This design comes from an exercise in tuning for small area, a short achievable clock period and few clock cycles on the open sky130 flow, not from production work.
The RTL was checked by simulation tests, not by an equivalence proof against the original design.
Not every run is shown, and edits may drop behaviour that the tests do not exercise.

## flow/design.v in outline (module list and top-level ports)
// module mac_pair: 202 lines
// module mac_sum: 343 lines
// module quant_tree: 409 lines
// module gemv_top: 369 lines
module gemv_top (
    input  logic        clk,
    input  logic        rst,
    input  logic        start,
    input  logic [9:0]  rows,
    input  logic [9:0]  cols,
    input  logic        x_tile_valid,
    input  logic [63:0] x_tile_in,
    output logic        x_tile_ready,
    input  logic        bias_tile_valid,
    input  logic [63:0] bias_tile_in,
    output logic        bias_tile_ready,
    input  logic        w_valid,
    input  logic [63:0] w_tile_row_in,
    output logic        w_ready,
    output logic        y_tile_valid,
    output logic [63:0] y_tile_out,
    output logic [9:0]  y_tile_idx,
    input  logic        y_tile_ready,
    output logic        tile_done,
    output logic        done
);
  // ...
==> flow/flow/run.sh <==
#!/bin/bash
set -euo pipefail
bash standard.sh SETUP_SLACK_MARGIN=6.4 MATCH_CELL_FOOTPRINT=0 \
    "BUFFER_PORTS_ARGS=-buffer_cell sky130_fd_sc_hd__buf_4" finish > flow_standard.log 2>&1
==> flow/standard.sh <==
#!/bin/bash
# synth_recipe.tcl (not shown) runs the flow's synth.tcl, then flattens the netlist and writes it again
# the make line also repeats each setting of config.mk as NAME=value (left out here)
make -C /OpenROAD-flow-scripts/flow DESIGN_CONFIG=/design/flow/config.mk WORK_HOME=/design/flow/orfs CLKGATE_MAP_FILE= SYNTH_SCRIPT=/design/flow/synth_recipe.tcl "${@:-finish}"
==> flow/config.mk <==
export PLATFORM = sky130hd
export DESIGN_NAME = gemv_top
export DESIGN_NICKNAME = gemv_top
export VERILOG_FILES = /design/flow/design.v
export SDC_FILE = /design/flow/constraint.sdc
export NUM_CORES = 4
export LEC_CHECK = 0
export CAP_MARGIN = 20
export CORE_MARGIN = 2
export CORE_UTILIZATION = 40
export CTS_BUF_LIST = sky130_fd_sc_hd__clkbuf_8 sky130_fd_sc_hd__clkbuf_16
export CTS_CLUSTER_DIAMETER = 60
export CTS_CLUSTER_SIZE = 35
export SLEW_MARGIN = 20
==> flow/constraint.sdc <==
create_clock -name core_clock -period 10.0 [get_ports {clk}]
set_input_delay 2.0000 -clock core_clock [delete_from_list [all_inputs] [get_ports {clk}]]
set_output_delay 2.0000 -clock core_clock [all_outputs]
set_load 0.01 [all_outputs]
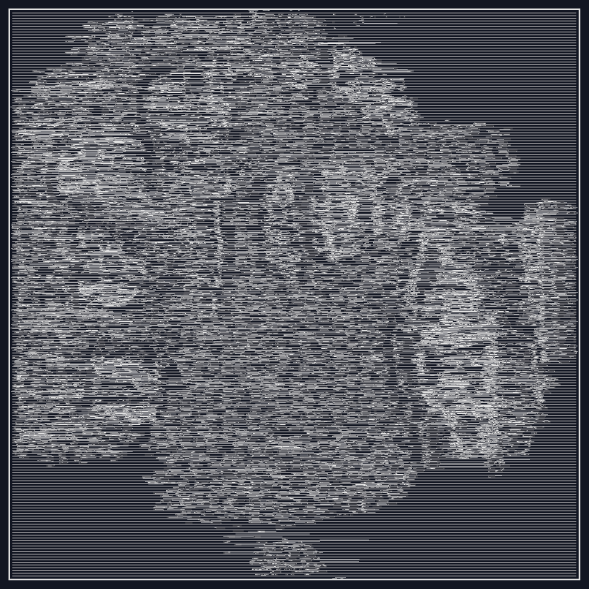
Fig. 1. Signal wires on met1 (run 1).
Scale: 1 px per um. Supply wires on this layer in grey.
9049 nets have wire on it. The wires run mostly horizontal. The layer holds 45% of the routed length. The layer carries 116 mm of wire.
met1 routing resource usage after global routing: 21.2%
final WL: 257 mm

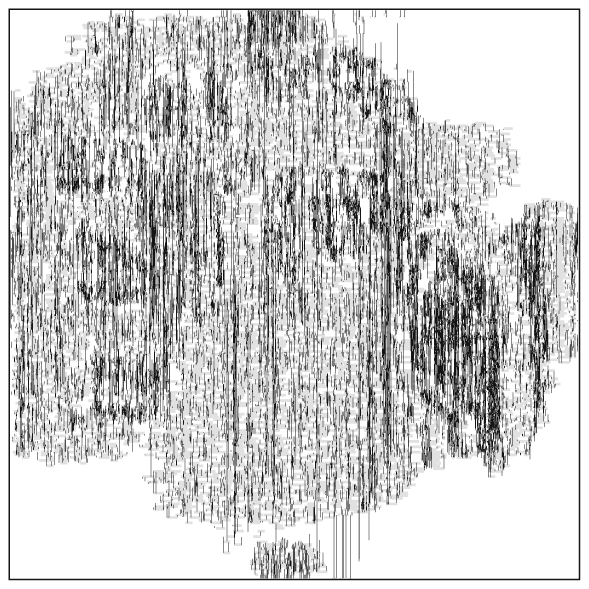
Fig. 2. Met2 routing (run 1).
Scale: 1 px per um.
8213 nets have wire on it. The longest straight run is 314 um. The wires run mostly vertical. The layer carries 122 mm of wire.
total via count in the routed design: 64217
GR Util met2: 25.8%

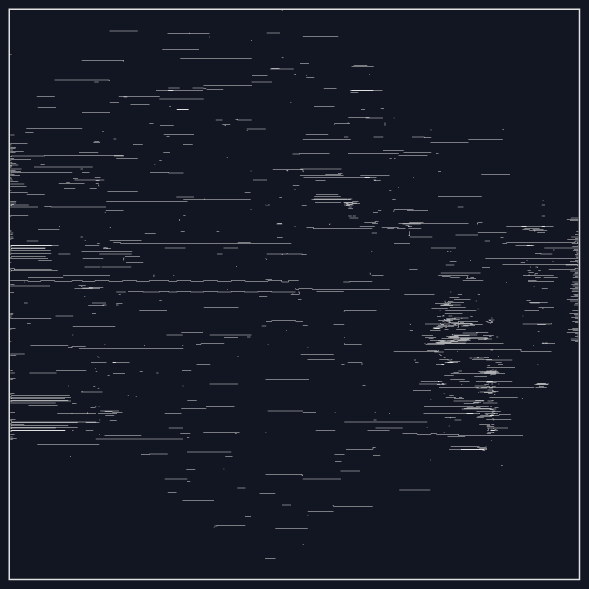
Fig. 3. Metal 3 (run 1).
Scale: 1 px per um.
507 nets have wire on it. The longest straight run is 171 um. The layer holds 4.8% of the routed length.
met3 Resource Use GR: 2.57%

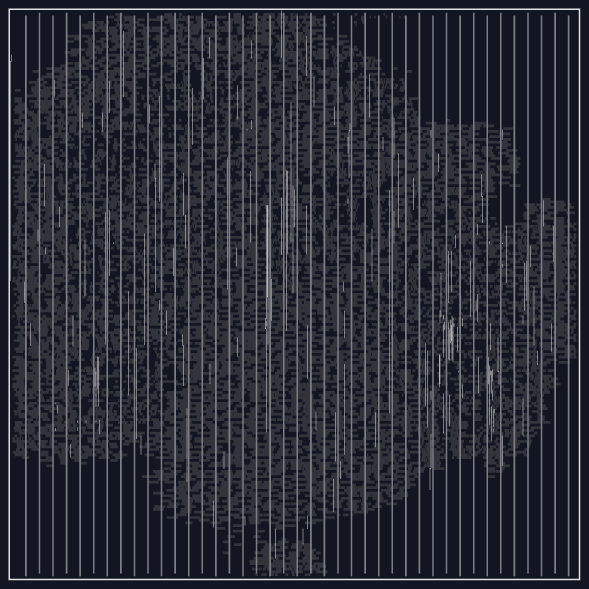
Fig. 4. Met4 routing (run 1).
Scale: 1 px per um. Supply wires on this layer in grey.
88 nets have wire on it. The layer holds 2.4% of the routed length.

==> notes.md, run 1 <==
The flow ran to the end and the layout has no timing, DRC or antenna violations. The flip-flop count of the largest register after layout came out at approximately 1500. Entering global routing, the biggest net connects just over 200 pins. The share of the core filled with cells in the final layout came out at approximately 45%. After floorplanning, the core was sized to cover about 0.32 mm^2. Setup repair after global routing could not meet its margin everywhere.

The cell count of the worst reg-to-reg path came out at 10. Registers represent a cell area share of between 60% and 70%. Among all cell classes, the greatest summed area belongs to registers. At the worst endpoint, the required time is roughly 11000 ps.

The clock network latency to the later pin of the worst-skew pair came out at 930 ps. The aggregate negative setup slack is 0 ps. The fill cell instance count of the final layout is approximately 28000. The worst slew slack as a fraction of its limit is approximately 16%. The commonest non-fill, non-tap cell in the layout is edfxtp_1. Along the worst path, the maximum fanout reaches 10.

Dividing the detail-routed wire length by the instance count gives around 20 um. The I/O pin total came out at 299. The clock sink count came out at about 3400. The top cell type by total area after synthesis is edfxtp_1. The portion of the layout cell area used by non-clock buffers is between 2 and 2.5%.

Synthesis instantiated just under 90 different standard cells from the library. Static timing analysis puts the maximum clock frequency at around 0.29 GHz. The number of gates resized after cts came out at 27.

The total instance count after detailed placement came out at 12518. Together, buffers and inverters on the worst path number 3. The cell count after synthesis came out at about 8400. The multiplexer area fraction after synthesis is roughly 4.4%. The number of max-cap violations came out at 0.

The number of multi-input combinational cells in the layout is a little under 4000. The most crowded layer after global routing is met2. The routed wire length on met3 is roughly 12 mm. The shortest clock period the worst path allows after layout is approximately 3500 ps.

The adder-cell area share of the yosys netlist is 9.70%. The standard cell with the maximum stage delay on the critical path is dfxtp_1. The H-tree depth is 4. STA classifies the critical path startpoint as a register. The clock buffer count came out at ~210. The most numerous cell in the Yosys netlist is edfxtp_1.

The post-synthesis register bit count came out at roughly 3400. The area taken by multi-input logic gates came out at between 0.03 and 0.04 mm^2. The number of buffers added on ports came out at around 290.

The commonest cells after synthesis are edfxtp_1 (1868), dfxtp_1 (1458), inv_1 (592). The worst slack at placement is around 5600 ps. The worst hold path class is reg2reg. The total length of routed met2 wires is approximately 120 mm. The final-layout worst hold slack is between 300 and 400 ps. The number of buffers other than clock buffers in the final layout came out at around 390. The sequential area share after synthesis is around two thirds. The setup path with the least slack is of type reg2reg. The top cell types in the final layout, fill and taps aside, are edfxtp_1 (1868), dfxtp_1 (1429), inv_1 (596). The net count of the finished layout is 9513. The clock arrives with 66.9 ps of skew. The buffer count from post-CTS setup fixing came out at 8. The total count of max-transition violations in the final report came out at 0. The register clock-pin slew on the reported worst setup and hold paths is 120 ps.

The data arrival time of the critical path is about 4300 ps. The Yosys warning count came out at 11. The highest layer touched by signal routing is met5.

The count of flip-flops with a built-in enable after synthesis is between 1500 and 2000.
Testbench counts for the RTL of run 1, summed over its fixed seeds: cycles 10,859.
Fig. 5: run 1, clock routing
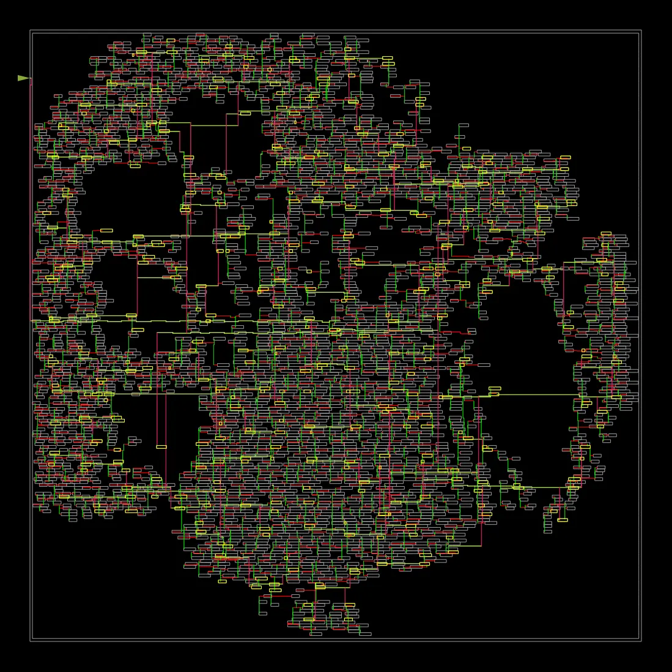

==> inputs of run 2 (changes only) <==
==> flow/flow/run.sh (replaced) <==
#!/bin/bash
set -euo pipefail
bash standard.sh SETUP_SLACK_MARGIN=6.4 MATCH_CELL_FOOTPRINT=0 \
    "BUFFER_PORTS_ARGS=-buffer_cell sky130_fd_sc_hd__buf_1" finish > flow_standard.log 2>&1
--- a/flow/config.mk
+++ b/flow/config.mk
@@ -7,8 +7,8 @@
 export LEC_CHECK = 0
 export CAP_MARGIN = 20
 export CORE_MARGIN = 2
-export CORE_UTILIZATION = 40
+export CORE_UTILIZATION = 55
 export CTS_BUF_LIST = sky130_fd_sc_hd__clkbuf_8 sky130_fd_sc_hd__clkbuf_16
-export CTS_CLUSTER_DIAMETER = 60
-export CTS_CLUSTER_SIZE = 35
+export CTS_CLUSTER_DIAMETER = 55
+export CTS_CLUSTER_SIZE = 30
 export SLEW_MARGIN = 20
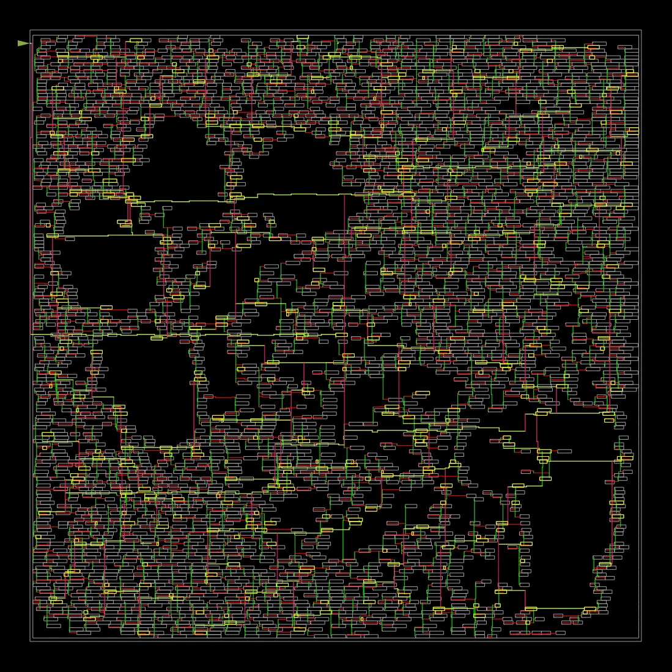
Fig. 6. Clock routing (run 2).
number of buffers created by CTS: 216

==> notes.md, run 2 <==
The delay contributed by the slowest stage of the critical path came out at roughly 470 ps. The setup-violating endpoint count in the final report came out at 0. The buffers plus inverters on the worst setup path was 1 (-2). The met1 usage in global routing is 29.7% (+8.5 points). The total routing usage reported by global routing is 21.3%.

The worst slew slack as a fraction of its limit came out at 23.1% (+6.7 points). Traced cell by cell, the critical path runs through buf_4. The fraction of layout instances using a drive strength above 1 is a little under an eighth.

The number of different library cells in the post-synthesis netlist came out at 88 (unchanged). The number of multi-input combinational cells in the layout came to 3967 (+0.025%). The compound-gate portion of the synthesized area came out at under 10%. The clock network latency to the later pin of the worst-skew pair came out at 910 ps (-20 ps). The final non-filler cell total came out at ~12000. The fmax came to 0.284 GHz (-0.38%). The routed length per placed instance is 21.5 um (+8.6%). There are about 3400 flip-flops and latches.

The cell depth of the worst min-delay path came out at 0. The share of cell area taken by flip-flops and latches came out at 61.8% (+0.97 points). The portion of the layout cell area used by non-clock buffers came to 1.62% (-0.52 points). The number of rows created at floorplan came out at 176. The register clock-pin slew on the reported worst setup and hold paths was 100 ps (-20 ps). The area taken by multi-input logic gates came out at 0.0371 mm^2 (about the same). The number of antenna violations at the first check in global routing came out at 25.

The routed wire length on met3 is 11.9 mm (-3.9%). The total instance count after detailed placement came to 11350 (-9.3%). The largest clock skew in the final design is 81.5 ps (+14.6 ps). The met2 layer usage reported by global route is 35.2% (+9.4 points).

The number of DRC violations after detailed routing came out at 0. The area of the die came out at approximately 0.24 mm^2. The sequential cell area in the final layout came out at 0.0868 mm^2. On the critical path the largest part of the delay comes from flip-flops. The peak fanout along the critical path is 6 (-4). The maximum clock insertion buffer count came out at 3. The worst hold path class is reg2reg. The post-synthesis simple-gate area fraction came out at under 10%. The fraction of the cycle the final worst path needs is 35.2%.

The worst slack at placement came out at 5580 ps (-30.4 ps). The first detailed-routing pass took 9 iterations. STA classifies the critical path endpoint as an output port. After legalization and detailed placement, the total HPWL measured roughly 170 mm. The number of buffers added on ports came out at 285 (unchanged).

The most common flop cell mapped by yosys is edfxtp_1. Summing the areas of all xor and xnor instances in the mapped netlist gives under 10% of the synthesized area. The weighted congestion reported at the end of routability-driven placement is just under 0.9. The critical path is of the reg2out type.

Summed over all layers, the global routing overflow is 0. The Yosys warning count was 11 (unchanged). edfxtp_1 is the most common cell in the netlist. The buffer count from post-CTS setup fixing was 8 (unchanged).

The area fraction of clock buffers and clock inverters is between 5 and 6%. The multiplexer area fraction after synthesis was 4.41% (unchanged). The via count normalized by instance count came out at between 5 and 6.

The core footprint was 0.230 mm^2 (-27%). The count of endpoints failing hold in the final timing report came out at 0. The adder-cell area share of the yosys netlist was 9.70% (unchanged). The cell sitting at the root of the clock tree is a clkbuf_16. The number of gates resized after cts came out at 33 (+22%). The TritonCTS clock tree is built. The I/O pin total came to 299 (unchanged). The fill cell instance count of the final layout came out at 17580 (-37%).

The clock buffer count is 224 (+5.7%). After detailed routing, the wire length on met1 is about 110 mm. The cell count of the worst reg-to-reg path came out at 8 (-2). The data arrival time of the critical path is 1520 ps (-2790 ps). By area the synthesized netlist is led by edfxtp_1 (44%), dfxtp_1 (23%), fa_1 (6.7%). The count of flip-flops with a built-in enable after synthesis is 1868 (unchanged). The H-tree depth is 4 (unchanged). The share of synthesized flip-flops with an asynchronous set or reset is under 10%. The inverter count of the layout excluding clock inverters came out at 610. The global routing met3 resource utilization is 3.28% (+0.71 points). Once detail routing completed, the nets flagged for antenna violations numbered 0. In this run, the number of DRC markers left after iteration 0 of detailed routing was 5174.

The least setup slack across all paths after layout came out at roughly 6500 ps. Once the floorplan was initialized, standard cells occupied a little under three fifths of the core. The total count of max-transition violations in the final report is 0 (unchanged).

The number of max-cap violations came out at 0 (unchanged). The post-synthesis register bit count is 3385 (unchanged). The top cell types in the final layout, fill and taps aside, are edfxtp_1 (1868), dfxtp_1 (1429), inv_1 (600). The number of nets in the final layout is 9541 (+0.29%).

The final-layout worst hold slack was 273 ps (-34.2 ps). The shortest clock period the worst path allows after layout came out at 3520 ps (+13.5 ps).

The worst setup path is launched from a register. The fraction of area in multi-input gates is 26.4%. The final instance area came out at ~0.14 mm^2. In this run the number of cells on the critical path is 1. The clock sink count was 3385 (unchanged).

Leaving out fill and tap cells, the most frequent cell in the layout is edfxtp_1. The share of the core filled with cells in the final layout came out at 60.9% (+16 points). The sequential area share after synthesis came to 68.0% (unchanged).

The instance count of the mapped netlist is 8383 (unchanged). The layout overhead on the synthesized area came out at 10.1%. Setup repair after global routing could not meet its margin everywhere. The number of buffers inserted for hold repair after clock tree synthesis is 0.

The flow ran to the end and the layout has no timing, DRC or antenna violations. The total length of routed met2 wires is 123 mm (+0.58%). The number of global-route vias before repair is 63999. The number of buffers other than clock buffers in the final layout is 411 (+4.8%). The largest net degree at the start of global routing was 205 (unchanged). After synthesis, the largest family of logic cells by area is adder cells. In this run the cell area of the synthesized design comes to 0.128 mm^2.

The required time at the worst-slack endpoint was 8000 ps (-2800 ps). In this run the top signal layer used is met5. The vertical extent of the die is slightly below 500 um.

The cell group occupying the most layout area is registers. The number of diodes added for antenna fixing is 14. The placed instances occupy a cell area of roughly 0.13 mm^2. The largest individual stage delay along the critical path comes from the cell dfrtp_2. The register-to-register setup slack came out at 6490 ps. The aggregate negative setup slack is 0 ps (unchanged). The flip-flop count of the largest register after layout is 1472 (unchanged). The average size of a mapped cell came out at approximately 15 um^2.

Summed over all instances, the cell type with the most area after synthesis is edfxtp_1. The fraction of synthesized cell area taken by the top area cell type is 44.0%. The global routing stage identified its most utilized layer as met2. The die is about 500 um wide. The first global-routing pass estimated roughly 390 mm of wire. For the pin with the worst max-slew slack, the measured transition is ~1200 ps. After synthesis, the most frequently instantiated cells are edfxtp_1 (1868), dfxtp_1 (1458), inv_1 (592).

The number of well taps came out at about 3000.
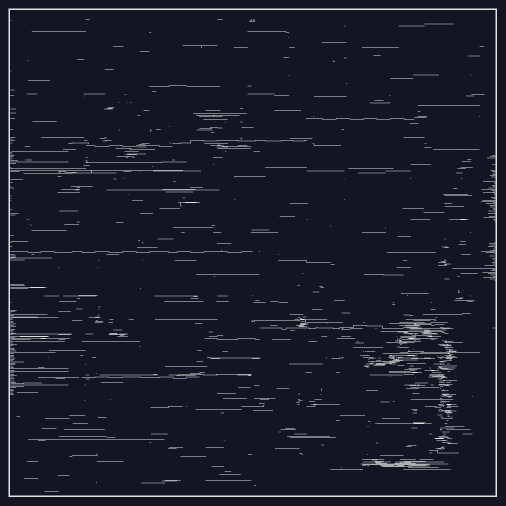
Fig. 7. Metal 3 (run 2).
Scale: 1 px per um.
549 nets have wire on it. The layer carries 11900 um of wire. The wires run mostly horizontal.
final WL: 255 mm
total via count in the routed design: 64167

Fig. 8: run 2, full-chip view from the flow's report step
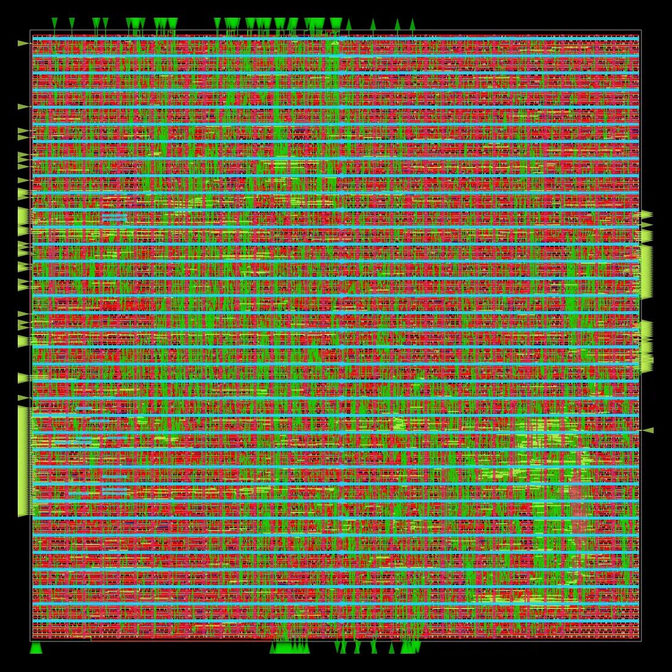

--- run 3: outline of the changes from run 2 ---
flow/design.v: 1323 -> 1273 lines; modules unchanged: 2
  quant_tree: edited, 409 -> 356 lines
  gemv_top: edited, 369 -> 372 lines
==> module gemv_top as of run 3 <==
module gemv_top (
    input  logic        clk,
    input  logic        rst,
    input  logic        start,
    input  logic [9:0]  rows,
    input  logic [9:0]  cols,
    input  logic        x_tile_valid,
    input  logic [63:0] x_tile_in,
    output logic        x_tile_ready,
    input  logic        bias_tile_valid,
    input  logic [63:0] bias_tile_in,
    output logic        bias_tile_ready,
    input  logic        w_valid,
    input  logic [63:0] w_tile_row_in,
    output logic        w_ready,
    output logic        y_tile_valid,
    output logic [63:0] y_tile_out,
    output logic [9:0]  y_tile_idx,
    input  logic        y_tile_ready,
    output logic        tile_done,
    output logic        done
);
    logic xrdy, wrdy, brdy, yvld;
    logic xsel, wsel, bsel, ysel;
    wire  xf = x_tile_valid & xsel;
    wire  wf = w_valid & wsel;
    wire  bf = bias_tile_valid & bsel;
    wire  yf = ysel & y_tile_ready;
    assign x_tile_ready    = xrdy;
    assign w_ready         = wrdy;
    assign bias_tile_ready = brdy;
    assign y_tile_valid    = yvld;
    logic       busy, cfg;
    logic [7:0] cq;          
    logic [6:0] rq;          
    logic [3:0] ntm1;        
    logic [3:0] lm1;         
    logic       u7, u4, u2, u1;    
    logic [5:0] rm1;         
    logic [3:0] nbt;         
    logic [7:0] lmask;       
    wire [7:0] cm1_c  = cq - 8'd1;
    wire [6:0] rm1_c  = rq - 7'd1;
    wire [3:0] ntm1_c = cm1_c[6:3];
    wire [3:0] lm1_c  = (ntm1_c == 4'd0) ? 4'd1 : ntm1_c;
    wire [3:0] d_c    = lm1_c - 4'd1;                
    wire       u7_c   = (d_c >= 4'd7);
    wire [3:0] r_c    = u7_c ? d_c - 4'd7 : d_c;
    logic [7:0] lmask_c;
    always_comb begin
        for (int e = 0; e < 8; e++) lmask_c[e] = (3'(e) <= cm1_c[2:0]);
    end
    logic [63:0] xr [0:15];
    logic [3:0]  ph, phn;    
    logic [4:0]  kx;         
    logic        xall;       
    logic [7:0]  xmk;        
    wire [63:0] m7 = u7 ? xr[8]  : xr[1];
    wire [63:0] m4 = u4 ? xr[12] : m7;
    wire [63:0] m2 = u2 ? xr[14] : m4;
    wire [63:0] m1 = u1 ? xr[15] : m2;
    logic [63:0] xin_m;
    always_comb begin
        for (int e = 0; e < 8; e++)
            xin_m[8*e +: 8] = x_tile_in[8*e +: 8] & {8{xmk[e]}};
    end
    always_ff @(posedge clk) begin
        xr[0] <= xsel ? xin_m : m1;
        xr[1] <= xr[0];
        for (int i = 2; i <= 8; i++)  xr[i] <= xr[i-1];
        xr[9] <= m7;
        for (int i = 10; i <= 12; i++) xr[i] <= xr[i-1];
        xr[13] <= m4;
        xr[14] <= xr[13];
        xr[15] <= m2;
    end
    logic [3:0]  tw;         
    logic [5:0]  rw;         
    logic        wact;       
    logic [3:0]  brd;        
    logic [63:0] breg;       
    wire        tw_last = (tw == ntm1);
    wire        w_end   = tw_last & (rw == rm1);
    wire [3:0]  twi     = tw_last ? 4'd0 : tw + 4'd1;    
    wire [5:0]  rwi     = tw_last ? rw + 6'd1 : rw;
    wire [3:0]  phn_n   = (phn == lm1) ? 4'd0 : phn + 4'd1;
    wire        hv_pre  = xall | ({1'b0, phn} < kx);     
    wire        wa0     = wact & (phn == tw);
    wire        wa1     = wact & ~w_end & (phn == twi);
    wire        wb0     = (tw  != 4'd0) | ({1'b0, rw[5:3]}  < brd);
    wire        wb1     = (twi != 4'd0) | ({1'b0, rwi[5:3]} < brd);
    wire [6:0]  nb0     = (tw  == 4'd0) ? {1'b0, rw}  : {1'b0, rw}  + 7'd1;
    wire [6:0]  nb1     = (twi == 4'd0) ? {1'b0, rwi} : {1'b0, rwi} + 7'd1;
    wire        bg0     = (nb0[6:3] >= brd);
    wire        bg1     = (nb1[6:3] >= brd);
    wire        bmore   = (brd < nbt);
    wire        xrdy_n  = xf ? (kx[3:0] != ntm1) : (~xall & (phn_n == kx[3:0]));
    wire        wrdy_n  = (xf | hv_pre) & (wf ? wa1 : wa0) & (bf | (wf ? wb1 : wb0));
    wire        brdy_n  = ~bf & bmore & (wf ? bg1 : bg0);
    logic [95:0] we;
    logic        v1, f1, l1;
    logic [7:0]  b1;
    logic        v2, f2, l2;
    logic [7:0]  b2;
    logic        rd3, rd4;
    logic [22:0] as_r, ac_r;     
    assign tile_done = v1;
    function automatic [11:0] booth4(input [7:0] w);
        logic [8:0] wx;
        wx = {w, 1'b0};
        for (int j = 0; j < 4; j++) begin
            booth4[3*j]   = wx[2*j+1] ^ wx[2*j];                                    
            booth4[3*j+1] = (wx[2*j+2] & ~wx[2*j+1] & ~wx[2*j])
                          | (~wx[2*j+2] & wx[2*j+1] & wx[2*j]);                      
            booth4[3*j+2] = wx[2*j+2];                                               
        end
    endfunction
    always_ff @(posedge clk) begin
        for (int i = 0; i < 8; i++) we[12*i +: 12] <= booth4(w_tile_row_in[8*i +: 8]);
        f1 <= (tw == 4'd0);
        l1 <= tw_last;
        b1 <= breg[8*rw[2:0] +: 8];
        f2 <= f1; l2 <= l1; b2 <= b1;
    end
    localparam int PW = 17;
    logic [PW-1:0] ps [0:3];
    logic [PW-1:0] pc [0:3];
    logic [PW-1:0] ps_n [0:3];
    logic [PW-1:0] pc_n [0:3];
    logic [22:0]   as_n, ac_n;
    for (genvar k = 0; k < 4; k++) begin : g_pair
        mac_pair u_pair (
            .x0(xr[1][16*k +: 8]), .x1(xr[1][16*k+8 +: 8]),
            .e0(we[24*k +: 12]),   .e1(we[24*k+12 +: 12]),
            .s(ps_n[k]), .c(pc_n[k])
        );
    end
    mac_sum u_sum (
        .s0(ps[0]), .c0(pc[0]), .s1(ps[1]), .c1(pc[1]),
        .s2(ps[2]), .c2(pc[2]), .s3(ps[3]), .c3(pc[3]),
        .b(f2 ? b2 : 8'd0),
        .as(f2 ? 23'd0 : as_r), .ac(f2 ? 23'd0 : ac_r),
        .s(as_n), .c(ac_n)
    );
    wire [22:0] acc = as_r + ac_r;    
    always_ff @(posedge clk) begin
        for (int k = 0; k < 4; k++) begin
            ps[k] <= ps_n[k];
            pc[k] <= pc_n[k];
        end
        if (v2) begin
            as_r <= as_n;
            ac_r <= ac_n;
        end
    end
    logic signed [22:0] st [0:63];
    logic iss, sh;           
    wire signed [22:0] s32  = rm1[5] ? st[32] : st[0];
    wire signed [22:0] s16  = rm1[4] ? st[48] : s32;
    wire signed [22:0] s8   = rm1[3] ? st[56] : s16;
    wire signed [22:0] s4   = rm1[2] ? st[60] : s8;
    wire signed [22:0] s2   = rm1[1] ? st[62] : s4;
    wire signed [22:0] s1   = rm1[0] ? st[63] : s2;
    logic signed [22:0] head;    
    always_ff @(posedge clk) begin
        if (sh) begin
            st[0] <= acc;
            for (int i = 1; i <= 32; i++) st[i] <= st[i-1];
            st[33] <= s32;
            for (int i = 34; i <= 48; i++) st[i] <= st[i-1];
            st[49] <= s16;
            for (int i = 50; i <= 56; i++) st[i] <= st[i-1];
            st[57] <= s8;
            for (int i = 58; i <= 60; i++) st[i] <= st[i-1];
            st[61] <= s4;
            st[62] <= st[61];
            st[63] <= s2;
            head   <= s1;
        end
    end
    logic [22:0] maxkey;
    wire  [22:0] key = st[0][22] ? {~st[0][21:0], 1'b1} : {st[0][21:0], 1'b0};
    wire         kup = rd4 & (key > maxkey);
    logic        mku;        
    logic        dinit;      
    logic [21:0] dM;
    logic [21:0] drem;
    logic [4:0]  dcnt;       
    logic [30:0] dq;
    logic [31:0] dq3;        
    wire [22:0] mk1 = maxkey + 23'd1;
    wire [21:0] Mv  = (mk1[22:1] == 22'd0) ? 22'd1 : mk1[22:1];
    logic [4:0] msb;
    always_comb begin
        msb = 5'd0;
        for (int i = 0; i < 22; i++) if (dM[i]) msb = 5'(i);
    end
    wire [4:0]  nit  = 5'd31 - msb;                          
    wire [31:0] kshr = 32'h7F000000 >> nit;                  
    logic       kb;                                          
    wire [22:0] r2   = {drem, kb};
    wire [23:0] dif  = {1'b0, r2} - {2'b0, dM};
    wire        qb   = ~dif[23];
    always_ff @(posedge clk) begin
        if (bsel) breg <= bias_tile_in;    
        xsel <= busy & (cfg | xrdy_n);      
        bsel <= busy & (cfg | brdy_n);      
        wsel <= busy & ~cfg & wrdy_n;       
        ysel <= yvld_n;                     
        if (mku) dM <= Mv;
        if (dinit) begin
            drem <= kshr[21:0];
            dq   <= '0;
        end else if (dcnt != 5'd0) begin
            drem <= qb ? dif[21:0] : r2[21:0];
            dq   <= {dq[29:0], qb};
        end
        dq3 <= {1'b0, dq} + {dq, 1'b0};
        kb  <= dinit ? (nit >= 5'd25) : (dcnt >= 5'd26);      
    end
    logic        qph;        
    logic [2:0]  ecnt;       
    logic [6:0]  qi;         
    logic [3:0]  tx;         
    logic [39:0] qe;
    logic        qv1, ql1;
    logic [2:0]  qs1;
    logic [31:0] qs, qc, qd, qf, qs_n, qc_n, qd_n, qf_n;
    logic        qv2, ql2;
    logic [2:0]  qs2;
    logic [63:0] asm_r;
    logic        acomp;
    logic [63:0] yout;
    logic [3:0]  yidx;
    logic        ylast;      
    function automatic [39:0] booth8(input [22:0] a);
        logic [24:0] ax;
        logic b3, b2, b1, b0;
        ax = {a[22], a, 1'b0};
        for (int j = 0; j < 8; j++) begin
            {b3, b2, b1, b0} = ax[3*j +: 4];        
            booth8[5*j]   = (b1 ^ b0) & ~(b3 ^ b2);                     
            booth8[5*j+1] = b2 ? (~b1 & ~b0) : (b1 & b0);               
            booth8[5*j+2] = (b3 ^ b2) & (b1 ^ b0);                      
            booth8[5*j+3] = b3 ? (~b2 & ~b1 & ~b0) : (b2 & b1 & b0);    
            booth8[5*j+4] = b3;                                         
        end
    endfunction
    wire [6:0] qi_n    = qi + {6'd0, iss};
    wire       iss_n   = (qph | (ecnt == 3'd4)) & ~kup & ~mku & ~dinit & (dcnt <= 5'd1)
                       & (qi_n <= {1'b0, rm1}) & ({1'b0, qi_n[5:3]} <= tx + 4'd1);
    quant_tree u_qt (.e(qe), .q({1'b0, dq}), .q3(dq3), .s(qs_n), .c(qc_n), .d(qd_n), .f(qf_n));
    wire [31:0] q3s   = qs ^ qc ^ qd;
    wire [31:0] q3c   = (qs & qc) | (qs & qd) | (qc & qd);
    wire [31:0] q3d   = {q3c[30:0], 1'b0};
    wire [31:0] q4s   = q3s ^ q3d ^ qf;
    wire [31:0] q4c   = (q3s & q3d) | (q3s & qf) | (q3d & qf);
    wire [31:0] qsum  = q4s + {q4c[30:0], 1'b0};
    wire [7:0]  ybyte = qsum[31:24];
    wire        ymove = acomp & ~ysel;
    wire        yvld_n = busy & ~cfg & (ymove | (ysel & ~yf));
    assign y_tile_out = yout;
    assign y_tile_idx = {6'd0, yidx};
    always_ff @(posedge clk) begin
        if (iss) qe <= booth8(head);
        qs <= qs_n;
        qc <= qc_n;
        qd <= qd_n;
        qf <= qf_n;
        if (qv2) asm_r[8*qs2 +: 8] <= ybyte;
        if (ymove) yout <= asm_r;
        qs1 <= qi[2:0];
        ql1 <= (qi[5:0] == rm1);
        qs2 <= qs1;
        ql2 <= ql1;
    end
    always_ff @(posedge clk or posedge rst) begin
        if (rst) begin
            busy <= 1'b0; cfg <= 1'b0;
            done <= 1'b0;
            xrdy <= 1'b0; wrdy <= 1'b0; brdy <= 1'b0; yvld <= 1'b0;
            kx <= '0; xall <= 1'b0;
            tw <= '0; rw <= '0; wact <= 1'b0; brd <= '0;
            iss <= 1'b0; sh <= 1'b0;
            v1 <= 1'b0; v2 <= 1'b0; rd3 <= 1'b0; rd4 <= 1'b0;
            mku <= 1'b0; dinit <= 1'b0; dcnt <= '0;
            qph <= 1'b0; ecnt <= '0; qi <= '0; tx <= '0;
            qv1 <= 1'b0; qv2 <= 1'b0; acomp <= 1'b0;
        end else begin
            done <= 1'b0;
            cfg  <= 1'b0;
            if (~busy) begin
                xrdy <= 1'b0; wrdy <= 1'b0; brdy <= 1'b0;
                if (start) begin
                    busy <= 1'b1;
                    cfg  <= 1'b1;
                end
            end else if (cfg) begin
                xrdy <= 1'b1;
                brdy <= 1'b1;
                kx <= '0; xall <= 1'b0;
                tw <= '0; rw <= '0; wact <= 1'b1; brd <= '0;
                mku <= 1'b1;
                qph <= 1'b0; ecnt <= '0; qi <= '0; tx <= '0;
                acomp <= 1'b0;
                iss <= 1'b0; sh <= 1'b0;
            end else begin
                kx   <= kx + {4'd0, xf};
                xall <= xall | (xf & (kx[3:0] == ntm1));
                xrdy <= xrdy_n;
                if (wf) begin
                    tw <= twi;
                    rw <= rwi;
                end
                wact <= wact & ~(wf & w_end);
                wrdy <= wrdy_n;
                brd  <= brd + {3'd0, bf};
                brdy <= brdy_n;
                if (wf & w_end) ecnt <= 3'd1;
                else if (ecnt != 3'd0 && ecnt != 3'd5) ecnt <= ecnt + 3'd1;
                if (ecnt == 3'd4) qph <= 1'b1;
                qi  <= qi_n;
                iss <= iss_n;
                sh  <= (v2 & l2) | (ecnt == 3'd3) | iss_n;    
                if (yf) tx <= tx + 4'd1;
                yvld <= yvld_n;
                if (ymove) acomp <= 1'b0;
                if (qv2 & ((qs2 == 3'd7) | ql2)) acomp <= 1'b1;
                if (yf & ylast) begin
                    busy <= 1'b0;
                    done <= 1'b1;
                end
                mku   <= kup;
                dinit <= mku;
                if (dinit) dcnt <= nit;
                else if (dcnt != 5'd0) dcnt <= dcnt - 5'd1;
            end
            v1  <= wf;
            v2  <= v1;
            rd3 <= v2 & l2;
            rd4 <= rd3;
            qv1 <= iss;
            qv2 <= qv1;
        end
    end
    always_ff @(posedge clk) begin
        if (~busy) begin
            cq <= cols[7:0];
            rq <= rows[6:0];
        end
        if (cfg) maxkey <= '0;
        else if (kup) maxkey <= key;
        if (cfg) begin
            ntm1 <= ntm1_c;
            lm1  <= lm1_c;
            u7 <= u7_c; u4 <= r_c[2]; u2 <= r_c[1]; u1 <= r_c[0];
            rm1 <= rm1_c[5:0];
            nbt <= {1'b0, rm1_c[5:3]} + 4'd1;
            lmask <= lmask_c;
            xmk <= (ntm1_c == 4'd0) ? lmask_c : 8'hFF;
            ph  <= lm1_c;
            phn <= 4'd0;
            yidx <= '0;
        end else begin
            ph  <= phn;
            phn <= phn_n;
            if (xf) xmk <= (kx[3:0] + 4'd1 == ntm1) ? lmask : 8'hFF;
            if (yf) yidx <= yidx + 4'd1;
            ylast <= ((yf ? yidx + 4'd1 : yidx) == nbt - 4'd1);
        end
    end
endmodule
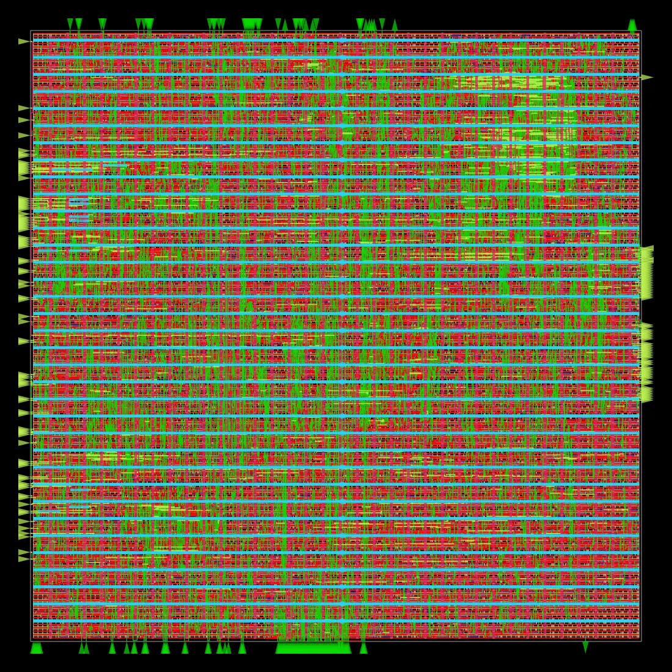
Fig. 9. Full-chip view from the flow's report step (run 3).
Layout Utilization: 60.6%
Die W: 486 um
final WL: 250 mm
IO Pins: 299

==> notes.md, run 3 <==
The flow ran to the end and the layout has no timing, DRC or antenna violations. The global-route wire length before repair is 382 mm (-1.1%). The number of DRC violations after detailed routing came out at 0 (unchanged).

The portion of the layout cell area used by non-clock buffers came out at 1.37% (-0.25 points). The post-synthesis register bit count came out at 3411 (+0.77%). The clock buffer count came to 222 (-0.89%).

The average size of a mapped cell came out at 15.2 um^2 (about the same). The least setup slack across all paths after layout is 6150 ps (-336 ps). The routed length on met1 is 109 mm (-4.1%). By area, registers come first.

The most used flip-flop cell after synthesis is edfxtp_1. Routed signal wires occupy layers up through met5. The H-tree depth came out at 4 (unchanged). The critical setup path kind is reg2reg.

The met2 layer usage reported by global route is 34.6% (-0.56 points). The weighted congestion reported at the end of routability-driven placement is 0.849 (-3.6%). In the layout the commonest cells are edfxtp_1 (1868), dfxtp_1 (1461), inv_1 (652).

The iteration count of the initial detailed-routing pass is 9 (unchanged). The routed wire length on met3 came out at 12.3 mm (+3.7%). The TritonCTS clock tree is built.

The delay contributed by the slowest stage of the critical path came out at 540 ps (+70 ps). The inverter count of the layout excluding clock inverters was 668 (+9.5%). The setup-violating endpoint count in the final report is 0 (unchanged). The share of cell area taken by flip-flops and latches is 62.1% (+0.29 points).

The number of global-route vias before repair was 64425 (+0.67%). The cell depth of the worst min-delay path is 0 (unchanged).

The total routing usage reported by global routing came out at 20.9% (-0.31 points). After synthesis, the largest family of logic cells by area is adder cells. The register clock-pin slew on the reported worst setup and hold paths is 100 ps (about the same).

The kind of cell with the highest combined delay along the critical path is adder cells. The data arrival time of the critical path came out at 4460 ps (+2940 ps). The total grt overflow came out at 0 (unchanged). The core footprint came to 0.232 mm^2 (+0.76%).

The via count normalized by instance count was 5.43 (about the same). The buffer count from post-CTS setup fixing is 6 (-2).

The number of rows created at floorplan came out at 177 (+0.57%).

The routed length per placed instance is 21.1 um (-2.1%). The worst slack at placement is 5420 ps (-165 ps). The post-synth design cell area came out at 0.128 mm^2 (+0.34%). Counting instances in the post-synthesis netlist gives the leading cell types as edfxtp_1 (1868), dfxtp_1 (1484), inv_1 (648). edfxtp_1 takes more of the synthesized area than any other cell. The area of the die is 0.237 mm^2 (+0.34%).

The Yosys warning count came out at 11 (unchanged). The flip-flop count of the largest register after layout came out at 1472 (unchanged).

The instance count of the mapped netlist was 8406 (+0.27%). The number of antenna violations at the first check in global routing came out at 30 (+20%). STA classifies the critical path endpoint as a register. By instance count, the leading cell after synthesis is edfxtp_1.

The largest clock skew in the final design is 74.3 ps (-7.21 ps). The post-synthesis xor/xnor area fraction is 4.76% (about the same). The number of buffers other than clock buffers in the final layout came out at 375 (-8.8%). The fmax came out at 0.260 GHz (-8.7%). The total length of routed met2 wires was 121 mm (-1.4%). The number of max-cap violations came out at 0 (unchanged). The min-delay analysis places its worst path in the category reg2reg. The measured slew at the worst slew-check pin is 1140 ps (-15.7 ps).

The starting density of the core was 55.1% (-0.23 points).

The met1 usage in global routing is 28.8% (-0.90 points). The largest net degree at the start of global routing came out at 200 (-2.4%). The number of buffers inserted for hold repair after clock tree synthesis was 0 (unchanged). In this run the most used layer during global routing was met2. The post-synthesis simple-gate area fraction is 3.13% (-0.21 points). The number of gates resized after cts is 74 (+120%).

The path length in cells of the critical path is 15 (+14). The area taken by multi-input logic gates was 0.0370 mm^2 (-0.12%). The HPWL after detailed placement came out at 168 mm (-3.4%). The clock buffer count from CTS is 214 (-0.93%).

The register-to-register setup slack is 6150 ps (-340 ps). The root buffer cell is clkbuf_16. STA classifies the critical path startpoint as a register.

The fraction of synthesized cell area taken by the top area cell type is 43.8% (-0.15 points). The DRC violation total after the first TritonRoute iteration is 5225 (+0.99%). The shortest clock period the worst path allows after layout came out at 3850 ps (+336 ps). The final instance area is 0.141 mm^2 (+0.12%).

The buffers plus inverters on the worst setup path is 3 (+2). The number of different library cells in the post-synthesis netlist came out at 87 (-1.1%). For this design, the slowest cell found on the critical path is fa_1. Traced cell by cell, the critical path runs through inv_2 > fa_1 > fa_1 > inv_2 > ha_4 > nand4_1 > nor2_4 > a2111oi_4 > a211oi_2 > buf_6 > o221ai_4 > nand2_4 > a31oi_4 > xnor2_4 > a22o_1. The number of well taps came to 3043 (+0.56%). The area fraction of clock buffers and clock inverters came out at 5.62% (-0.16 points). The clock network latency to the later pin of the worst-skew pair was 870 ps (-40 ps). The number of buffers added on ports was 285 (unchanged).

The fraction of layout instances using a drive strength above 1 was 11.2% (-0.18 points). The peak fanout along the critical path is 8 (+2). The clock sink count came out at 3411 (+0.77%). The count of endpoints failing hold in the final timing report came out at 0 (unchanged). The share of synthesized flip-flops with an asynchronous set or reset is 1.73% (-0.013 points). The cell count of the worst reg-to-reg path is 15 (+7). The worst slew slack as a fraction of its limit came to 24.2% (+1.0 points). The count of flip-flops with a built-in enable after synthesis is 1868 (unchanged). The final-layout worst hold slack is 305 ps (+32.5 ps). The sequential area share after synthesis is 68.2% (+0.18 points).

The commonest non-fill, non-tap cell in the layout is edfxtp_1. The number of diodes added for antenna fixing came to 24 (+10). The total count of max-transition violations in the final report came out at 0 (unchanged). The number of nets with antenna violations after detailed routing came out at 0 (unchanged).

The number of nets in the final layout came out at 9530 (-0.12%). The sequential cell area in the final layout is 0.0873 mm^2 (+0.59%).
Testbench counts for the RTL of run 3, summed over its fixed seeds: cycles 10,859.
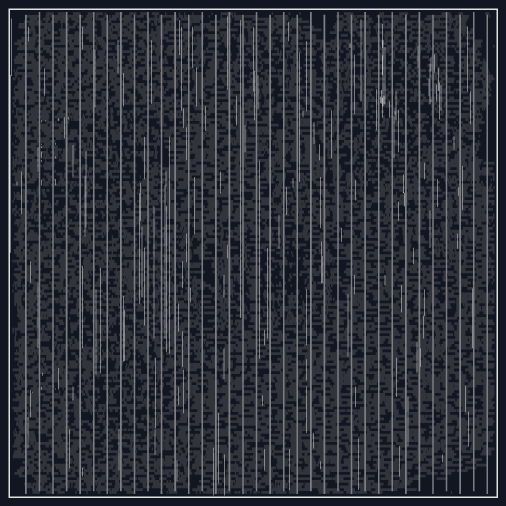
Fig. 10. Met4 routing (run 3).
Scale: 1 px per um. Supply wires on this layer in grey.
total via count in the routed design: 64240

Fig. 11: run 3, signal wires on met1
Scale: 1 px per um. Supply wires on this layer in grey.
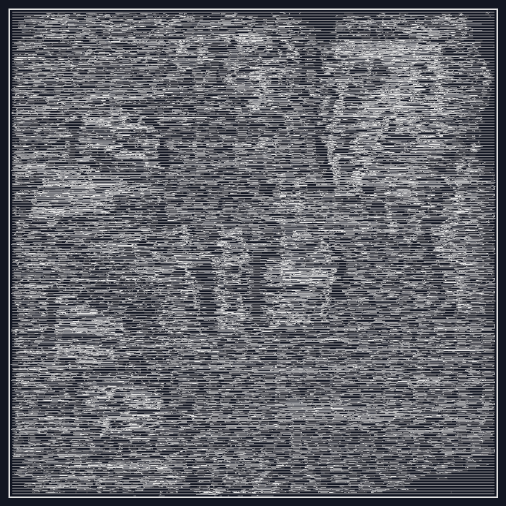

==> inputs of run 4 (changes only) <==
--- a/flow/design.v
+++ b/flow/design.v
@@ -1129,6 +1129,9 @@
     logic [31:0] qs, qc, qd, qf, qs_n, qc_n, qd_n, qf_n;
     logic        qv2, ql2;
     logic [2:0]  qs2;
+    logic        qv3, ql3;
+    logic [2:0]  qs3;
+    logic [7:0]  yb3;
     logic [63:0] asm_r;
     logic        acomp;
     logic [63:0] yout;
@@ -1168,12 +1171,15 @@
         qc <= qc_n;
         qd <= qd_n;
         qf <= qf_n;
-        if (qv2) asm_r[8*qs2 +: 8] <= ybyte;
+        yb3 <= ybyte;
+        if (qv3) asm_r[8*qs3 +: 8] <= yb3;
         if (ymove) yout <= asm_r;
         qs1 <= qi[2:0];
         ql1 <= (qi[5:0] == rm1);
         qs2 <= qs1;
         ql2 <= ql1;
+        qs3 <= qs2;
+        ql3 <= ql2;
     end
     always_ff @(posedge clk or posedge rst) begin
         if (rst) begin
@@ -1186,7 +1192,7 @@
             v1 <= 1'b0; v2 <= 1'b0; rd3 <= 1'b0; rd4 <= 1'b0;
             mku <= 1'b0; dinit <= 1'b0; dcnt <= '0;
             qph <= 1'b0; ecnt <= '0; qi <= '0; tx <= '0;
-            qv1 <= 1'b0; qv2 <= 1'b0; acomp <= 1'b0;
+            qv1 <= 1'b0; qv2 <= 1'b0; qv3 <= 1'b0; acomp <= 1'b0;
         end else begin
             done <= 1'b0;
             cfg  <= 1'b0;
@@ -1226,7 +1232,7 @@
                 if (yf) tx <= tx + 4'd1;
                 yvld <= yvld_n;
                 if (ymove) acomp <= 1'b0;
-                if (qv2 & ((qs2 == 3'd7) | ql2)) acomp <= 1'b1;
+                if (qv3 & ((qs3 == 3'd7) | ql3)) acomp <= 1'b1;
                 if (yf & ylast) begin
                     busy <= 1'b0;
                     done <= 1'b1;
@@ -1242,6 +1248,7 @@
             rd4 <= rd3;
             qv1 <= iss;
             qv2 <= qv1;
+            qv3 <= qv2;
         end
     end
     always_ff @(posedge clk) begin
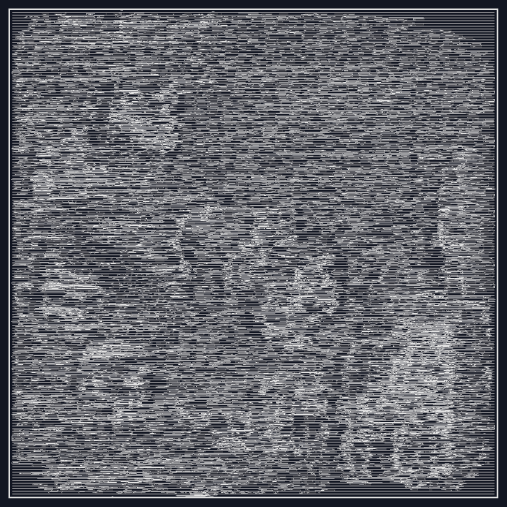
Fig. 12. Signal wires on met1 (run 4).
Scale: 1 px per um. Supply wires on this layer in grey.
The layer carries 112 mm of wire. The longest straight run is 105 um. The wires run mostly horizontal. 9032 nets have wire on it. The layer holds 44% of the routed length.
final WL: 253 mm
total via count in the routed design: 64138

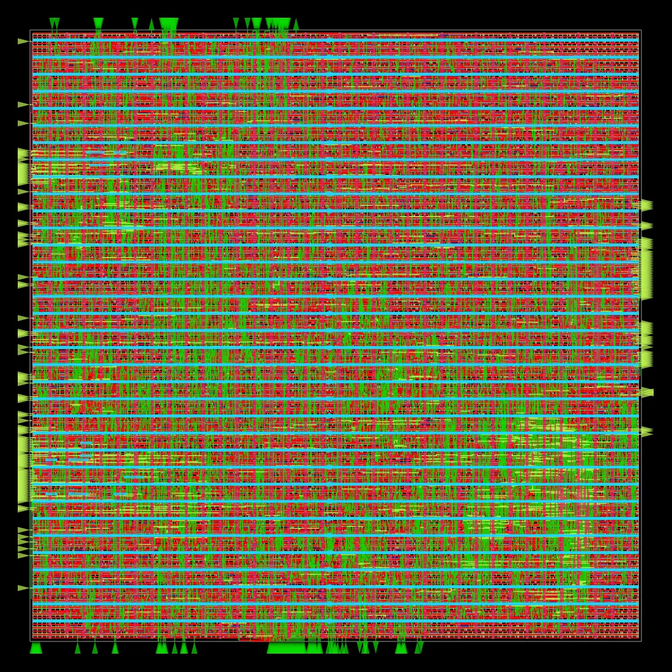
Fig. 13. Full-chip view from the flow's report step (run 4).
row cnt: 177
die outline height: 487 um

==> notes.md, run 4 <==
The starting density of the core was 55.2% (+0.085 points). The number of DRC violations after detailed routing came out at 0 (unchanged). The number of nets in the final layout is 9498 (-0.34%). The number of diodes added for antenna fixing came out at 22 (-8.3%). The required time at the worst-slack endpoint is roughly 8000 ps. The fmax came out at 0.285 GHz (+9.9%). The total routing usage reported by global routing is 21.2% (+0.27 points). The peak fanout along the critical path came out at 5 (-3). The final instance area is 0.141 mm^2 (+0.19%). The largest clock skew in the final design is 72.3 ps (-2.02 ps). The register-to-register setup slack came out at 6530 ps (+380 ps). The delay contributed by the slowest stage of the critical path came out at 410 ps (-130 ps).

The number of buffers other than clock buffers in the final layout is 358 (-4.5%). The final-layout worst hold slack is 304 ps (-1.38 ps). The number of buffers inserted for hold repair after clock tree synthesis was 0 (unchanged).

The instance count of the mapped netlist is 8385 (-0.25%). The number of max-cap violations is 0 (unchanged). The compound-gate portion of the synthesized area came out at 6.73%.

The number of gates resized after cts is 18 (-76%). The largest net degree at the start of global routing came out at 227 (+14%). The post-synthesis simple-gate area fraction is 3.31% (+0.18 points). The buffer count from post-CTS setup fixing is 2 (-4). The global routing stage identified its most utilized layer as met2. The number of nets with antenna violations after detailed routing is 0 (unchanged). The share of the core filled with cells in the final layout came out at 60.7% (+0.12 points). The share of cell area taken by flip-flops and latches is 62.2% (about the same). The number of different library cells in the post-synthesis netlist is 87 (unchanged).

The share of synthesized flip-flops with an asynchronous set or reset came out at 1.75% (+0.023 points). The worst path uses a little over a third of the clock period. The iteration count of the initial detailed-routing pass was 9 (unchanged). The post-synthesis register bit count came to 3424 (+0.38%).

The buffers plus inverters on the worst setup path is 1 (-2). The core footprint came out at 0.232 mm^2 (unchanged). The critical setup path kind is reg2out.

The data arrival time of the critical path is 1510 ps (-2950 ps). The DRC violation total after the first TritonRoute iteration came out at 5069 (-3.0%). The measured slew at the worst slew-check pin came out at 1240 ps (+104 ps). The inverter count of the layout excluding clock inverters was 582 (-13%). Counting instances in the post-synthesis netlist gives the leading cell types as edfxtp_1 (1868), dfxtp_1 (1496), inv_1 (559).

After synthesis, the largest family of logic cells by area is adder cells. The global routing met3 resource utilization is 3.35%. The signal on the critical path passes through buf_4. The routed length per placed instance came to 21.4 um (+1.5%).

The sequential area share after synthesis came out at 68.3% (+0.10 points). The H-tree depth came out at 4 (unchanged). The number of global-route vias before repair came out at 64236 (-0.29%). The cell sitting at the root of the clock tree is a clkbuf_16. The clock buffer count was 227 (+2.3%). Setup repair after global routing could not meet its margin everywhere.

The weighted congestion reported at the end of routability-driven placement is 0.879 (+3.5%). The count of endpoints failing hold in the final timing report came out at 0 (unchanged).

The fraction of area in multi-input gates is 26.2%. The top cell types in the final layout, fill and taps aside, are edfxtp_1 (1868), dfxtp_1 (1486), inv_1 (562). The post-synth design cell area came out at 0.128 mm^2 (+0.15%). In the final timing run, aggregate negative setup slack is 0 ps. TritonCTS built the clock tree.

The area of the die was 0.237 mm^2 (+0.15%). The final non-filler cell total is approximately 12000. The width of the chip came to 487 um (about the same). The met2 layer usage reported by global route came out at 35.0% (+0.35 points). Yosys instantiated no cell more often than edfxtp_1. The total grt overflow came out at 0 (unchanged).

The sequential cell area in the final layout came out at 0.0876 mm^2 (+0.28%). The synthesized netlist devotes about a tenth of its cell area to adder and majority cells. The worst slack at placement is 5940 ps (+524 ps). The routed length on met1 came out at 112 mm (+2.3%). The final sequential cell count came out at about 3400. The worst setup path is captured at an output port. The register clock-pin slew on the reported worst setup and hold paths came out at 100 ps (about the same). The post-synthesis xor/xnor area fraction came out at 4.78% (+0.013 points). The worst hold path class is reg2reg. Multiplexer cells account for under 10% of the synthesized area. In this design, the largest share of critical-path delay is due to flip-flops.

Once placement completed, the tool counted placed cells totaling 11357. The global-route wire length before repair came out at 387 mm (+1.2%).

The path length in cells of the critical path came out at 1 (-14). The fraction of layout instances using a drive strength above 1 is 10.6% (-0.62 points).

The average size of a mapped cell was 15.3 um^2 (+0.41%). The area taken by multi-input logic gates came out at 0.0369 mm^2 (-0.42%). The standard cell with the maximum stage delay on the critical path is dfxtp_2.

The run finished with no timing, DRC or antenna violations. Ranked by total area, the top cell class in this layout is registers. The routed wire length on met3 is 11.9 mm (-2.8%). The total length of routed met2 wires is 122 mm (+0.45%). The number of antenna violations at the first check in global routing came out at 25 (-17%). The area fraction of clock buffers and clock inverters came to 6.04% (+0.42 points).

The fraction of synthesized cell area taken by the top area cell type is 43.8% (-0.068 points). The layout overhead on the synthesized area is 9.86%. STA classifies the critical path startpoint as a register. The setup-violating endpoint count in the final report came out at 0 (unchanged). The worst slew slack as a fraction of its limit came out at 17.2% (-7.0 points). The top cell type by total area after synthesis is edfxtp_1. The fill cell instance count of the final layout came out at roughly 18000. The cell depth of the worst min-delay path is 0 (unchanged). The post-placement cell area is 0.132 mm^2.

The Yosys warning count came to 11 (unchanged). The clock sink count is 3424 (+0.38%). The number of buffers added on ports is 285 (unchanged). The shortest clock period the worst path allows after layout came out at 3510 ps (-346 ps).

The maximum clock insertion buffer count is 3. Sorting the synthesized cells by area gives the leading types as edfxtp_1 (44%), dfxtp_1 (23%), fa_1 (6.7%). The cell count of the worst reg-to-reg path came out at 10 (-5). The portion of the layout cell area used by non-clock buffers is 1.30% (-0.072 points).

The number of well taps is 3043 (unchanged). The least setup slack across all paths after layout came to 6490 ps (+346 ps). The clock network latency to the later pin of the worst-skew pair came to 900 ps (+30 ps).

The I/O pin total came to 299 (unchanged). The most common flop cell mapped by yosys is edfxtp_1. The number of multi-input combinational cells in the layout is 3960. The HPWL after detailed placement came out at 170 mm (+1.5%). The clock buffer count from CTS is 220 (+2.8%). The via count normalized by instance count came to 5.43 (about the same). The flip-flop count of the largest register after layout was 1472 (unchanged). The total count of max-transition violations in the final report was 0 (unchanged). The met1 usage in global routing is 29.2% (+0.43 points). The count of flip-flops with a built-in enable after synthesis was 1868 (unchanged). The detailed router used layers up to and including met5. The library cell used most frequently in the layout, excluding fill and tap cells, is edfxtp_1.
Testbench counts for the RTL of run 4, summed over its fixed seeds: cycles 10,883.
Fig. 14: run 4, metal 3
Scale: 1 px per um.
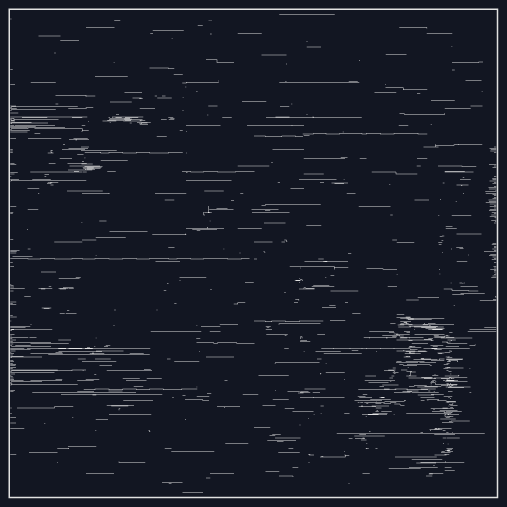

==> inputs of run 5 (changes only) <==
==> flow/flow/run.sh (replaced) <==
#!/bin/bash
set -euo pipefail
bash standard.sh SETUP_SLACK_MARGIN=6.65 MATCH_CELL_FOOTPRINT=0 \
    "BUFFER_PORTS_ARGS=-buffer_cell sky130_fd_sc_hd__buf_1" finish > flow_standard.log 2>&1
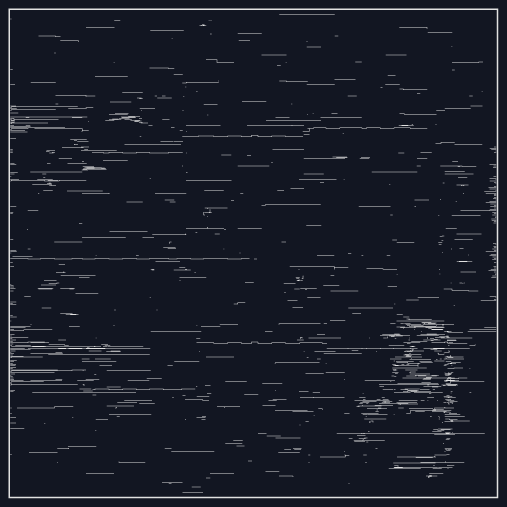
Fig. 15. Metal 3 (run 5).
Scale: 1 px per um.
The layer holds 4.6% of the routed length. The wires run mostly horizontal. The longest straight run is 148 um. The layer carries 11800 um of wire.

==> notes.md, run 5 <==
The largest individual stage delay along the critical path comes from the cell dfrtp_2. The portion of the layout cell area used by non-clock buffers is 1.58% (+0.28 points). The inverter count of the layout excluding clock inverters is 582 (unchanged). The worst setup path is captured at an output port.

The number of buffers other than clock buffers in the final layout was 383 (+7.0%). The fill cell instance count of the final layout is 17528 (-0.39%). The vertical extent of the die is 487 um (unchanged). The number of diodes added for antenna fixing came out at 25 (+14%). The fraction of synthesized cell area taken by the top area cell type is 43.8% (unchanged).

The post-synthesis register bit count is 3424 (unchanged). Signal routing reaches up to met5. The aggregate negative setup slack came out at 0 ps (unchanged). In the layout the commonest cells are edfxtp_1 (1868), dfxtp_1 (1387), inv_1 (558).

The least setup slack across all paths after layout is 6540 ps (+41.4 ps). The count of flip-flops with a built-in enable after synthesis came out at 1868 (unchanged). The count of endpoints failing hold in the final timing report is 0 (unchanged). The number of max-cap violations came out at 0 (unchanged). The post-placement cell area came to 0.132 mm^2 (unchanged). The buffers plus inverters on the worst setup path is 1 (unchanged). The number of nets with antenna violations after detailed routing is 0 (unchanged). The average size of a mapped cell is 15.3 um^2 (unchanged). The met1 usage in global routing came out at 29.3% (+0.078 points). The worst slew slack as a fraction of its limit came out at 20.1% (+2.9 points). The clock network latency to the later pin of the worst-skew pair is 890 ps (about the same). The number of buffers inserted for hold repair after clock tree synthesis came out at 0 (unchanged). The register clock-pin slew on the reported worst setup and hold paths came out at 100 ps (about the same). The share of cell area taken by flip-flops and latches came out at 62.0% (-0.21 points). The via count normalized by instance count was 5.44 (+0.18%). The fraction of the cycle the final worst path needs is 34.6% (-0.41 points). The total grt overflow is 0 (unchanged).

The buffer count from post-CTS setup fixing is 11 (+9). The kind of cell adding the most delay to the critical path is flip-flops. The HPWL after detailed placement came out at 170 mm (unchanged).

The final non-filler cell total is 11835 (+0.24%). The H-tree depth is 4 (unchanged). The number of gates resized after cts came out at 118 (+100). The total count of max-transition violations in the final report is 0 (unchanged). The peak fanout along the critical path came out at 2 (-3). The area of the die is 0.237 mm^2 (unchanged). The clock sink count is 3424 (unchanged). The path length in cells of the critical path came out at 1 (unchanged). The maximum clock insertion buffer count is 3 (unchanged). The share of synthesized flip-flops with an asynchronous set or reset is 1.75% (unchanged).

The number of well taps is 3043 (unchanged). The total instance count after detailed placement is 11357 (unchanged). The shortest clock period the worst path allows after layout was 3460 ps (-41.4 ps). The final instance area was 0.142 mm^2 (+0.52%). The critical setup path kind is reg2out. The root buffer cell is clkbuf_16. The TritonCTS clock tree is built. The largest clock skew in the final design came out at 68.2 ps (-4.07 ps).

The sequential cell area in the final layout is 0.0877 mm^2 (+0.19%). The total routing usage reported by global routing is 21.2% (+0.036 points). The clock buffer count from CTS came out at 220 (unchanged).

The number of global-route vias before repair is 64334 (+0.15%). The measured slew at the worst slew-check pin came out at 1200 ps (-43.9 ps). The routed length per placed instance came out at 21.4 um (about the same). The fraction of area in multi-input gates is 26.2% (-0.027 points). The global routing met3 resource utilization is 3.29% (-0.060 points). The required time at the worst-slack endpoint is 8000 ps (about the same). The flip-flop count of the largest register after layout is 1472 (unchanged). The clock buffer count came out at 227 (unchanged). The instance count of the mapped netlist came out at 8385 (unchanged). The cell count of the worst reg-to-reg path came out at 10 (unchanged).

The most crowded layer after global routing is met2. The core footprint is 0.232 mm^2 (unchanged). The area taken by multi-input logic gates is 0.0370 mm^2 (+0.42%).

The multiplexer area fraction after synthesis is 4.20% (unchanged). The largest net degree at the start of global routing came out at 227 (unchanged). The register-to-register setup slack is 6660 ps (+130 ps). The compound-gate portion of the synthesized area came out at 6.73% (unchanged). The total length of routed met2 wires was 122 mm (+0.52%). The number of antenna violations at the first check in global routing came to 24 (-4.0%). The dominant combinational cell family by area after synthesis is adder cells. The routed length on met1 came to 112 mm (+0.21%). The setup-violating endpoint count in the final report came out at 0 (unchanged). The most common flop cell mapped by yosys is edfxtp_1. The Yosys warning count is 11 (unchanged).

The worst setup path is launched from a register. The delay contributed by the slowest stage of the critical path came out at 480 ps (+70 ps). The number of different library cells in the post-synthesis netlist was 87 (unchanged). The data arrival time of the critical path is 1460 ps (-50 ps).

The number of buffers added on ports came out at 285 (unchanged). The DRC violation total after the first TritonRoute iteration is 5141 (+1.4%). The sequential area share after synthesis is 68.3% (unchanged).

The final-layout worst hold slack came out at 307 ps (+2.77 ps). The iteration count of the initial detailed-routing pass came out at 9 (unchanged). The post-synthesis simple-gate area fraction came to 3.31% (unchanged).

The library cell used most frequently in the layout, excluding fill and tap cells, is edfxtp_1. The global-route wire length before repair was 387 mm (+0.16%). The post-synthesis xor/xnor area fraction is 4.78% (unchanged). After synthesis, the most frequently instantiated cells are edfxtp_1 (1868), dfxtp_1 (1496), inv_1 (559).

The width of the chip is 487 um (unchanged). The weighted congestion reported at the end of routability-driven placement came out at 0.879 (unchanged). Traced cell by cell, the critical path runs through buf_6. The share of the core filled with cells in the final layout is 61.0% (+0.32 points). Setup repair after global routing could not meet its margin everywhere. In the final design, more cell area goes to registers than to any other class. The fmax came out at 0.289 GHz (+1.2%). The number of multi-input combinational cells in the layout is 3960 (unchanged). The I/O pin total came out at 299 (unchanged).

The routed wire length on met3 came out at 11.8 mm (-1.5%). The cell depth of the worst min-delay path came to 0 (unchanged). The layout overhead on the synthesized area is 10.4%. The worst hold path class is reg2reg. Summed over all instances, the cell type with the most area after synthesis is edfxtp_1. The adder-cell area share of the yosys netlist came to 9.68% (unchanged). Ranked by total cell area, the synthesized netlist is headed by edfxtp_1 (44%), dfxtp_1 (23%), fa_1 (6.7%).

The final sequential cell count is 3424 (unchanged). By instance count, the leading cell after synthesis is edfxtp_1. The area fraction of clock buffers and clock inverters came out at 6.00% (-0.031 points). The number of rows created at floorplan was 177 (unchanged). The number of DRC violations after detailed routing came out at 0 (unchanged). The starting density of the core is 55.2% (unchanged). The post-synth design cell area is 0.128 mm^2 (unchanged).

The worst slack at placement came out at 5940 ps (unchanged). The number of nets in the final layout is 9523 (+0.26%). The fraction of layout instances using a drive strength above 1 is 13.1% (+2.5 points). The flow ran to the end and the layout has no timing, DRC or antenna violations.
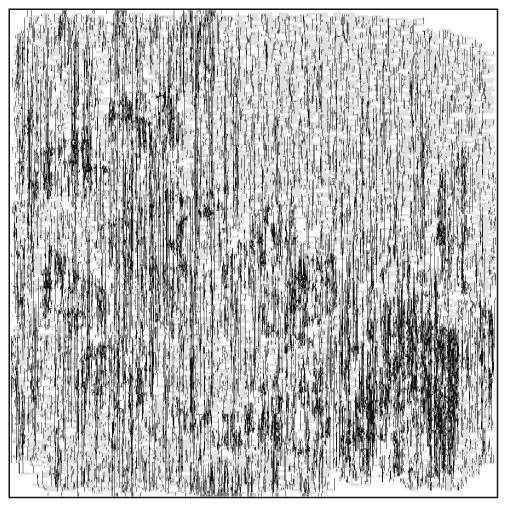
Fig. 16. Met2 routing (run 5).
Scale: 1 px per um.
final WL: 253 mm
GR Util met2: 35.1%
total via count in the routed design: 64406

Fig. 17: run 5, clock routing
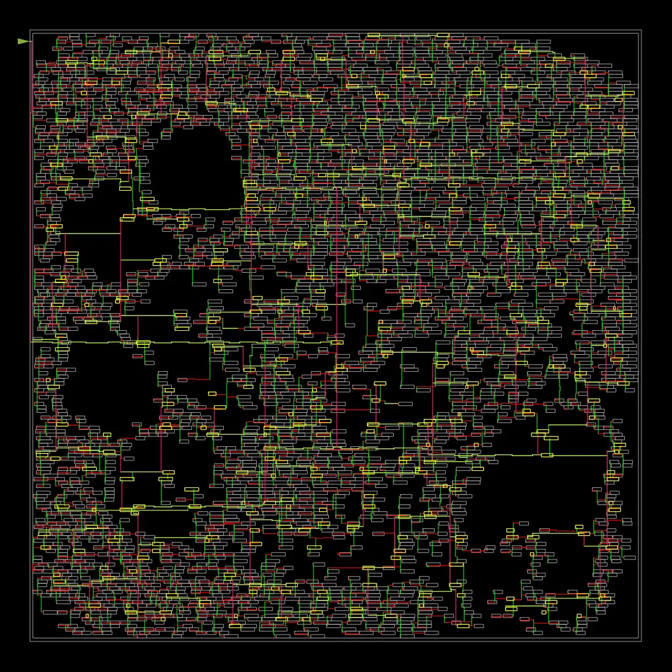

==> inputs of run 6 (changes only) <==
--- a/flow/config.mk
+++ b/flow/config.mk
@@ -7,7 +7,7 @@
 export LEC_CHECK = 0
 export CAP_MARGIN = 20
 export CORE_MARGIN = 2
-export CORE_UTILIZATION = 55
+export CORE_UTILIZATION = 60
 export CTS_BUF_LIST = sky130_fd_sc_hd__clkbuf_8 sky130_fd_sc_hd__clkbuf_16
 export CTS_CLUSTER_DIAMETER = 55
 export CTS_CLUSTER_SIZE = 30
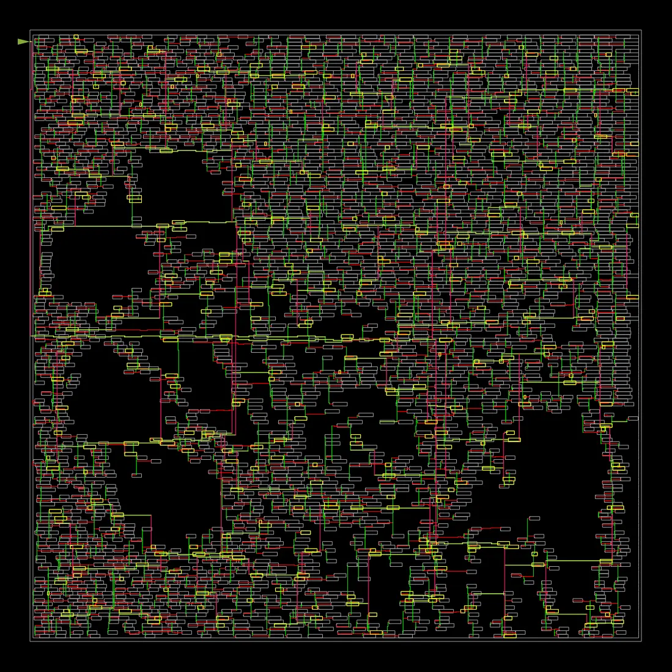
Fig. 18. Clock routing (run 6).
Skew-Pair Late Insertion Delay: 890 ps
Seq cells: 3424
Layout Skew: 42.1 ps

==> notes.md, run 6 <==
The inverter count of the layout excluding clock inverters is 582 (unchanged). The routed length per placed instance came to 21.4 um (about the same). The critical setup path kind is reg2out. The post-synth design cell area was 0.128 mm^2 (unchanged).

The weighted congestion reported at the end of routability-driven placement is 0.883 (+0.47%). The Yosys warning count came out at 11 (unchanged). The number of buffers added on ports is 285 (unchanged). The average size of a mapped cell is 15.3 um^2 (unchanged). The routed length on met1 is 108 mm (-3.6%). The peak fanout along the critical path was 2 (unchanged).

For this design, the slowest cell found on the critical path is dfrtp_2. The top cell type by total area after synthesis is edfxtp_1. The number of gates resized after cts is 116 (-1.7%). The HPWL after detailed placement was 165 mm (-3.0%). The aggregate negative setup slack is 0 ps (unchanged).

The kind of launch point of the worst setup path is a register. The met1 usage in global routing is 31.0% (+1.8 points). The via count normalized by instance count came out at 5.55 (+2.0%). The delay contributed by the slowest stage of the critical path was 490 ps (about the same). The fmax came out at 0.286 GHz (-1.0%).

The number of buffers inserted for hold repair after clock tree synthesis came out at 0 (unchanged). The setup-violating endpoint count in the final report came out at 0 (unchanged). The I/O pin total came out at 299 (unchanged). The measured slew at the worst slew-check pin came out at 1190 ps (-9.40 ps). The fraction of layout instances using a drive strength above 1 is 12.5% (-0.56 points). The number of global-route vias before repair came out at 64319 (-0.023%). The count of flip-flops with a built-in enable after synthesis is 1868 (unchanged). The share of the core filled with cells in the final layout is 66.0% (+5.0 points).

The number of rows created at floorplan is 169 (-4.5%). The top cell types in the final layout, fill and taps aside, are edfxtp_1 (1868), dfxtp_1 (1391), inv_1 (562). The worst slack at placement came out at 5970 ps (+25.5 ps).

The area taken by multi-input logic gates came out at 0.0370 mm^2 (about the same). The TritonCTS clock tree is built. The commonest cells after synthesis are edfxtp_1 (1868), dfxtp_1 (1496), inv_1 (559). Yosys instantiated no cell more often than edfxtp_1. The maximum clock insertion buffer count came out at 3 (unchanged).

The final non-filler cell total is 11550 (-2.4%). The DRC violation total after the first TritonRoute iteration came out at 5265 (+2.4%). The data arrival time of the critical path came out at 1500 ps (+40 ps). The worst hold path class is reg2reg.

The core footprint came to 0.212 mm^2 (-8.5%). The number of diodes added for antenna fixing is 4 (-84%). The fraction of area in multi-input gates came to 26.4% (+0.28 points). The iteration count of the initial detailed-routing pass is 7 (-2). The fraction of synthesized cell area taken by the top area cell type was 43.8% (unchanged). The share of synthesized flip-flops with an asynchronous set or reset came out at 1.75% (unchanged). The register clock-pin slew on the reported worst setup and hold paths came out at 100 ps (about the same).

The highest metal layer with signal wires is met5. The number of multi-input combinational cells in the layout came out at 3960 (unchanged). After synthesis, the largest family of logic cells by area is adder cells.

The share of cell area taken by flip-flops and latches came to 62.6% (+0.63 points). The path length in cells of the critical path came out at 1 (unchanged). The flip-flop count of the largest register after layout is 1472 (unchanged). The H-tree depth is 4 (unchanged). The total count of max-transition violations in the final report came out at 0 (unchanged). The sequential area share after synthesis was 68.3% (unchanged). The number of antenna violations at the first check in global routing came out at 25 (+4.2%).

The number of max-cap violations is 0 (unchanged). The least setup slack across all paths after layout is 6500 ps (-36.7 ps).

The total instance count after detailed placement is 11138 (-1.9%). Walking the worst path, the cells encountered are buf_6. The cell count of the worst reg-to-reg path is 10 (unchanged). The instance count of the mapped netlist is 8385 (unchanged).

The clock sink count came out at 3424 (unchanged). The final-layout worst hold slack is 308 ps (+1.88 ps). The cell group occupying the most layout area is registers. The portion of the layout cell area used by non-clock buffers is 1.64% (+0.064 points). The cell depth of the worst min-delay path was 0 (unchanged).

The register-to-register setup slack was 6720 ps (+60 ps). The shortest clock period the worst path allows after layout is 3500 ps (+36.7 ps). After global routing, the most crowded layer is met2.

The width of the chip came to 466 um (-4.2%). The sequential cell area in the final layout is 0.0877 mm^2 (about the same). The number of buffers other than clock buffers in the final layout is 390 (+1.8%). The total routing usage reported by global routing is 22.7% (+1.4 points). The buffers plus inverters on the worst setup path came out at 1 (unchanged). The multiplexer area fraction after synthesis is 4.20% (unchanged). The clock buffer count came out at 203 (-11%). The number of different library cells in the post-synthesis netlist came out at 87 (unchanged).

The clock buffer count from CTS was 197 (-10%). For this run, the leading register cell type out of synthesis is edfxtp_1. Setup repair after global routing could not meet its margin everywhere. The largest net degree at the start of global routing came out at 210 (-7.5%).

The post-synthesis register bit count is 3424 (unchanged). The compound-gate portion of the synthesized area is 6.73% (unchanged). The total grt overflow is 0 (unchanged). Broken down by cell family, the worst path's largest delay share belongs to flip-flops. The number of nets in the final layout was 9507 (-0.17%). The count of endpoints failing hold in the final timing report is 0 (unchanged).

The global routing met3 resource utilization is 3.26% (-0.033 points). The global-route wire length before repair is 379 mm (-2.2%). The fill cell instance count of the final layout is 15206 (-13%).

The worst slew slack as a fraction of its limit came out at 20.8% (+0.63 points). The fraction of the cycle the final worst path needs is 35.0% (+0.37 points). The post-synthesis xor/xnor area fraction came to 4.78% (unchanged). The vertical extent of the die is 466 um (-4.2%). The flow ran to the end and the layout has no timing, DRC or antenna violations. The layout overhead on the synthesized area is 9.32%.

The buffer count from post-CTS setup fixing came out at 11 (unchanged). The post-synthesis simple-gate area fraction was 3.31% (unchanged). By area the synthesized netlist is led by edfxtp_1 (44%), dfxtp_1 (23%), fa_1 (6.7%).

The number of DRC violations after detailed routing came out at 0 (unchanged).
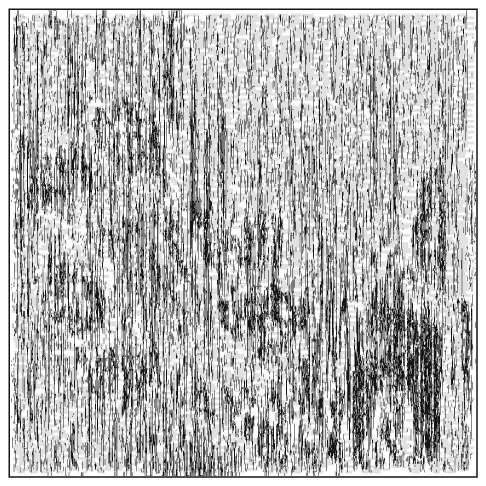
Fig. 19. Met2 routing (run 6).
Scale: 1 px per um.
total via count in the routed design: 64143
GR Util met2: 37.7%
final WL: 247 mm

Fig. 20: run 6, signal wires on met1
Scale: 1 px per um. Supply wires on this layer in grey.
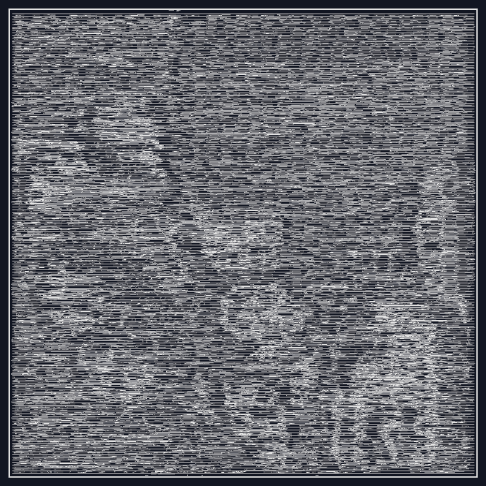

==> inputs of run 7 (changes only) <==
--- a/flow/config.mk
+++ b/flow/config.mk
@@ -7,8 +7,8 @@
 export LEC_CHECK = 0
 export CAP_MARGIN = 20
 export CORE_MARGIN = 2
-export CORE_UTILIZATION = 60
+export CORE_UTILIZATION = 55
 export CTS_BUF_LIST = sky130_fd_sc_hd__clkbuf_8 sky130_fd_sc_hd__clkbuf_16
-export CTS_CLUSTER_DIAMETER = 55
-export CTS_CLUSTER_SIZE = 30
+export CTS_CLUSTER_DIAMETER = 60
+export CTS_CLUSTER_SIZE = 35
 export SLEW_MARGIN = 20
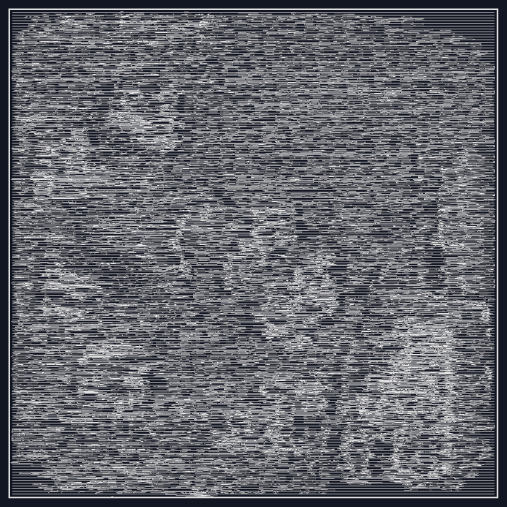
Fig. 21. Signal wires on met1 (run 7).
Scale: 1 px per um. Supply wires on this layer in grey.
The wires run mostly horizontal. 9043 nets have wire on it. The layer holds 44% of the routed length.
met1 routing resource usage after global routing: 29.2%
total via count in the routed design: 64116

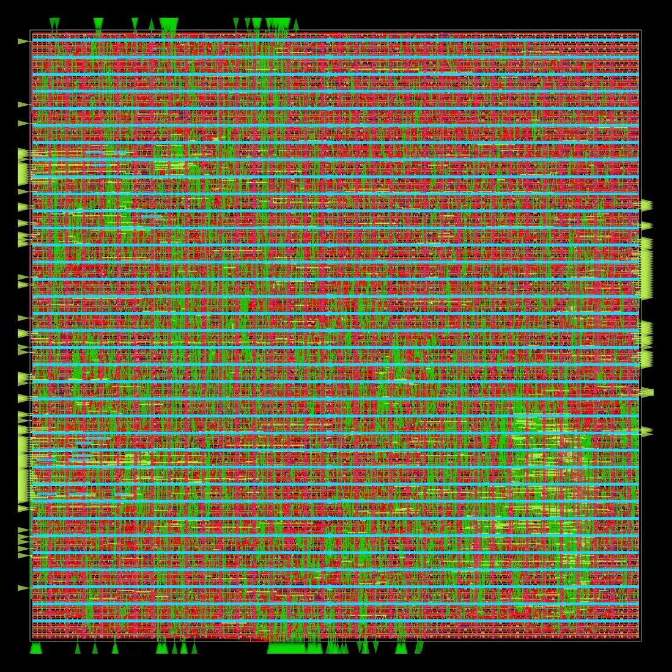
Fig. 22. Full-chip view from the flow's report step (run 7).
final WL: 253 mm
DIE AREA: 0.237 mm^2
final std cells w/o fill: 11750
Layout Utilization: 60.4%

==> notes.md, run 7 <==
The total grt overflow came out at 0 (unchanged). The number of buffers added on ports came out at 285 (unchanged). The DRC violation total after the first TritonRoute iteration is 5287 (+0.42%). The weighted congestion reported at the end of routability-driven placement came out at 0.879 (-0.46%).

The global-route wire length before repair came out at 385 mm (+1.6%). The number of max-cap violations is 0 (unchanged). The core footprint was 0.232 mm^2 (+9.3%).

The instance count of the mapped netlist came to 8385 (unchanged). The post-synth design cell area came out at 0.128 mm^2 (unchanged). The number of DRC violations after detailed routing came to 0 (unchanged).

The worst slack at placement is 5940 ps (-25.5 ps). The via count normalized by instance count is 5.46 (-1.7%).

The count of flip-flops with a built-in enable after synthesis came out at 1868 (unchanged). The aggregate negative setup slack came to 0 ps (unchanged). The cell depth of the worst min-delay path was 0 (unchanged).

The peak fanout along the critical path came to 2 (unchanged). The register-to-register setup slack came out at 6670 ps (-50 ps). The final sequential cell count came out at 3424 (unchanged). By instance count, the leading cell after synthesis is edfxtp_1.

The inverter count of the layout excluding clock inverters is 582 (unchanged). The compound-gate portion of the synthesized area came out at 6.73% (unchanged). The global routing met3 resource utilization came out at 3.07% (-0.19 points).

In the final design, more cell area goes to registers than to any other class. The shortest clock period the worst path allows after layout came out at 3480 ps (-18.4 ps). The register clock-pin slew on the reported worst setup and hold paths came to 110 ps (about the same). The number of nets in the final layout is 9489 (-0.19%). The fmax is 0.287 GHz (+0.53%). The share of cell area taken by flip-flops and latches came to 62.6% (about the same). The cell count of the worst reg-to-reg path is 10 (unchanged).

Setup repair after global routing could not meet its margin everywhere. The final-layout worst hold slack was 305 ps (-3.29 ps). The width of the chip is 487 um (+4.4%).

The critical setup path kind is reg2out. The count of endpoints failing hold in the final timing report is 0 (unchanged). The routed length on met1 is 112 mm (+3.5%).

The number of different library cells in the post-synthesis netlist came out at 87 (unchanged). The fraction of synthesized cell area taken by the top area cell type is 43.8% (unchanged). The number of gates resized after cts came out at 122 (+5.2%). The met2 layer usage reported by global route is 35.1% (-2.6 points). The number of buffers other than clock buffers in the final layout came out at 388 (-0.51%). The worst slew slack as a fraction of its limit is 20.9% (+0.13 points). The data arrival time of the critical path is 1480 ps (-20 ps).

The clock network latency to the later pin of the worst-skew pair came out at 870 ps (-20 ps). The run finished with no timing, DRC or antenna violations. The number of diodes added for antenna fixing was 14 (+10). The clock buffer count is 189 (-6.9%).

The commonest cells after synthesis are edfxtp_1 (1868), dfxtp_1 (1496), inv_1 (559). The post-synthesis register bit count is 3424 (unchanged). The clock buffer count from CTS was 181 (-8.1%).

The layout overhead on the synthesized area came out at 9.41% (about the same). On the critical path, the stage with the largest delay is an instance of dfrtp_2.

Among cell families on the critical path, the largest total delay comes from flip-flops. The critical path goes through buf_6.

In this run the worst hold path is classified as reg2reg. The multiplexer area fraction after synthesis is 4.20% (unchanged). The number of global-route vias before repair came out at 63751 (-0.88%). The number of antenna violations at the first check in global routing is 25 (unchanged).
Fig. 23: run 7, met4 routing
Scale: 1 px per um. Supply wires on this layer in grey.
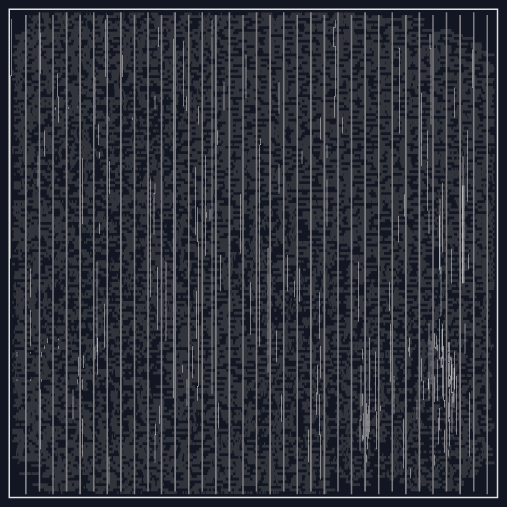

==> inputs of run 8 (changes only) <==
--- a/flow/design.v
+++ b/flow/design.v
@@ -1197,7 +1197,7 @@
             done <= 1'b0;
             cfg  <= 1'b0;
             if (~busy) begin
-                xrdy <= 1'b0; wrdy <= 1'b0; brdy <= 1'b0;
+                xrdy <= 1'b0; brdy <= 1'b0;
                 if (start) begin
                     busy <= 1'b1;
                     cfg  <= 1'b1;
@@ -1220,7 +1220,6 @@
                     rw <= rwi;
                 end
                 wact <= wact & ~(wf & w_end);
-                wrdy <= wrdy_n;
                 brd  <= brd + {3'd0, bf};
                 brdy <= brdy_n;
                 if (wf & w_end) ecnt <= 3'd1;
@@ -1230,7 +1229,6 @@
                 iss <= iss_n;
                 sh  <= (v2 & l2) | (ecnt == 3'd3) | iss_n;    
                 if (yf) tx <= tx + 4'd1;
-                yvld <= yvld_n;
                 if (ymove) acomp <= 1'b0;
                 if (qv3 & ((qs3 == 3'd7) | ql3)) acomp <= 1'b1;
                 if (yf & ylast) begin
@@ -1244,6 +1242,8 @@
             end
             v1  <= wf;
             v2  <= v1;
+            wrdy <= busy & ~cfg & wrdy_n;    
+            yvld <= yvld_n;
             rd3 <= v2 & l2;
             rd4 <= rd3;
             qv1 <= iss;
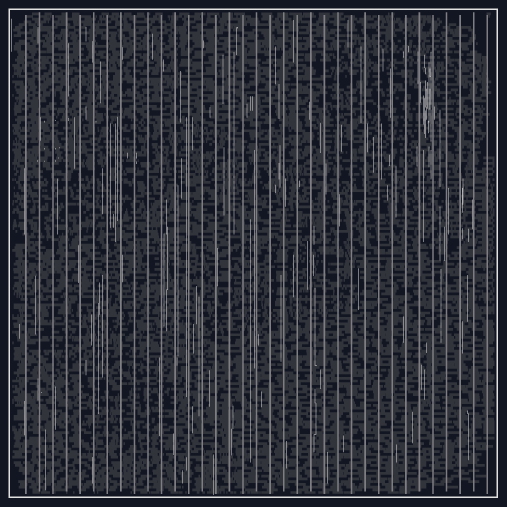
Fig. 24. Met4 routing (run 8).
Scale: 1 px per um. Supply wires on this layer in grey.
The longest straight run is 280 um. 88 nets have wire on it.
final WL: 251 mm
total via count in the routed design: 63492

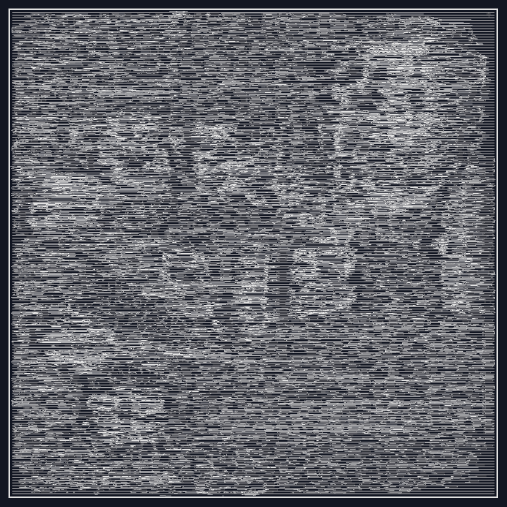
Fig. 25. Signal wires on met1 (run 8).
Scale: 1 px per um. Supply wires on this layer in grey.
The layer holds 44% of the routed length. The longest straight run is 167 um. The layer carries 111 mm of wire. The wires run mostly horizontal.

==> notes.md, run 8 <==
The top cell type by total area after synthesis is edfxtp_1. The register-to-register setup slack came out at 6590 ps (-80 ps). The post-synthesis xor/xnor area fraction is ~4.7%.

The average size of a mapped cell is 15.3 um^2. After detailed routing, the average wire length per cell comes to 21.4 um. The met2 layer usage reported by global route came out at 35.5% (+0.42 points). The global-route wire length before repair came to 382 mm (-0.77%). The worst slew slack as a fraction of its limit came out at 22.6% (+1.7 points). The count of flip-flops with a built-in enable after synthesis is 1868 (unchanged). The fmax came out at 0.285 GHz (-0.89%). The standard cell with the maximum stage delay on the critical path is dfrtp_2. The multiplexer area fraction after synthesis came to 4.27% (+0.072 points). The compound-gate portion of the synthesized area is 6.74% (+0.019 points).

Traced cell by cell, the critical path runs through buf_6. The fraction of layout instances using a drive strength above 1 is between 10% and 20%. The largest clock skew in the final design came out at 51.2 ps. Summing all multi-input logic gate instances after layout gives 0.0371 mm^2.

The delay contributed by the slowest stage of the critical path came out at approximately 520 ps. CTS placed an instance of clkbuf_16 at the clock tree root. The total count of max-transition violations in the final report came to 0. The share of synthesized flip-flops with an asynchronous set or reset is 1.75%. The path length in cells of the critical path is 1. The total instance count after detailed placement is 11363. The setup-violating endpoint count in the final report came out at 0. The maximum clock insertion buffer count is 3. The number of buffers other than clock buffers in the final layout came out at 379 (-2.3%).

The worst setup path is of the reg2out kind. The total grt overflow came out at 0 (unchanged). The layer flagged by global routing as most heavily used is met2. Summing the areas of all and, or, nand and nor instances in the mapped netlist gives roughly 3.2% of the synthesized area. The most used flip-flop cell after synthesis is edfxtp_1.

The final sequential cell count is 3424 (unchanged). Summed over all nets, the half-perimeter wirelength after detailed placement is 170 mm. The cell depth of the worst min-delay path is 0 (unchanged). The Yosys warning count came out at 11. The inverter count of the layout excluding clock inverters is 575 (-1.2%). The clock buffer count from CTS was 180 (-0.55%). After detailed routing, no signal wire sits above met5. The number of nets in the final layout came to 9481 (-0.084%).

STA classifies the critical path startpoint as a register. The weighted congestion reported at the end of routability-driven placement came out at 0.854 (-2.8%). In this run the count of I/O pins placed on the die edge is about 300. The top cell types in the final layout, fill and taps aside, are edfxtp_1 (1868), dfxtp_1 (1385), inv_1 (558). The DRC violation total after the first TritonRoute iteration was 4991 (-5.6%). The dominant combinational cell family by area after synthesis is adder cells. The via count normalized by instance count came to 5.41 (-0.85%).

The number of different library cells in the post-synthesis netlist is 81 (-6.9%). The required time at the worst-slack endpoint came out at approximately 8000 ps. The clock buffer count was 187 (-1.1%). The post-synthesis register bit count is 3424 (unchanged). The count of endpoints failing hold in the final timing report is 0 (unchanged). The worst slack at placement came out at 5980 ps (+40.1 ps). The iteration count of the initial detailed-routing pass came out at 8. The number of multi-input combinational cells in the layout came out at around 4000. The data arrival time of the critical path was 1510 ps (+30 ps). edfxtp_1 is the most common cell in the netlist. The buffer count from post-CTS setup fixing came out at 10. The layout overhead on the synthesized area came out at 9.30% (about the same).

Setup repair after global routing could not meet its margin everywhere. Ranked by total area, the top cell class in this layout is registers. The number of well taps came out at about 3000.

The flip-flop count of the largest register after layout is roughly 1500. The share of the core filled with cells in the final layout is 60.3% (-0.10 points). The met1 usage in global routing is 28.6% (-0.64 points).

The final-layout worst hold slack was 317 ps (+11.8 ps). The number of global-route vias before repair was 63666 (-0.13%). The total length of routed met2 wires is around 120 mm. In this run the worst hold path is classified as reg2reg.

The number of DRC violations after detailed routing is 0 (unchanged). The clock network latency to the later pin of the worst-skew pair is 850 ps (-20 ps). The peak fanout along the critical path is 1 (-1). The area of the die is 0.237 mm^2 (about the same). The number of antenna violations at the first check in global routing came out at 29 (+16%). The fraction of synthesized cell area taken by the top area cell type came out at 43.8% (about the same). The number of diodes added for antenna fixing is 11 (-3). The shortest clock period the worst path allows after layout was 3510 ps (+31.2 ps). The starting density of the core came out at a little under three fifths. The routed length on met1 came out at 111 mm (-1.2%). The detail route stage leaves a number of antenna-violating nets equal to 0.

In the finished design, the share of the clock period the worst path needs comes to a little over a third. The post-synth design cell area is 0.128 mm^2 (about the same). The number of max-cap violations is 0 (unchanged).

The total routing usage reported by global routing is approximately a fifth. The H-tree depth came out at 4. Summing all non-filler instances in the final layout gives an area of 0.140 mm^2. The post-placement cell area came out at between 0.1 and 0.15 mm^2. Measured on the final layout, buffering overhead outside the clock network stands at under 10%. The largest net degree at the start of global routing is around 230. The clock sink count is 3424. The register clock-pin slew on the reported worst setup and hold paths is 110 ps (about the same). Across the whole layout, multi-input logic makes up approximately a quarter of the cell area. The number of rows created at floorplan came out at about 180.

The layout has roughly 18000 filler cells. Yosys attributes the largest share of cell area to edfxtp_1 (44%), dfxtp_1 (23%), fa_1 (6.7%). Grouping stages by cell kind, the critical path spends the most delay in flip-flops.

Sorting the synthesized cells by how often they occur yields edfxtp_1 (1868), dfxtp_1 (1496), inv_1 (556). The sequential cell area in the final layout is around 0.088 mm^2. TritonCTS built the clock tree.

The number of gates resized after cts is 152 (+25%). For the pin with the worst max-slew slack, the measured transition is roughly 1200 ps. The sequential area share after synthesis came out at between 60% and 70%. The least setup slack across all paths after layout is roughly 6500 ps. The library cell used most frequently in the layout, excluding fill and tap cells, is edfxtp_1. The share of cell area taken by flip-flops and latches was 62.7% (+0.11 points). The core footprint is 0.232 mm^2 (unchanged). The number of buffers added on ports is 285 (unchanged). Measured on the final layout, the clock distribution area share stands at 5.00%. The final non-filler cell total is 11735 (-0.13%). The cell count of the worst reg-to-reg path is 12 (+2). The global routing met3 resource utilization came out at 3.25% (+0.18 points). The number of buffers inserted for hold repair after clock tree synthesis came out at 0.

The worst setup path is captured at an output port.

Summing the areas of all fa, ha and maj instances in the mapped netlist gives ~9.7% of the synthesized area. The aggregate negative setup slack is 0 ps (unchanged). The width of the chip is 487 um (about the same). The instance count of the mapped netlist is 8383 (-0.024%). The run finished with no timing, DRC or antenna violations.

The buffers plus inverters on the worst setup path is 1.
Testbench counts for the RTL of run 8, summed over its fixed seeds: cycles 10,883.
Fig. 26: run 8, full-chip view from the flow's report step
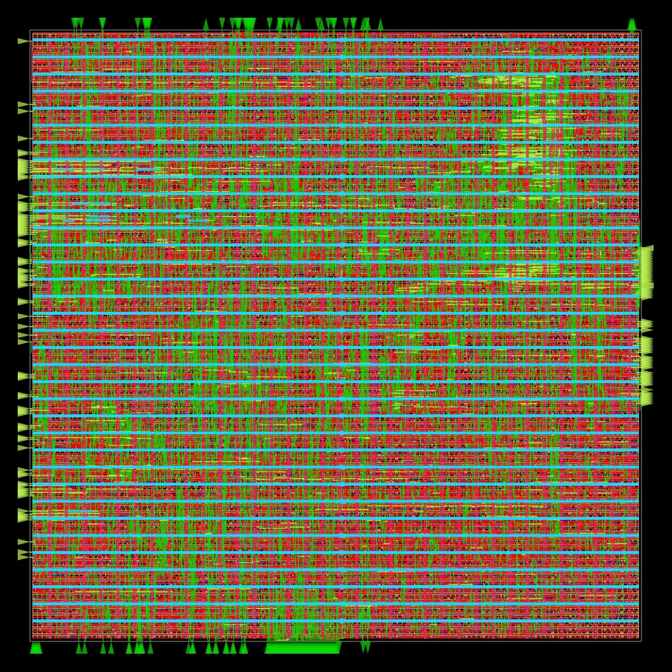

==> inputs of run 9 (changes only) <==
--- a/flow/config.mk
+++ b/flow/config.mk
@@ -5,10 +5,10 @@
 export SDC_FILE = /design/flow/constraint.sdc
 export NUM_CORES = 4
 export LEC_CHECK = 0
-export CAP_MARGIN = 20
+export CAP_MARGIN = 10
 export CORE_MARGIN = 2
 export CORE_UTILIZATION = 55
 export CTS_BUF_LIST = sky130_fd_sc_hd__clkbuf_8 sky130_fd_sc_hd__clkbuf_16
 export CTS_CLUSTER_DIAMETER = 60
 export CTS_CLUSTER_SIZE = 35
-export SLEW_MARGIN = 20
+export SLEW_MARGIN = 10
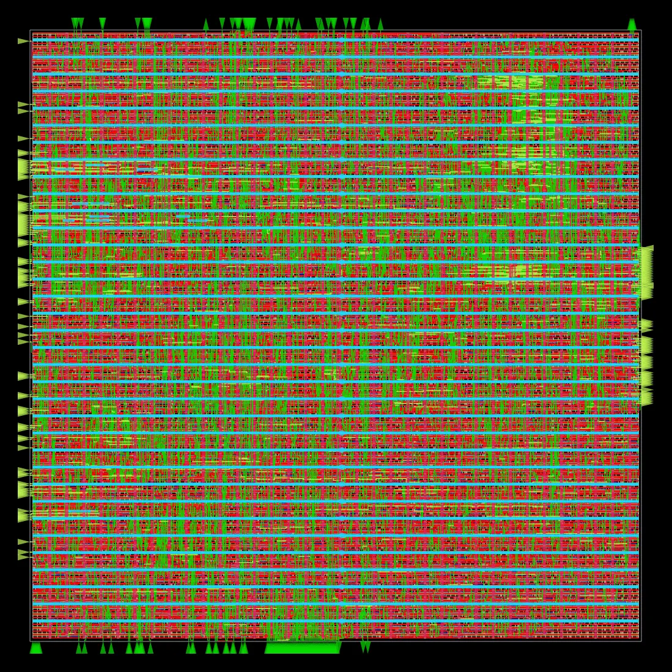
Fig. 27. Full-chip view from the flow's report step (run 9).
final WL: 250 mm
die outline height: 487 um

==> notes.md, run 9 <==
The run finished with no timing, DRC or antenna violations. The shortest clock period the worst path allows after layout is 3510 ps (-2.36 ps). The buffers plus inverters on the worst setup path came out at 1 (unchanged). The number of buffers added on ports came to 285 (unchanged).

The layout overhead on the synthesized area came out at 9.23% (about the same). The number of buffers other than clock buffers in the final layout is 375 (-1.1%). The delay contributed by the slowest stage of the critical path is 520 ps (about the same). TritonCTS built the clock tree. The compound-gate portion of the synthesized area is 6.74% (unchanged). The post-synthesis register bit count came out at 3424 (unchanged).

The total routing usage reported by global routing came to 21.0% (unchanged). The number of max-cap violations was 0 (unchanged). The number of DRC violations after detailed routing came out at 0 (unchanged). The kind of cell with the highest combined delay along the critical path is flip-flops. Among all cell classes, the greatest summed area belongs to registers. The starting density of the core came out at 55.2% (unchanged).

The sequential area share after synthesis came to 68.3% (unchanged). The fraction of synthesized cell area taken by the top area cell type came to 43.8% (unchanged). The routed length per placed instance is 21.3 um (-0.22%). The measured slew at the worst slew-check pin came out at 1220 ps (+62.3 ps). The post-synth design cell area came out at 0.128 mm^2 (unchanged). The buffer count from post-CTS setup fixing came to 10 (unchanged). The setup-violating endpoint count in the final report is 0 (unchanged). The number of gates resized after cts is 152 (unchanged). The worst slew slack as a fraction of its limit came out at 18.4% (-4.2 points). The count of flip-flops with a built-in enable after synthesis came out at 1868 (unchanged). The post-synthesis xor/xnor area fraction came out at 4.73% (unchanged). The cell count of the worst reg-to-reg path is 12 (unchanged). The post-placement cell area came out at 0.132 mm^2 (unchanged). The H-tree depth was 4 (unchanged). The met2 layer usage reported by global route came to 35.5% (unchanged). The clock sink count is 3424 (unchanged).

The number of antenna violations at the first check in global routing is 29 (unchanged). The largest clock skew in the final design is 50.9 ps (-0.210 ps). The fraction of the cycle the final worst path needs came to 35.1% (about the same). The dominant combinational cell family by area after synthesis is adder cells. The I/O pin total came out at 299 (unchanged). The number of diodes added for antenna fixing was 9 (-2). The area of the die came to 0.237 mm^2 (unchanged). The sequential cell area in the final layout came out at 0.0878 mm^2 (about the same). The weighted congestion reported at the end of routability-driven placement is 0.854 (unchanged). The cell depth of the worst min-delay path is 0 (unchanged). The biggest area contributor in the post-synthesis netlist is edfxtp_1. The routed length on met1 came out at 110 mm (-0.48%). The iteration count of the initial detailed-routing pass came to 7 (-1).

The width of the chip is 487 um (unchanged). The total grt overflow is 0 (unchanged). The adder-cell area share of the yosys netlist is 9.69% (unchanged). The library cells used most frequently in the layout, excluding fill and tap cells, are edfxtp_1 (1868), dfxtp_1 (1385), inv_1 (558). In the synthesized netlist, the cells that appear most often are edfxtp_1 (1868), dfxtp_1 (1496), inv_1 (556). The post-synthesis simple-gate area fraction was 3.24% (unchanged). The register clock-pin slew on the reported worst setup and hold paths came out at 120 ps (about the same). The fraction of area in multi-input gates came out at 26.5% (about the same). The clock buffer count is 187 (unchanged). The final non-filler cell total is 11729 (-0.051%).

The clock network latency to the later pin of the worst-skew pair came out at 850 ps (about the same). The total instance count after detailed placement is 11363 (unchanged). The count of endpoints failing hold in the final timing report is 0 (unchanged). Walking the worst path, the cells encountered are buf_6.

The data arrival time of the critical path came out at 1510 ps (about the same). The area fraction of clock buffers and clock inverters came to 5.00% (about the same). The fmax is 0.285 GHz (about the same). The core footprint is 0.232 mm^2 (unchanged). The most common cell in the synthesized netlist is edfxtp_1. The maximum clock insertion buffer count came out at 3 (unchanged). The via count normalized by instance count was 5.41 (about the same). The number of nets with antenna violations after detailed routing is 0 (unchanged). The aggregate negative setup slack came out at 0 ps (unchanged). The average size of a mapped cell came to 15.3 um^2 (unchanged). The inverter count of the layout excluding clock inverters was 575 (unchanged).

The HPWL after detailed placement came to 170 mm (unchanged). The register-to-register setup slack came out at 6590 ps (about the same). The fill cell instance count of the final layout came out at 17742 (+0.045%).

The portion of the layout cell area used by non-clock buffers is 1.48% (-0.055 points). The DRC violation total after the first TritonRoute iteration came out at 5157 (+3.3%). The total count of max-transition violations in the final report came to 0 (unchanged). The worst setup path is of the reg2out kind. The clock buffer count from CTS came to 180 (unchanged). After synthesis, the cell types taking the most area are edfxtp_1 (44%), dfxtp_1 (23%), fa_1 (6.7%). Leaving out fill and tap cells, the most frequent cell in the layout is edfxtp_1. The required time at the worst-slack endpoint came out at 8000 ps (about the same).

The kind of launch point of the worst setup path is a register. The Yosys warning count is 11 (unchanged). The fraction of layout instances using a drive strength above 1 is 12.2% (-0.040 points).

The least setup slack across all paths after layout came to 6490 ps (+2.36 ps). The largest net degree at the start of global routing is 227 (unchanged). The total length of routed met2 wires is 123 mm (about the same).

The worst hold path class is reg2reg. The number of global-route vias before repair is 63666 (unchanged). The share of the core filled with cells in the final layout was 60.3% (about the same). Setup repair after global routing could not meet its margin everywhere. The number of buffers inserted for hold repair after clock tree synthesis was 0 (unchanged).

For this run, the leading register cell type out of synthesis is edfxtp_1. The number of nets in the final layout is 9477 (-0.042%). The global-route wire length before repair is 382 mm (unchanged). The flip-flop count of the largest register after layout was 1472 (unchanged). CTS placed an instance of clkbuf_16 at the clock tree root.

The number of well taps was 3043 (unchanged). The final instance area is 0.140 mm^2 (about the same). The number of different library cells in the post-synthesis netlist came out at 81 (unchanged). Routed signal wires occupy layers up through met5.

The instance count of the mapped netlist is 8383 (unchanged). The share of cell area taken by flip-flops and latches came out at 62.7% (about the same).

The final-layout worst hold slack came out at 322 ps (+4.58 ps). Among all stages on the critical path, the largest delay is contributed by dfrtp_2. The number of multi-input combinational cells in the layout came out at 3969 (unchanged). In the detailed route, the total length drawn on met3 is between 10 and 15 mm. The path length in cells of the critical path is 1 (unchanged). The area taken by multi-input logic gates is 0.0371 mm^2 (unchanged). The worst slack at placement came out at 5980 ps (unchanged). The number of rows created at floorplan was 177 (unchanged). The peak fanout along the critical path came out at 1 (unchanged).

The endpoint class of the critical path is an output port. The share of synthesized flip-flops with an asynchronous set or reset came out at 1.75% (unchanged). The final sequential cell count was 3424 (unchanged). The multiplexer area fraction after synthesis is 4.27% (unchanged). The most crowded layer after global routing is met2. The global routing met3 resource utilization came out at 3.25% (unchanged).
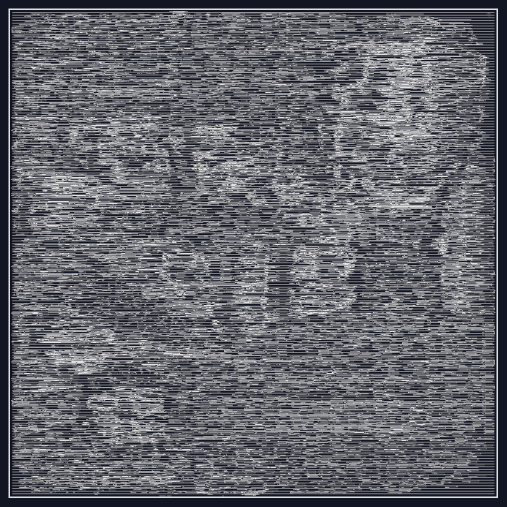
Fig. 28. Signal wires on met1 (run 9).
Scale: 1 px per um. Supply wires on this layer in grey.
The layer carries 110 mm of wire. The layer holds 44% of the routed length.
total via count in the routed design: 63466
met1 routing resource usage after global routing: 28.6%

==> inputs of run 10 (changes only) <==
--- a/flow/config.mk
+++ b/flow/config.mk
@@ -5,10 +5,10 @@
 export SDC_FILE = /design/flow/constraint.sdc
 export NUM_CORES = 4
 export LEC_CHECK = 0
-export CAP_MARGIN = 10
+export CAP_MARGIN = 5
 export CORE_MARGIN = 2
 export CORE_UTILIZATION = 55
 export CTS_BUF_LIST = sky130_fd_sc_hd__clkbuf_8 sky130_fd_sc_hd__clkbuf_16
 export CTS_CLUSTER_DIAMETER = 60
 export CTS_CLUSTER_SIZE = 35
-export SLEW_MARGIN = 10
+export SLEW_MARGIN = 5
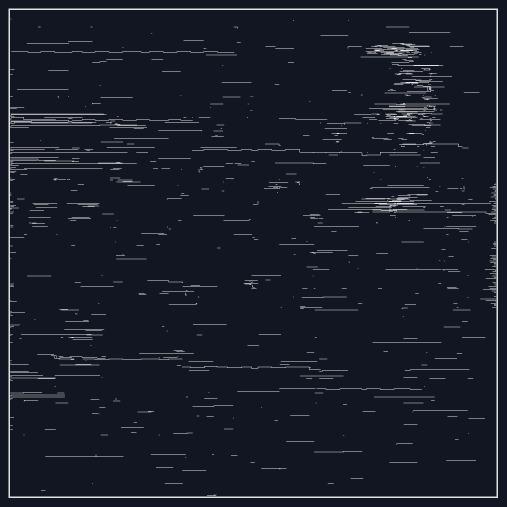
Fig. 29. Metal 3 (run 10).
Scale: 1 px per um.
met3 Resource Use GR: 3.25%

==> notes.md, run 10 <==
The routed length per placed instance came out at 21.3 um (unchanged). The compound-gate portion of the synthesized area came to 6.74% (unchanged). The share of the core filled with cells in the final layout is 60.3% (unchanged).

The area fraction of clock buffers and clock inverters is 5.00% (unchanged). The number of buffers other than clock buffers in the final layout is 375 (unchanged). The number of gates resized after cts came to 152 (unchanged). The global-route wire length before repair was 382 mm (unchanged). The worst hold path belongs to the class reg2reg. The count of flip-flops with a built-in enable after synthesis was 1868 (unchanged). Traced cell by cell, the critical path runs through buf_6. The clock buffer count came out at 187 (unchanged). The starting density of the core came out at 55.2% (unchanged).

The final instance area came out at 0.140 mm^2 (unchanged). The clock buffer count from CTS is 180 (unchanged). The worst slack at placement came out at 5980 ps (unchanged). The fmax came to 0.285 GHz (unchanged). The register clock-pin slew on the reported worst setup and hold paths came to 120 ps (about the same). The maximum clock insertion buffer count is 3 (unchanged). Setup repair after global routing could not meet its margin everywhere. The post-synthesis register bit count came out at 3424 (unchanged). The met2 layer usage reported by global route came to 35.5% (unchanged).

The worst slew slack as a fraction of its limit came out at 18.4% (unchanged). The number of well taps was 3043 (unchanged). The fraction of synthesized cell area taken by the top area cell type is 43.8% (unchanged). The worst setup path is captured at an output port. The fraction of the cycle the final worst path needs is 35.1% (unchanged). The measured slew at the worst slew-check pin came out at 1220 ps (unchanged).

The met1 usage in global routing is 28.6% (unchanged). The multiplexer area fraction after synthesis was 4.27% (unchanged). The total instance count after detailed placement came to 11363 (unchanged). For this run, the leading register cell type out of synthesis is edfxtp_1. The post-synthesis simple-gate area fraction came to 3.24% (unchanged).

The inverter count of the layout excluding clock inverters came out at 575 (unchanged). The instance count of the mapped netlist is 8383 (unchanged). edfxtp_1 is the most common cell in the netlist. The vertical extent of the die is 487 um (unchanged).

The final non-filler cell total came out at 11729 (unchanged). The post-synthesis xor/xnor area fraction is 4.73% (unchanged). The count of endpoints failing hold in the final timing report came out at 0 (unchanged). The number of multi-input combinational cells in the layout came out at 3969 (unchanged). By area the synthesized netlist is led by edfxtp_1 (44%), dfxtp_1 (23%), fa_1 (6.7%).

The largest net degree at the start of global routing is 227 (unchanged). The weighted congestion reported at the end of routability-driven placement came out at 0.854 (unchanged). The commonest non-fill, non-tap cell in the layout is edfxtp_1. The flow ran to the end and the layout has no timing, DRC or antenna violations. The data arrival time of the critical path is 1510 ps (about the same). After synthesis, the most frequently instantiated cells are edfxtp_1 (1868), dfxtp_1 (1496), inv_1 (556). The number of max-cap violations is 0 (unchanged).

The cell depth of the worst min-delay path is 0 (unchanged). The area of the die is 0.237 mm^2 (unchanged).

The total grt overflow came out at 0 (unchanged). The final-layout worst hold slack came to 322 ps (unchanged). The path length in cells of the critical path is 1 (unchanged). The layout overhead on the synthesized area is 9.23% (unchanged). The routed length on met1 came out at 110 mm (unchanged). The number of buffers inserted for hold repair after clock tree synthesis is 0 (unchanged). The fraction of layout instances using a drive strength above 1 came out at 12.2% (unchanged).

The total length of routed met2 wires is 123 mm (unchanged). The peak fanout along the critical path came out at 1 (unchanged). The post-placement cell area came out at 0.132 mm^2 (unchanged). The number of global-route vias before repair came out at 63666 (unchanged). TritonCTS built the clock tree.

The DRC violation total after the first TritonRoute iteration is 5157 (unchanged). The top cell types in the final layout, fill and taps aside, are edfxtp_1 (1868), dfxtp_1 (1385), inv_1 (558). The total count of max-transition violations in the final report is 0 (unchanged). The core footprint came out at 0.232 mm^2 (unchanged).

The HPWL after detailed placement came out at 170 mm (unchanged). The H-tree depth was 4 (unchanged). The average size of a mapped cell was 15.3 um^2 (unchanged). The number of nets with antenna violations after detailed routing is 0 (unchanged). The root buffer cell is clkbuf_16.

The register-to-register setup slack came out at 6590 ps (about the same). The number of nets in the final layout came to 9477 (unchanged). The clock network latency to the later pin of the worst-skew pair came out at 850 ps (about the same). After global routing, the most crowded layer is met2. The area taken by multi-input logic gates is 0.0371 mm^2 (unchanged). The number of buffers added on ports is 285 (unchanged). The I/O pin total is 299 (unchanged). The portion of the layout cell area used by non-clock buffers is 1.48% (unchanged).

The fill cell instance count of the final layout came out at 17742 (unchanged). The kind of cell adding the most delay to the critical path is flip-flops. The number of different library cells in the post-synthesis netlist came out at 81 (unchanged). The sequential area share after synthesis came out at 68.3% (unchanged). The width of the chip came out at 487 um (unchanged). The required time at the worst-slack endpoint came out at 8000 ps (about the same). The post-synth design cell area came out at 0.128 mm^2 (unchanged). The number of rows created at floorplan came out at 177 (unchanged). The adder-cell area share of the yosys netlist is 9.69% (unchanged). The setup-violating endpoint count in the final report was 0 (unchanged). In the final design, more cell area goes to registers than to any other class. The aggregate negative setup slack is 0 ps (unchanged).

The buffer count from post-CTS setup fixing came out at 10 (unchanged). The slowest stage of the critical path is the dfrtp_2 cell. The highest metal layer with signal wires is met5. The share of synthesized flip-flops with an asynchronous set or reset came out at 1.75% (unchanged).

The total routed wirelength is 250 mm (unchanged). The fraction of area in multi-input gates came to 26.5% (unchanged). The shortest clock period the worst path allows after layout came out at 3510 ps (unchanged).

The flip-flop count of the largest register after layout came out at 1472 (unchanged). The buffers plus inverters on the worst setup path came out at 1 (unchanged). The via count normalized by instance count came out at 5.41 (unchanged). The largest total area in the synthesized netlist belongs to edfxtp_1. The clock sink count came to 3424 (unchanged).

The routed wire length on met3 came out at 11.2 mm (unchanged). The share of cell area taken by flip-flops and latches came out at 62.7% (unchanged). The final sequential cell count is 3424 (unchanged). The delay contributed by the slowest stage of the critical path came out at 520 ps (about the same). The iteration count of the initial detailed-routing pass came out at 7 (unchanged). After synthesis, the largest family of logic cells by area is adder cells. The cell count of the worst reg-to-reg path came out at 12 (unchanged). The number of diodes added for antenna fixing was 9 (unchanged).

The least setup slack across all paths after layout came out at 6490 ps (unchanged). The total via count after detailed routing came out at 63466 (unchanged). The total routing usage reported by global routing is 21.0% (unchanged).

The critical setup path kind is reg2out. The sequential cell area in the final layout came out at 0.0878 mm^2 (unchanged).
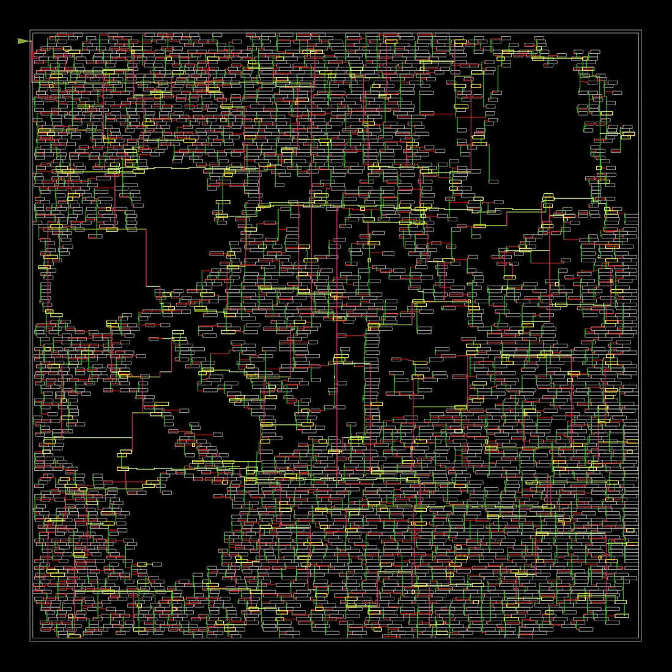
Fig. 30. Clock routing (run 10).
Layout Skew: 50.9 ps

Fig. 31: run 10, met2 routing
Scale: 1 px per um.
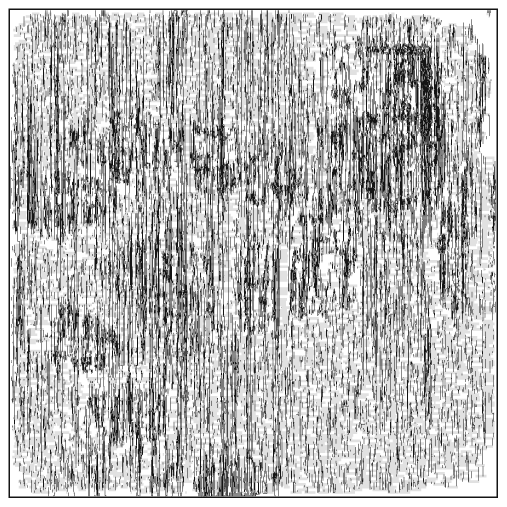

==> inputs of run 11 (changes only) <==
==> flow/config.mk (replaced) <==
export PLATFORM = sky130hd
export DESIGN_NAME = gemv_top
export DESIGN_NICKNAME = gemv_top
export VERILOG_FILES = /design/flow/design.v
export SDC_FILE = /design/flow/constraint.sdc
export NUM_CORES = 4
export LEC_CHECK = 0
export CAP_MARGIN = 20
export CORE_MARGIN = 2
export CORE_UTILIZATION = 60
export CTS_BUF_LIST = sky130_fd_sc_hd__clkbuf_8 sky130_fd_sc_hd__clkbuf_16
export CTS_CLUSTER_DIAMETER = 55
export CTS_CLUSTER_SIZE = 30
export SLEW_MARGIN = 20
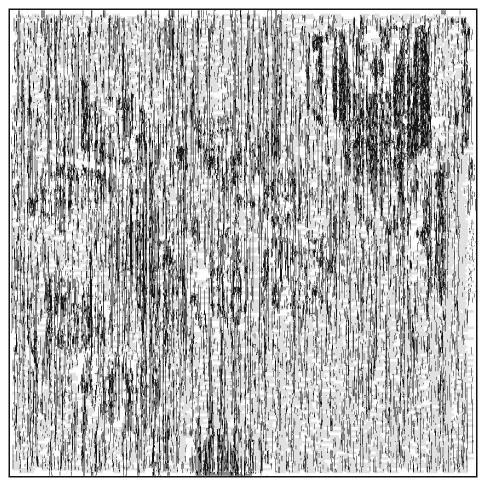
Fig. 32. Met2 routing (run 11).
Scale: 1 px per um.
GR Util met2: 37.8%
total via count in the routed design: 64042
final WL: 249 mm

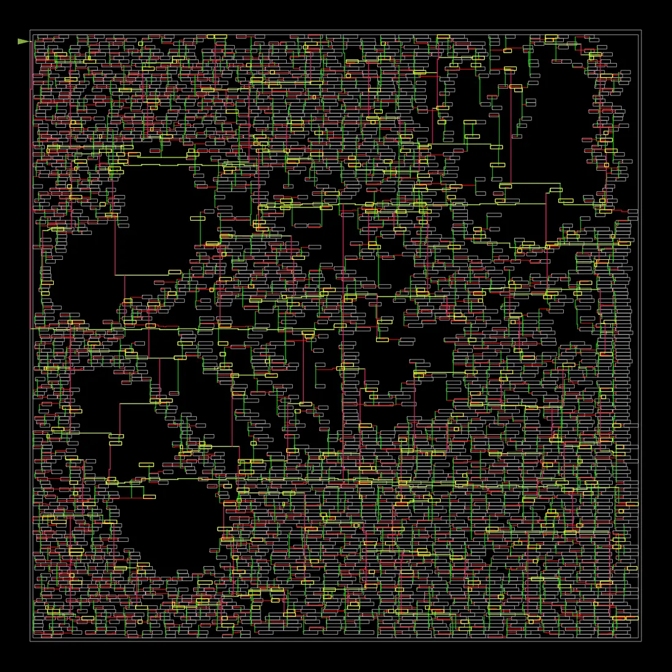
Fig. 33. Clock routing (run 11).
count of clock-net buffers in the final layout: 207
Skew-Pair Late Insertion Delay: 880 ps

==> notes.md, run 11 <==
The register-to-register setup slack came out at 6640 ps (+50 ps). The share of cell area taken by flip-flops and latches came out at 62.5% (-0.19 points). The slowest stage of the critical path is the dfrtp_2 cell. The compound-gate portion of the synthesized area came out at 6.74% (unchanged). The number of different library cells in the post-synthesis netlist came to 81 (unchanged).

The critical path goes through buf_6. The fill cell instance count of the final layout came out at 15045 (-15%). The total grt overflow came out at 0 (unchanged). The fraction of layout instances using a drive strength above 1 came out at 12.6% (+0.45 points). The register clock-pin slew on the reported worst setup and hold paths came to 100 ps (-20 ps). The commonest cells after synthesis are edfxtp_1 (1868), dfxtp_1 (1496), inv_1 (556). The peak fanout along the critical path came to 1 (unchanged). The number of nets in the final layout came out at 9509 (+0.34%). By area, the combinational part of the netlist is dominated by adder cells. The routed wire length on met3 came out at 12.1 mm (+8.4%).

The cell count of the worst reg-to-reg path came out at 12 (unchanged). The flip-flop count of the largest register after layout came out at 1472 (unchanged). The count of endpoints failing hold in the final timing report came out at 0 (unchanged).

The setup-violating endpoint count in the final report came out at 0 (unchanged). The post-synth design cell area is 0.128 mm^2 (unchanged). The post-synthesis simple-gate area fraction came out at 3.24% (unchanged). The inverter count of the layout excluding clock inverters is 575 (unchanged). The routed length on met1 is 108 mm (-2.1%).

The area taken by multi-input logic gates is 0.0371 mm^2 (about the same). The H-tree depth is 4 (unchanged). The shortest clock period the worst path allows after layout came out at 3500 ps (-9.32 ps).

The most crowded layer after global routing is met2. The share of the core filled with cells in the final layout came out at 66.2% (+5.9 points).

The cell sitting at the root of the clock tree is a clkbuf_16. The instance count of the mapped netlist is 8383 (unchanged). The weighted congestion reported at the end of routability-driven placement is 0.887 (+3.8%). The DRC violation total after the first TritonRoute iteration is 5393 (+4.6%).

The via count normalized by instance count came to 5.54 (+2.3%). The global-route wire length before repair is 383 mm (+0.16%). The path length in cells of the critical path is 1 (unchanged). The worst slack at placement is 5950 ps (-36.0 ps). The count of flip-flops with a built-in enable after synthesis is 1868 (unchanged). The clock buffer count from CTS came out at 201 (+12%). The average size of a mapped cell was 15.3 um^2 (unchanged).

The HPWL after detailed placement is 168 mm (-1.5%). The number of buffers added on ports came out at 285 (unchanged). The layout overhead on the synthesized area is 9.58%. The total instance count after detailed placement was 11143 (-1.9%). The sequential area share after synthesis is 68.3% (unchanged).

Leaving out fill and tap cells, the most frequent cells in the layout are edfxtp_1 (1868), dfxtp_1 (1379), inv_1 (557). The area of the die is 0.217 mm^2 (-8.3%). The worst slew slack as a fraction of its limit is 18.1% (-0.38 points). The area fraction of clock buffers and clock inverters is 5.38% (+0.38 points). The number of diodes added for antenna fixing came out at 14 (+5). The I/O pin total is 299 (unchanged). The number of buffers inserted for hold repair after clock tree synthesis is 0 (unchanged). The required time at the worst-slack endpoint came out at 8000 ps (about the same).

The cell group occupying the most layout area is registers. By instance count, the leading cell after synthesis is edfxtp_1. The number of well taps is 2821 (-7.3%). The share of synthesized flip-flops with an asynchronous set or reset was 1.75% (unchanged). The largest clock skew in the final design came to 50.4 ps (-0.520 ps). The fraction of synthesized cell area taken by the top area cell type is 43.8% (unchanged). The flow ran to the end and the layout has no timing, DRC or antenna violations.

The portion of the layout cell area used by non-clock buffers is 1.60% (+0.12 points). In the post-synthesis netlist, the biggest area contributors are edfxtp_1 (44%), dfxtp_1 (23%), fa_1 (6.7%). The vertical extent of the die is 466 um (-4.2%). The aggregate negative setup slack came to 0 ps (unchanged).

The kind of cell adding the most delay to the critical path is flip-flops. The endpoint class of the critical path is an output port. The met1 usage in global routing came to 31.4% (+2.9 points).

The routed length per placed instance came out at 21.5 um (+0.86%). For this run, the leading register cell type out of synthesis is edfxtp_1. The number of rows created at floorplan came out at 169 (-4.5%). The data arrival time of the critical path came to 1500 ps (about the same). The total count of max-transition violations in the final report is 0 (unchanged). The total routing usage reported by global routing is 22.9% (+1.9 points).

The top cell type by total area after synthesis is edfxtp_1. The fraction of area in multi-input gates came out at 26.4% (-0.11 points). The measured slew at the worst slew-check pin is 1230 ps (+5.71 ps). The core footprint is 0.212 mm^2 (-8.6%). The adder-cell area share of the yosys netlist was 9.69% (unchanged).

==> gallery <==
Met4 routing.
Scale: 1 px per um. Supply wires on this layer in grey.
image #1
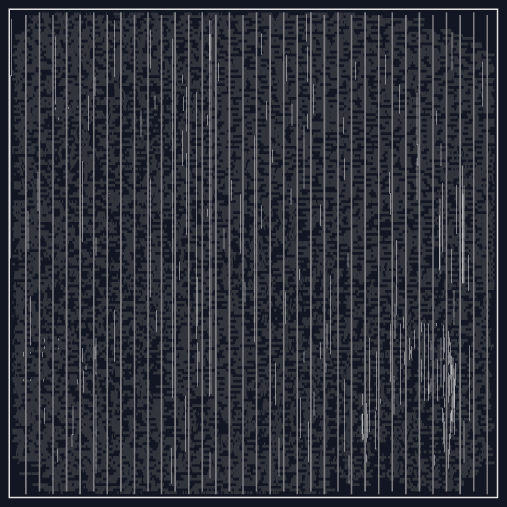
image #2
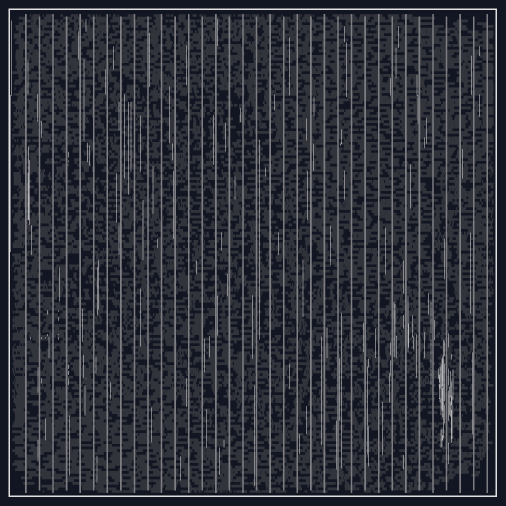
image #3
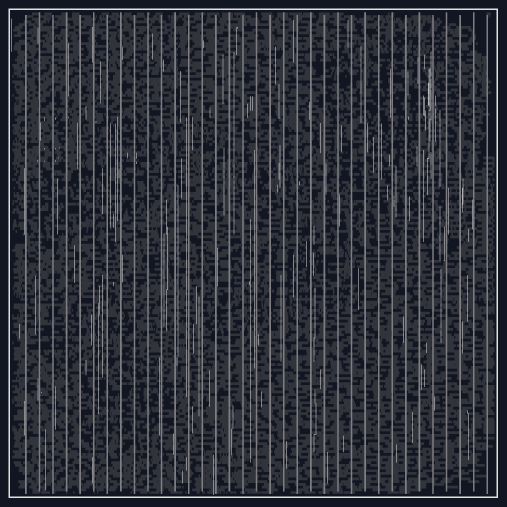
image #4
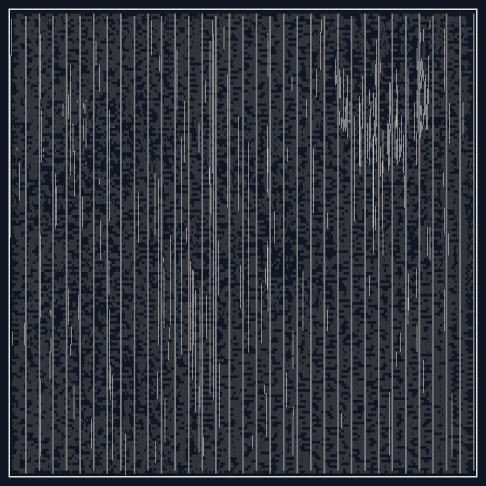
image #5
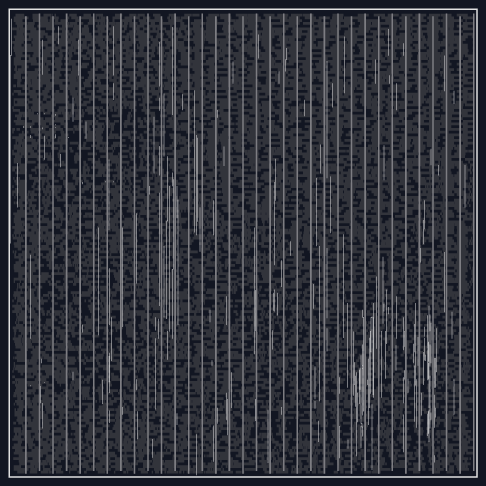
- image #5 = run 6
- image #1 = run 5
- image #2 = run 2
- image #3 = run 9
- image #4 = run 11

Key to image #1:
The longest straight run is 376 um. The layer holds 2.8% of the routed length.


==> notes/layouts.md <==
Pictures saved along the way, in no particular order.

Clock routing.
(a)
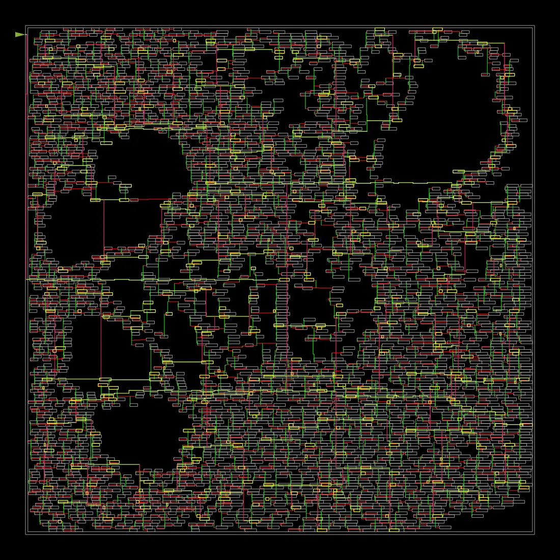
(b)
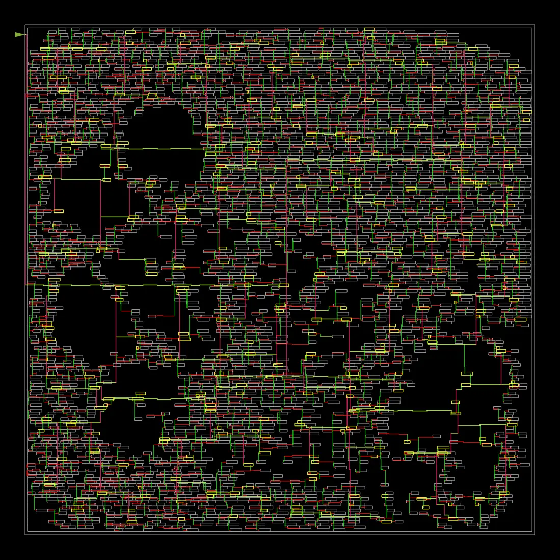
The one with the most clock buffers is (a).
| from | picture |
|---|---|
| run 3 | (a) |
| run 7 | (b) |

[separate check: timing with driven ports]
How much do the figures lean on ideal ports? The routed layouts below were timed once more, with nothing changed but the port constraints.
Step 1 assumes that a clkbuf_16 drives the clock port and a buf_2 every other input.
Step 2, shift: input delay + t, output delay - t, t = (earliest + latest rising clock arrival at the registers) / 2. This alone moves slack from input paths to output paths.
a / b / c = ideal / step 1 / step 2; a / b = the first two.
run | t, ns | setup WS [ns] | cell pins on the clock port's net
run 1 | 0.999 | 6.498 / 6.395 / 6.276 | 1
run 2 | 0.955 | 6.485 / 6.393 / 6.203 | 1
run 3 | 0.929 | 6.148 / 6.148 / 6.147 | 1
run 4 | 0.948 | 6.494 / 6.406 / 6.103 | 1
run 5 | 0.948 | 6.535 / 6.447 / 6.111 | 1
run 6 | 0.957 | 6.499 / 6.408 / 5.872 | 1
run 7 | 0.936 | 6.517 / 6.427 / 6.120 | 1
run 8 | 0.925 | 6.486 / 6.392 / 6.313 | 1
run 9 | 0.924 | 6.488 / 6.394 / 6.338 | 1
run 10 | 0.924 | 6.488 / 6.394 / 6.338 | 1
run 11 | 0.942 | 6.498 / 6.408 / 6.310 | 1
After both steps setup and hold are still met in every run listed. The setup slack of run 6, which loses most, moves by -0.091 ns with the drivers and by -0.627 ns with both steps.
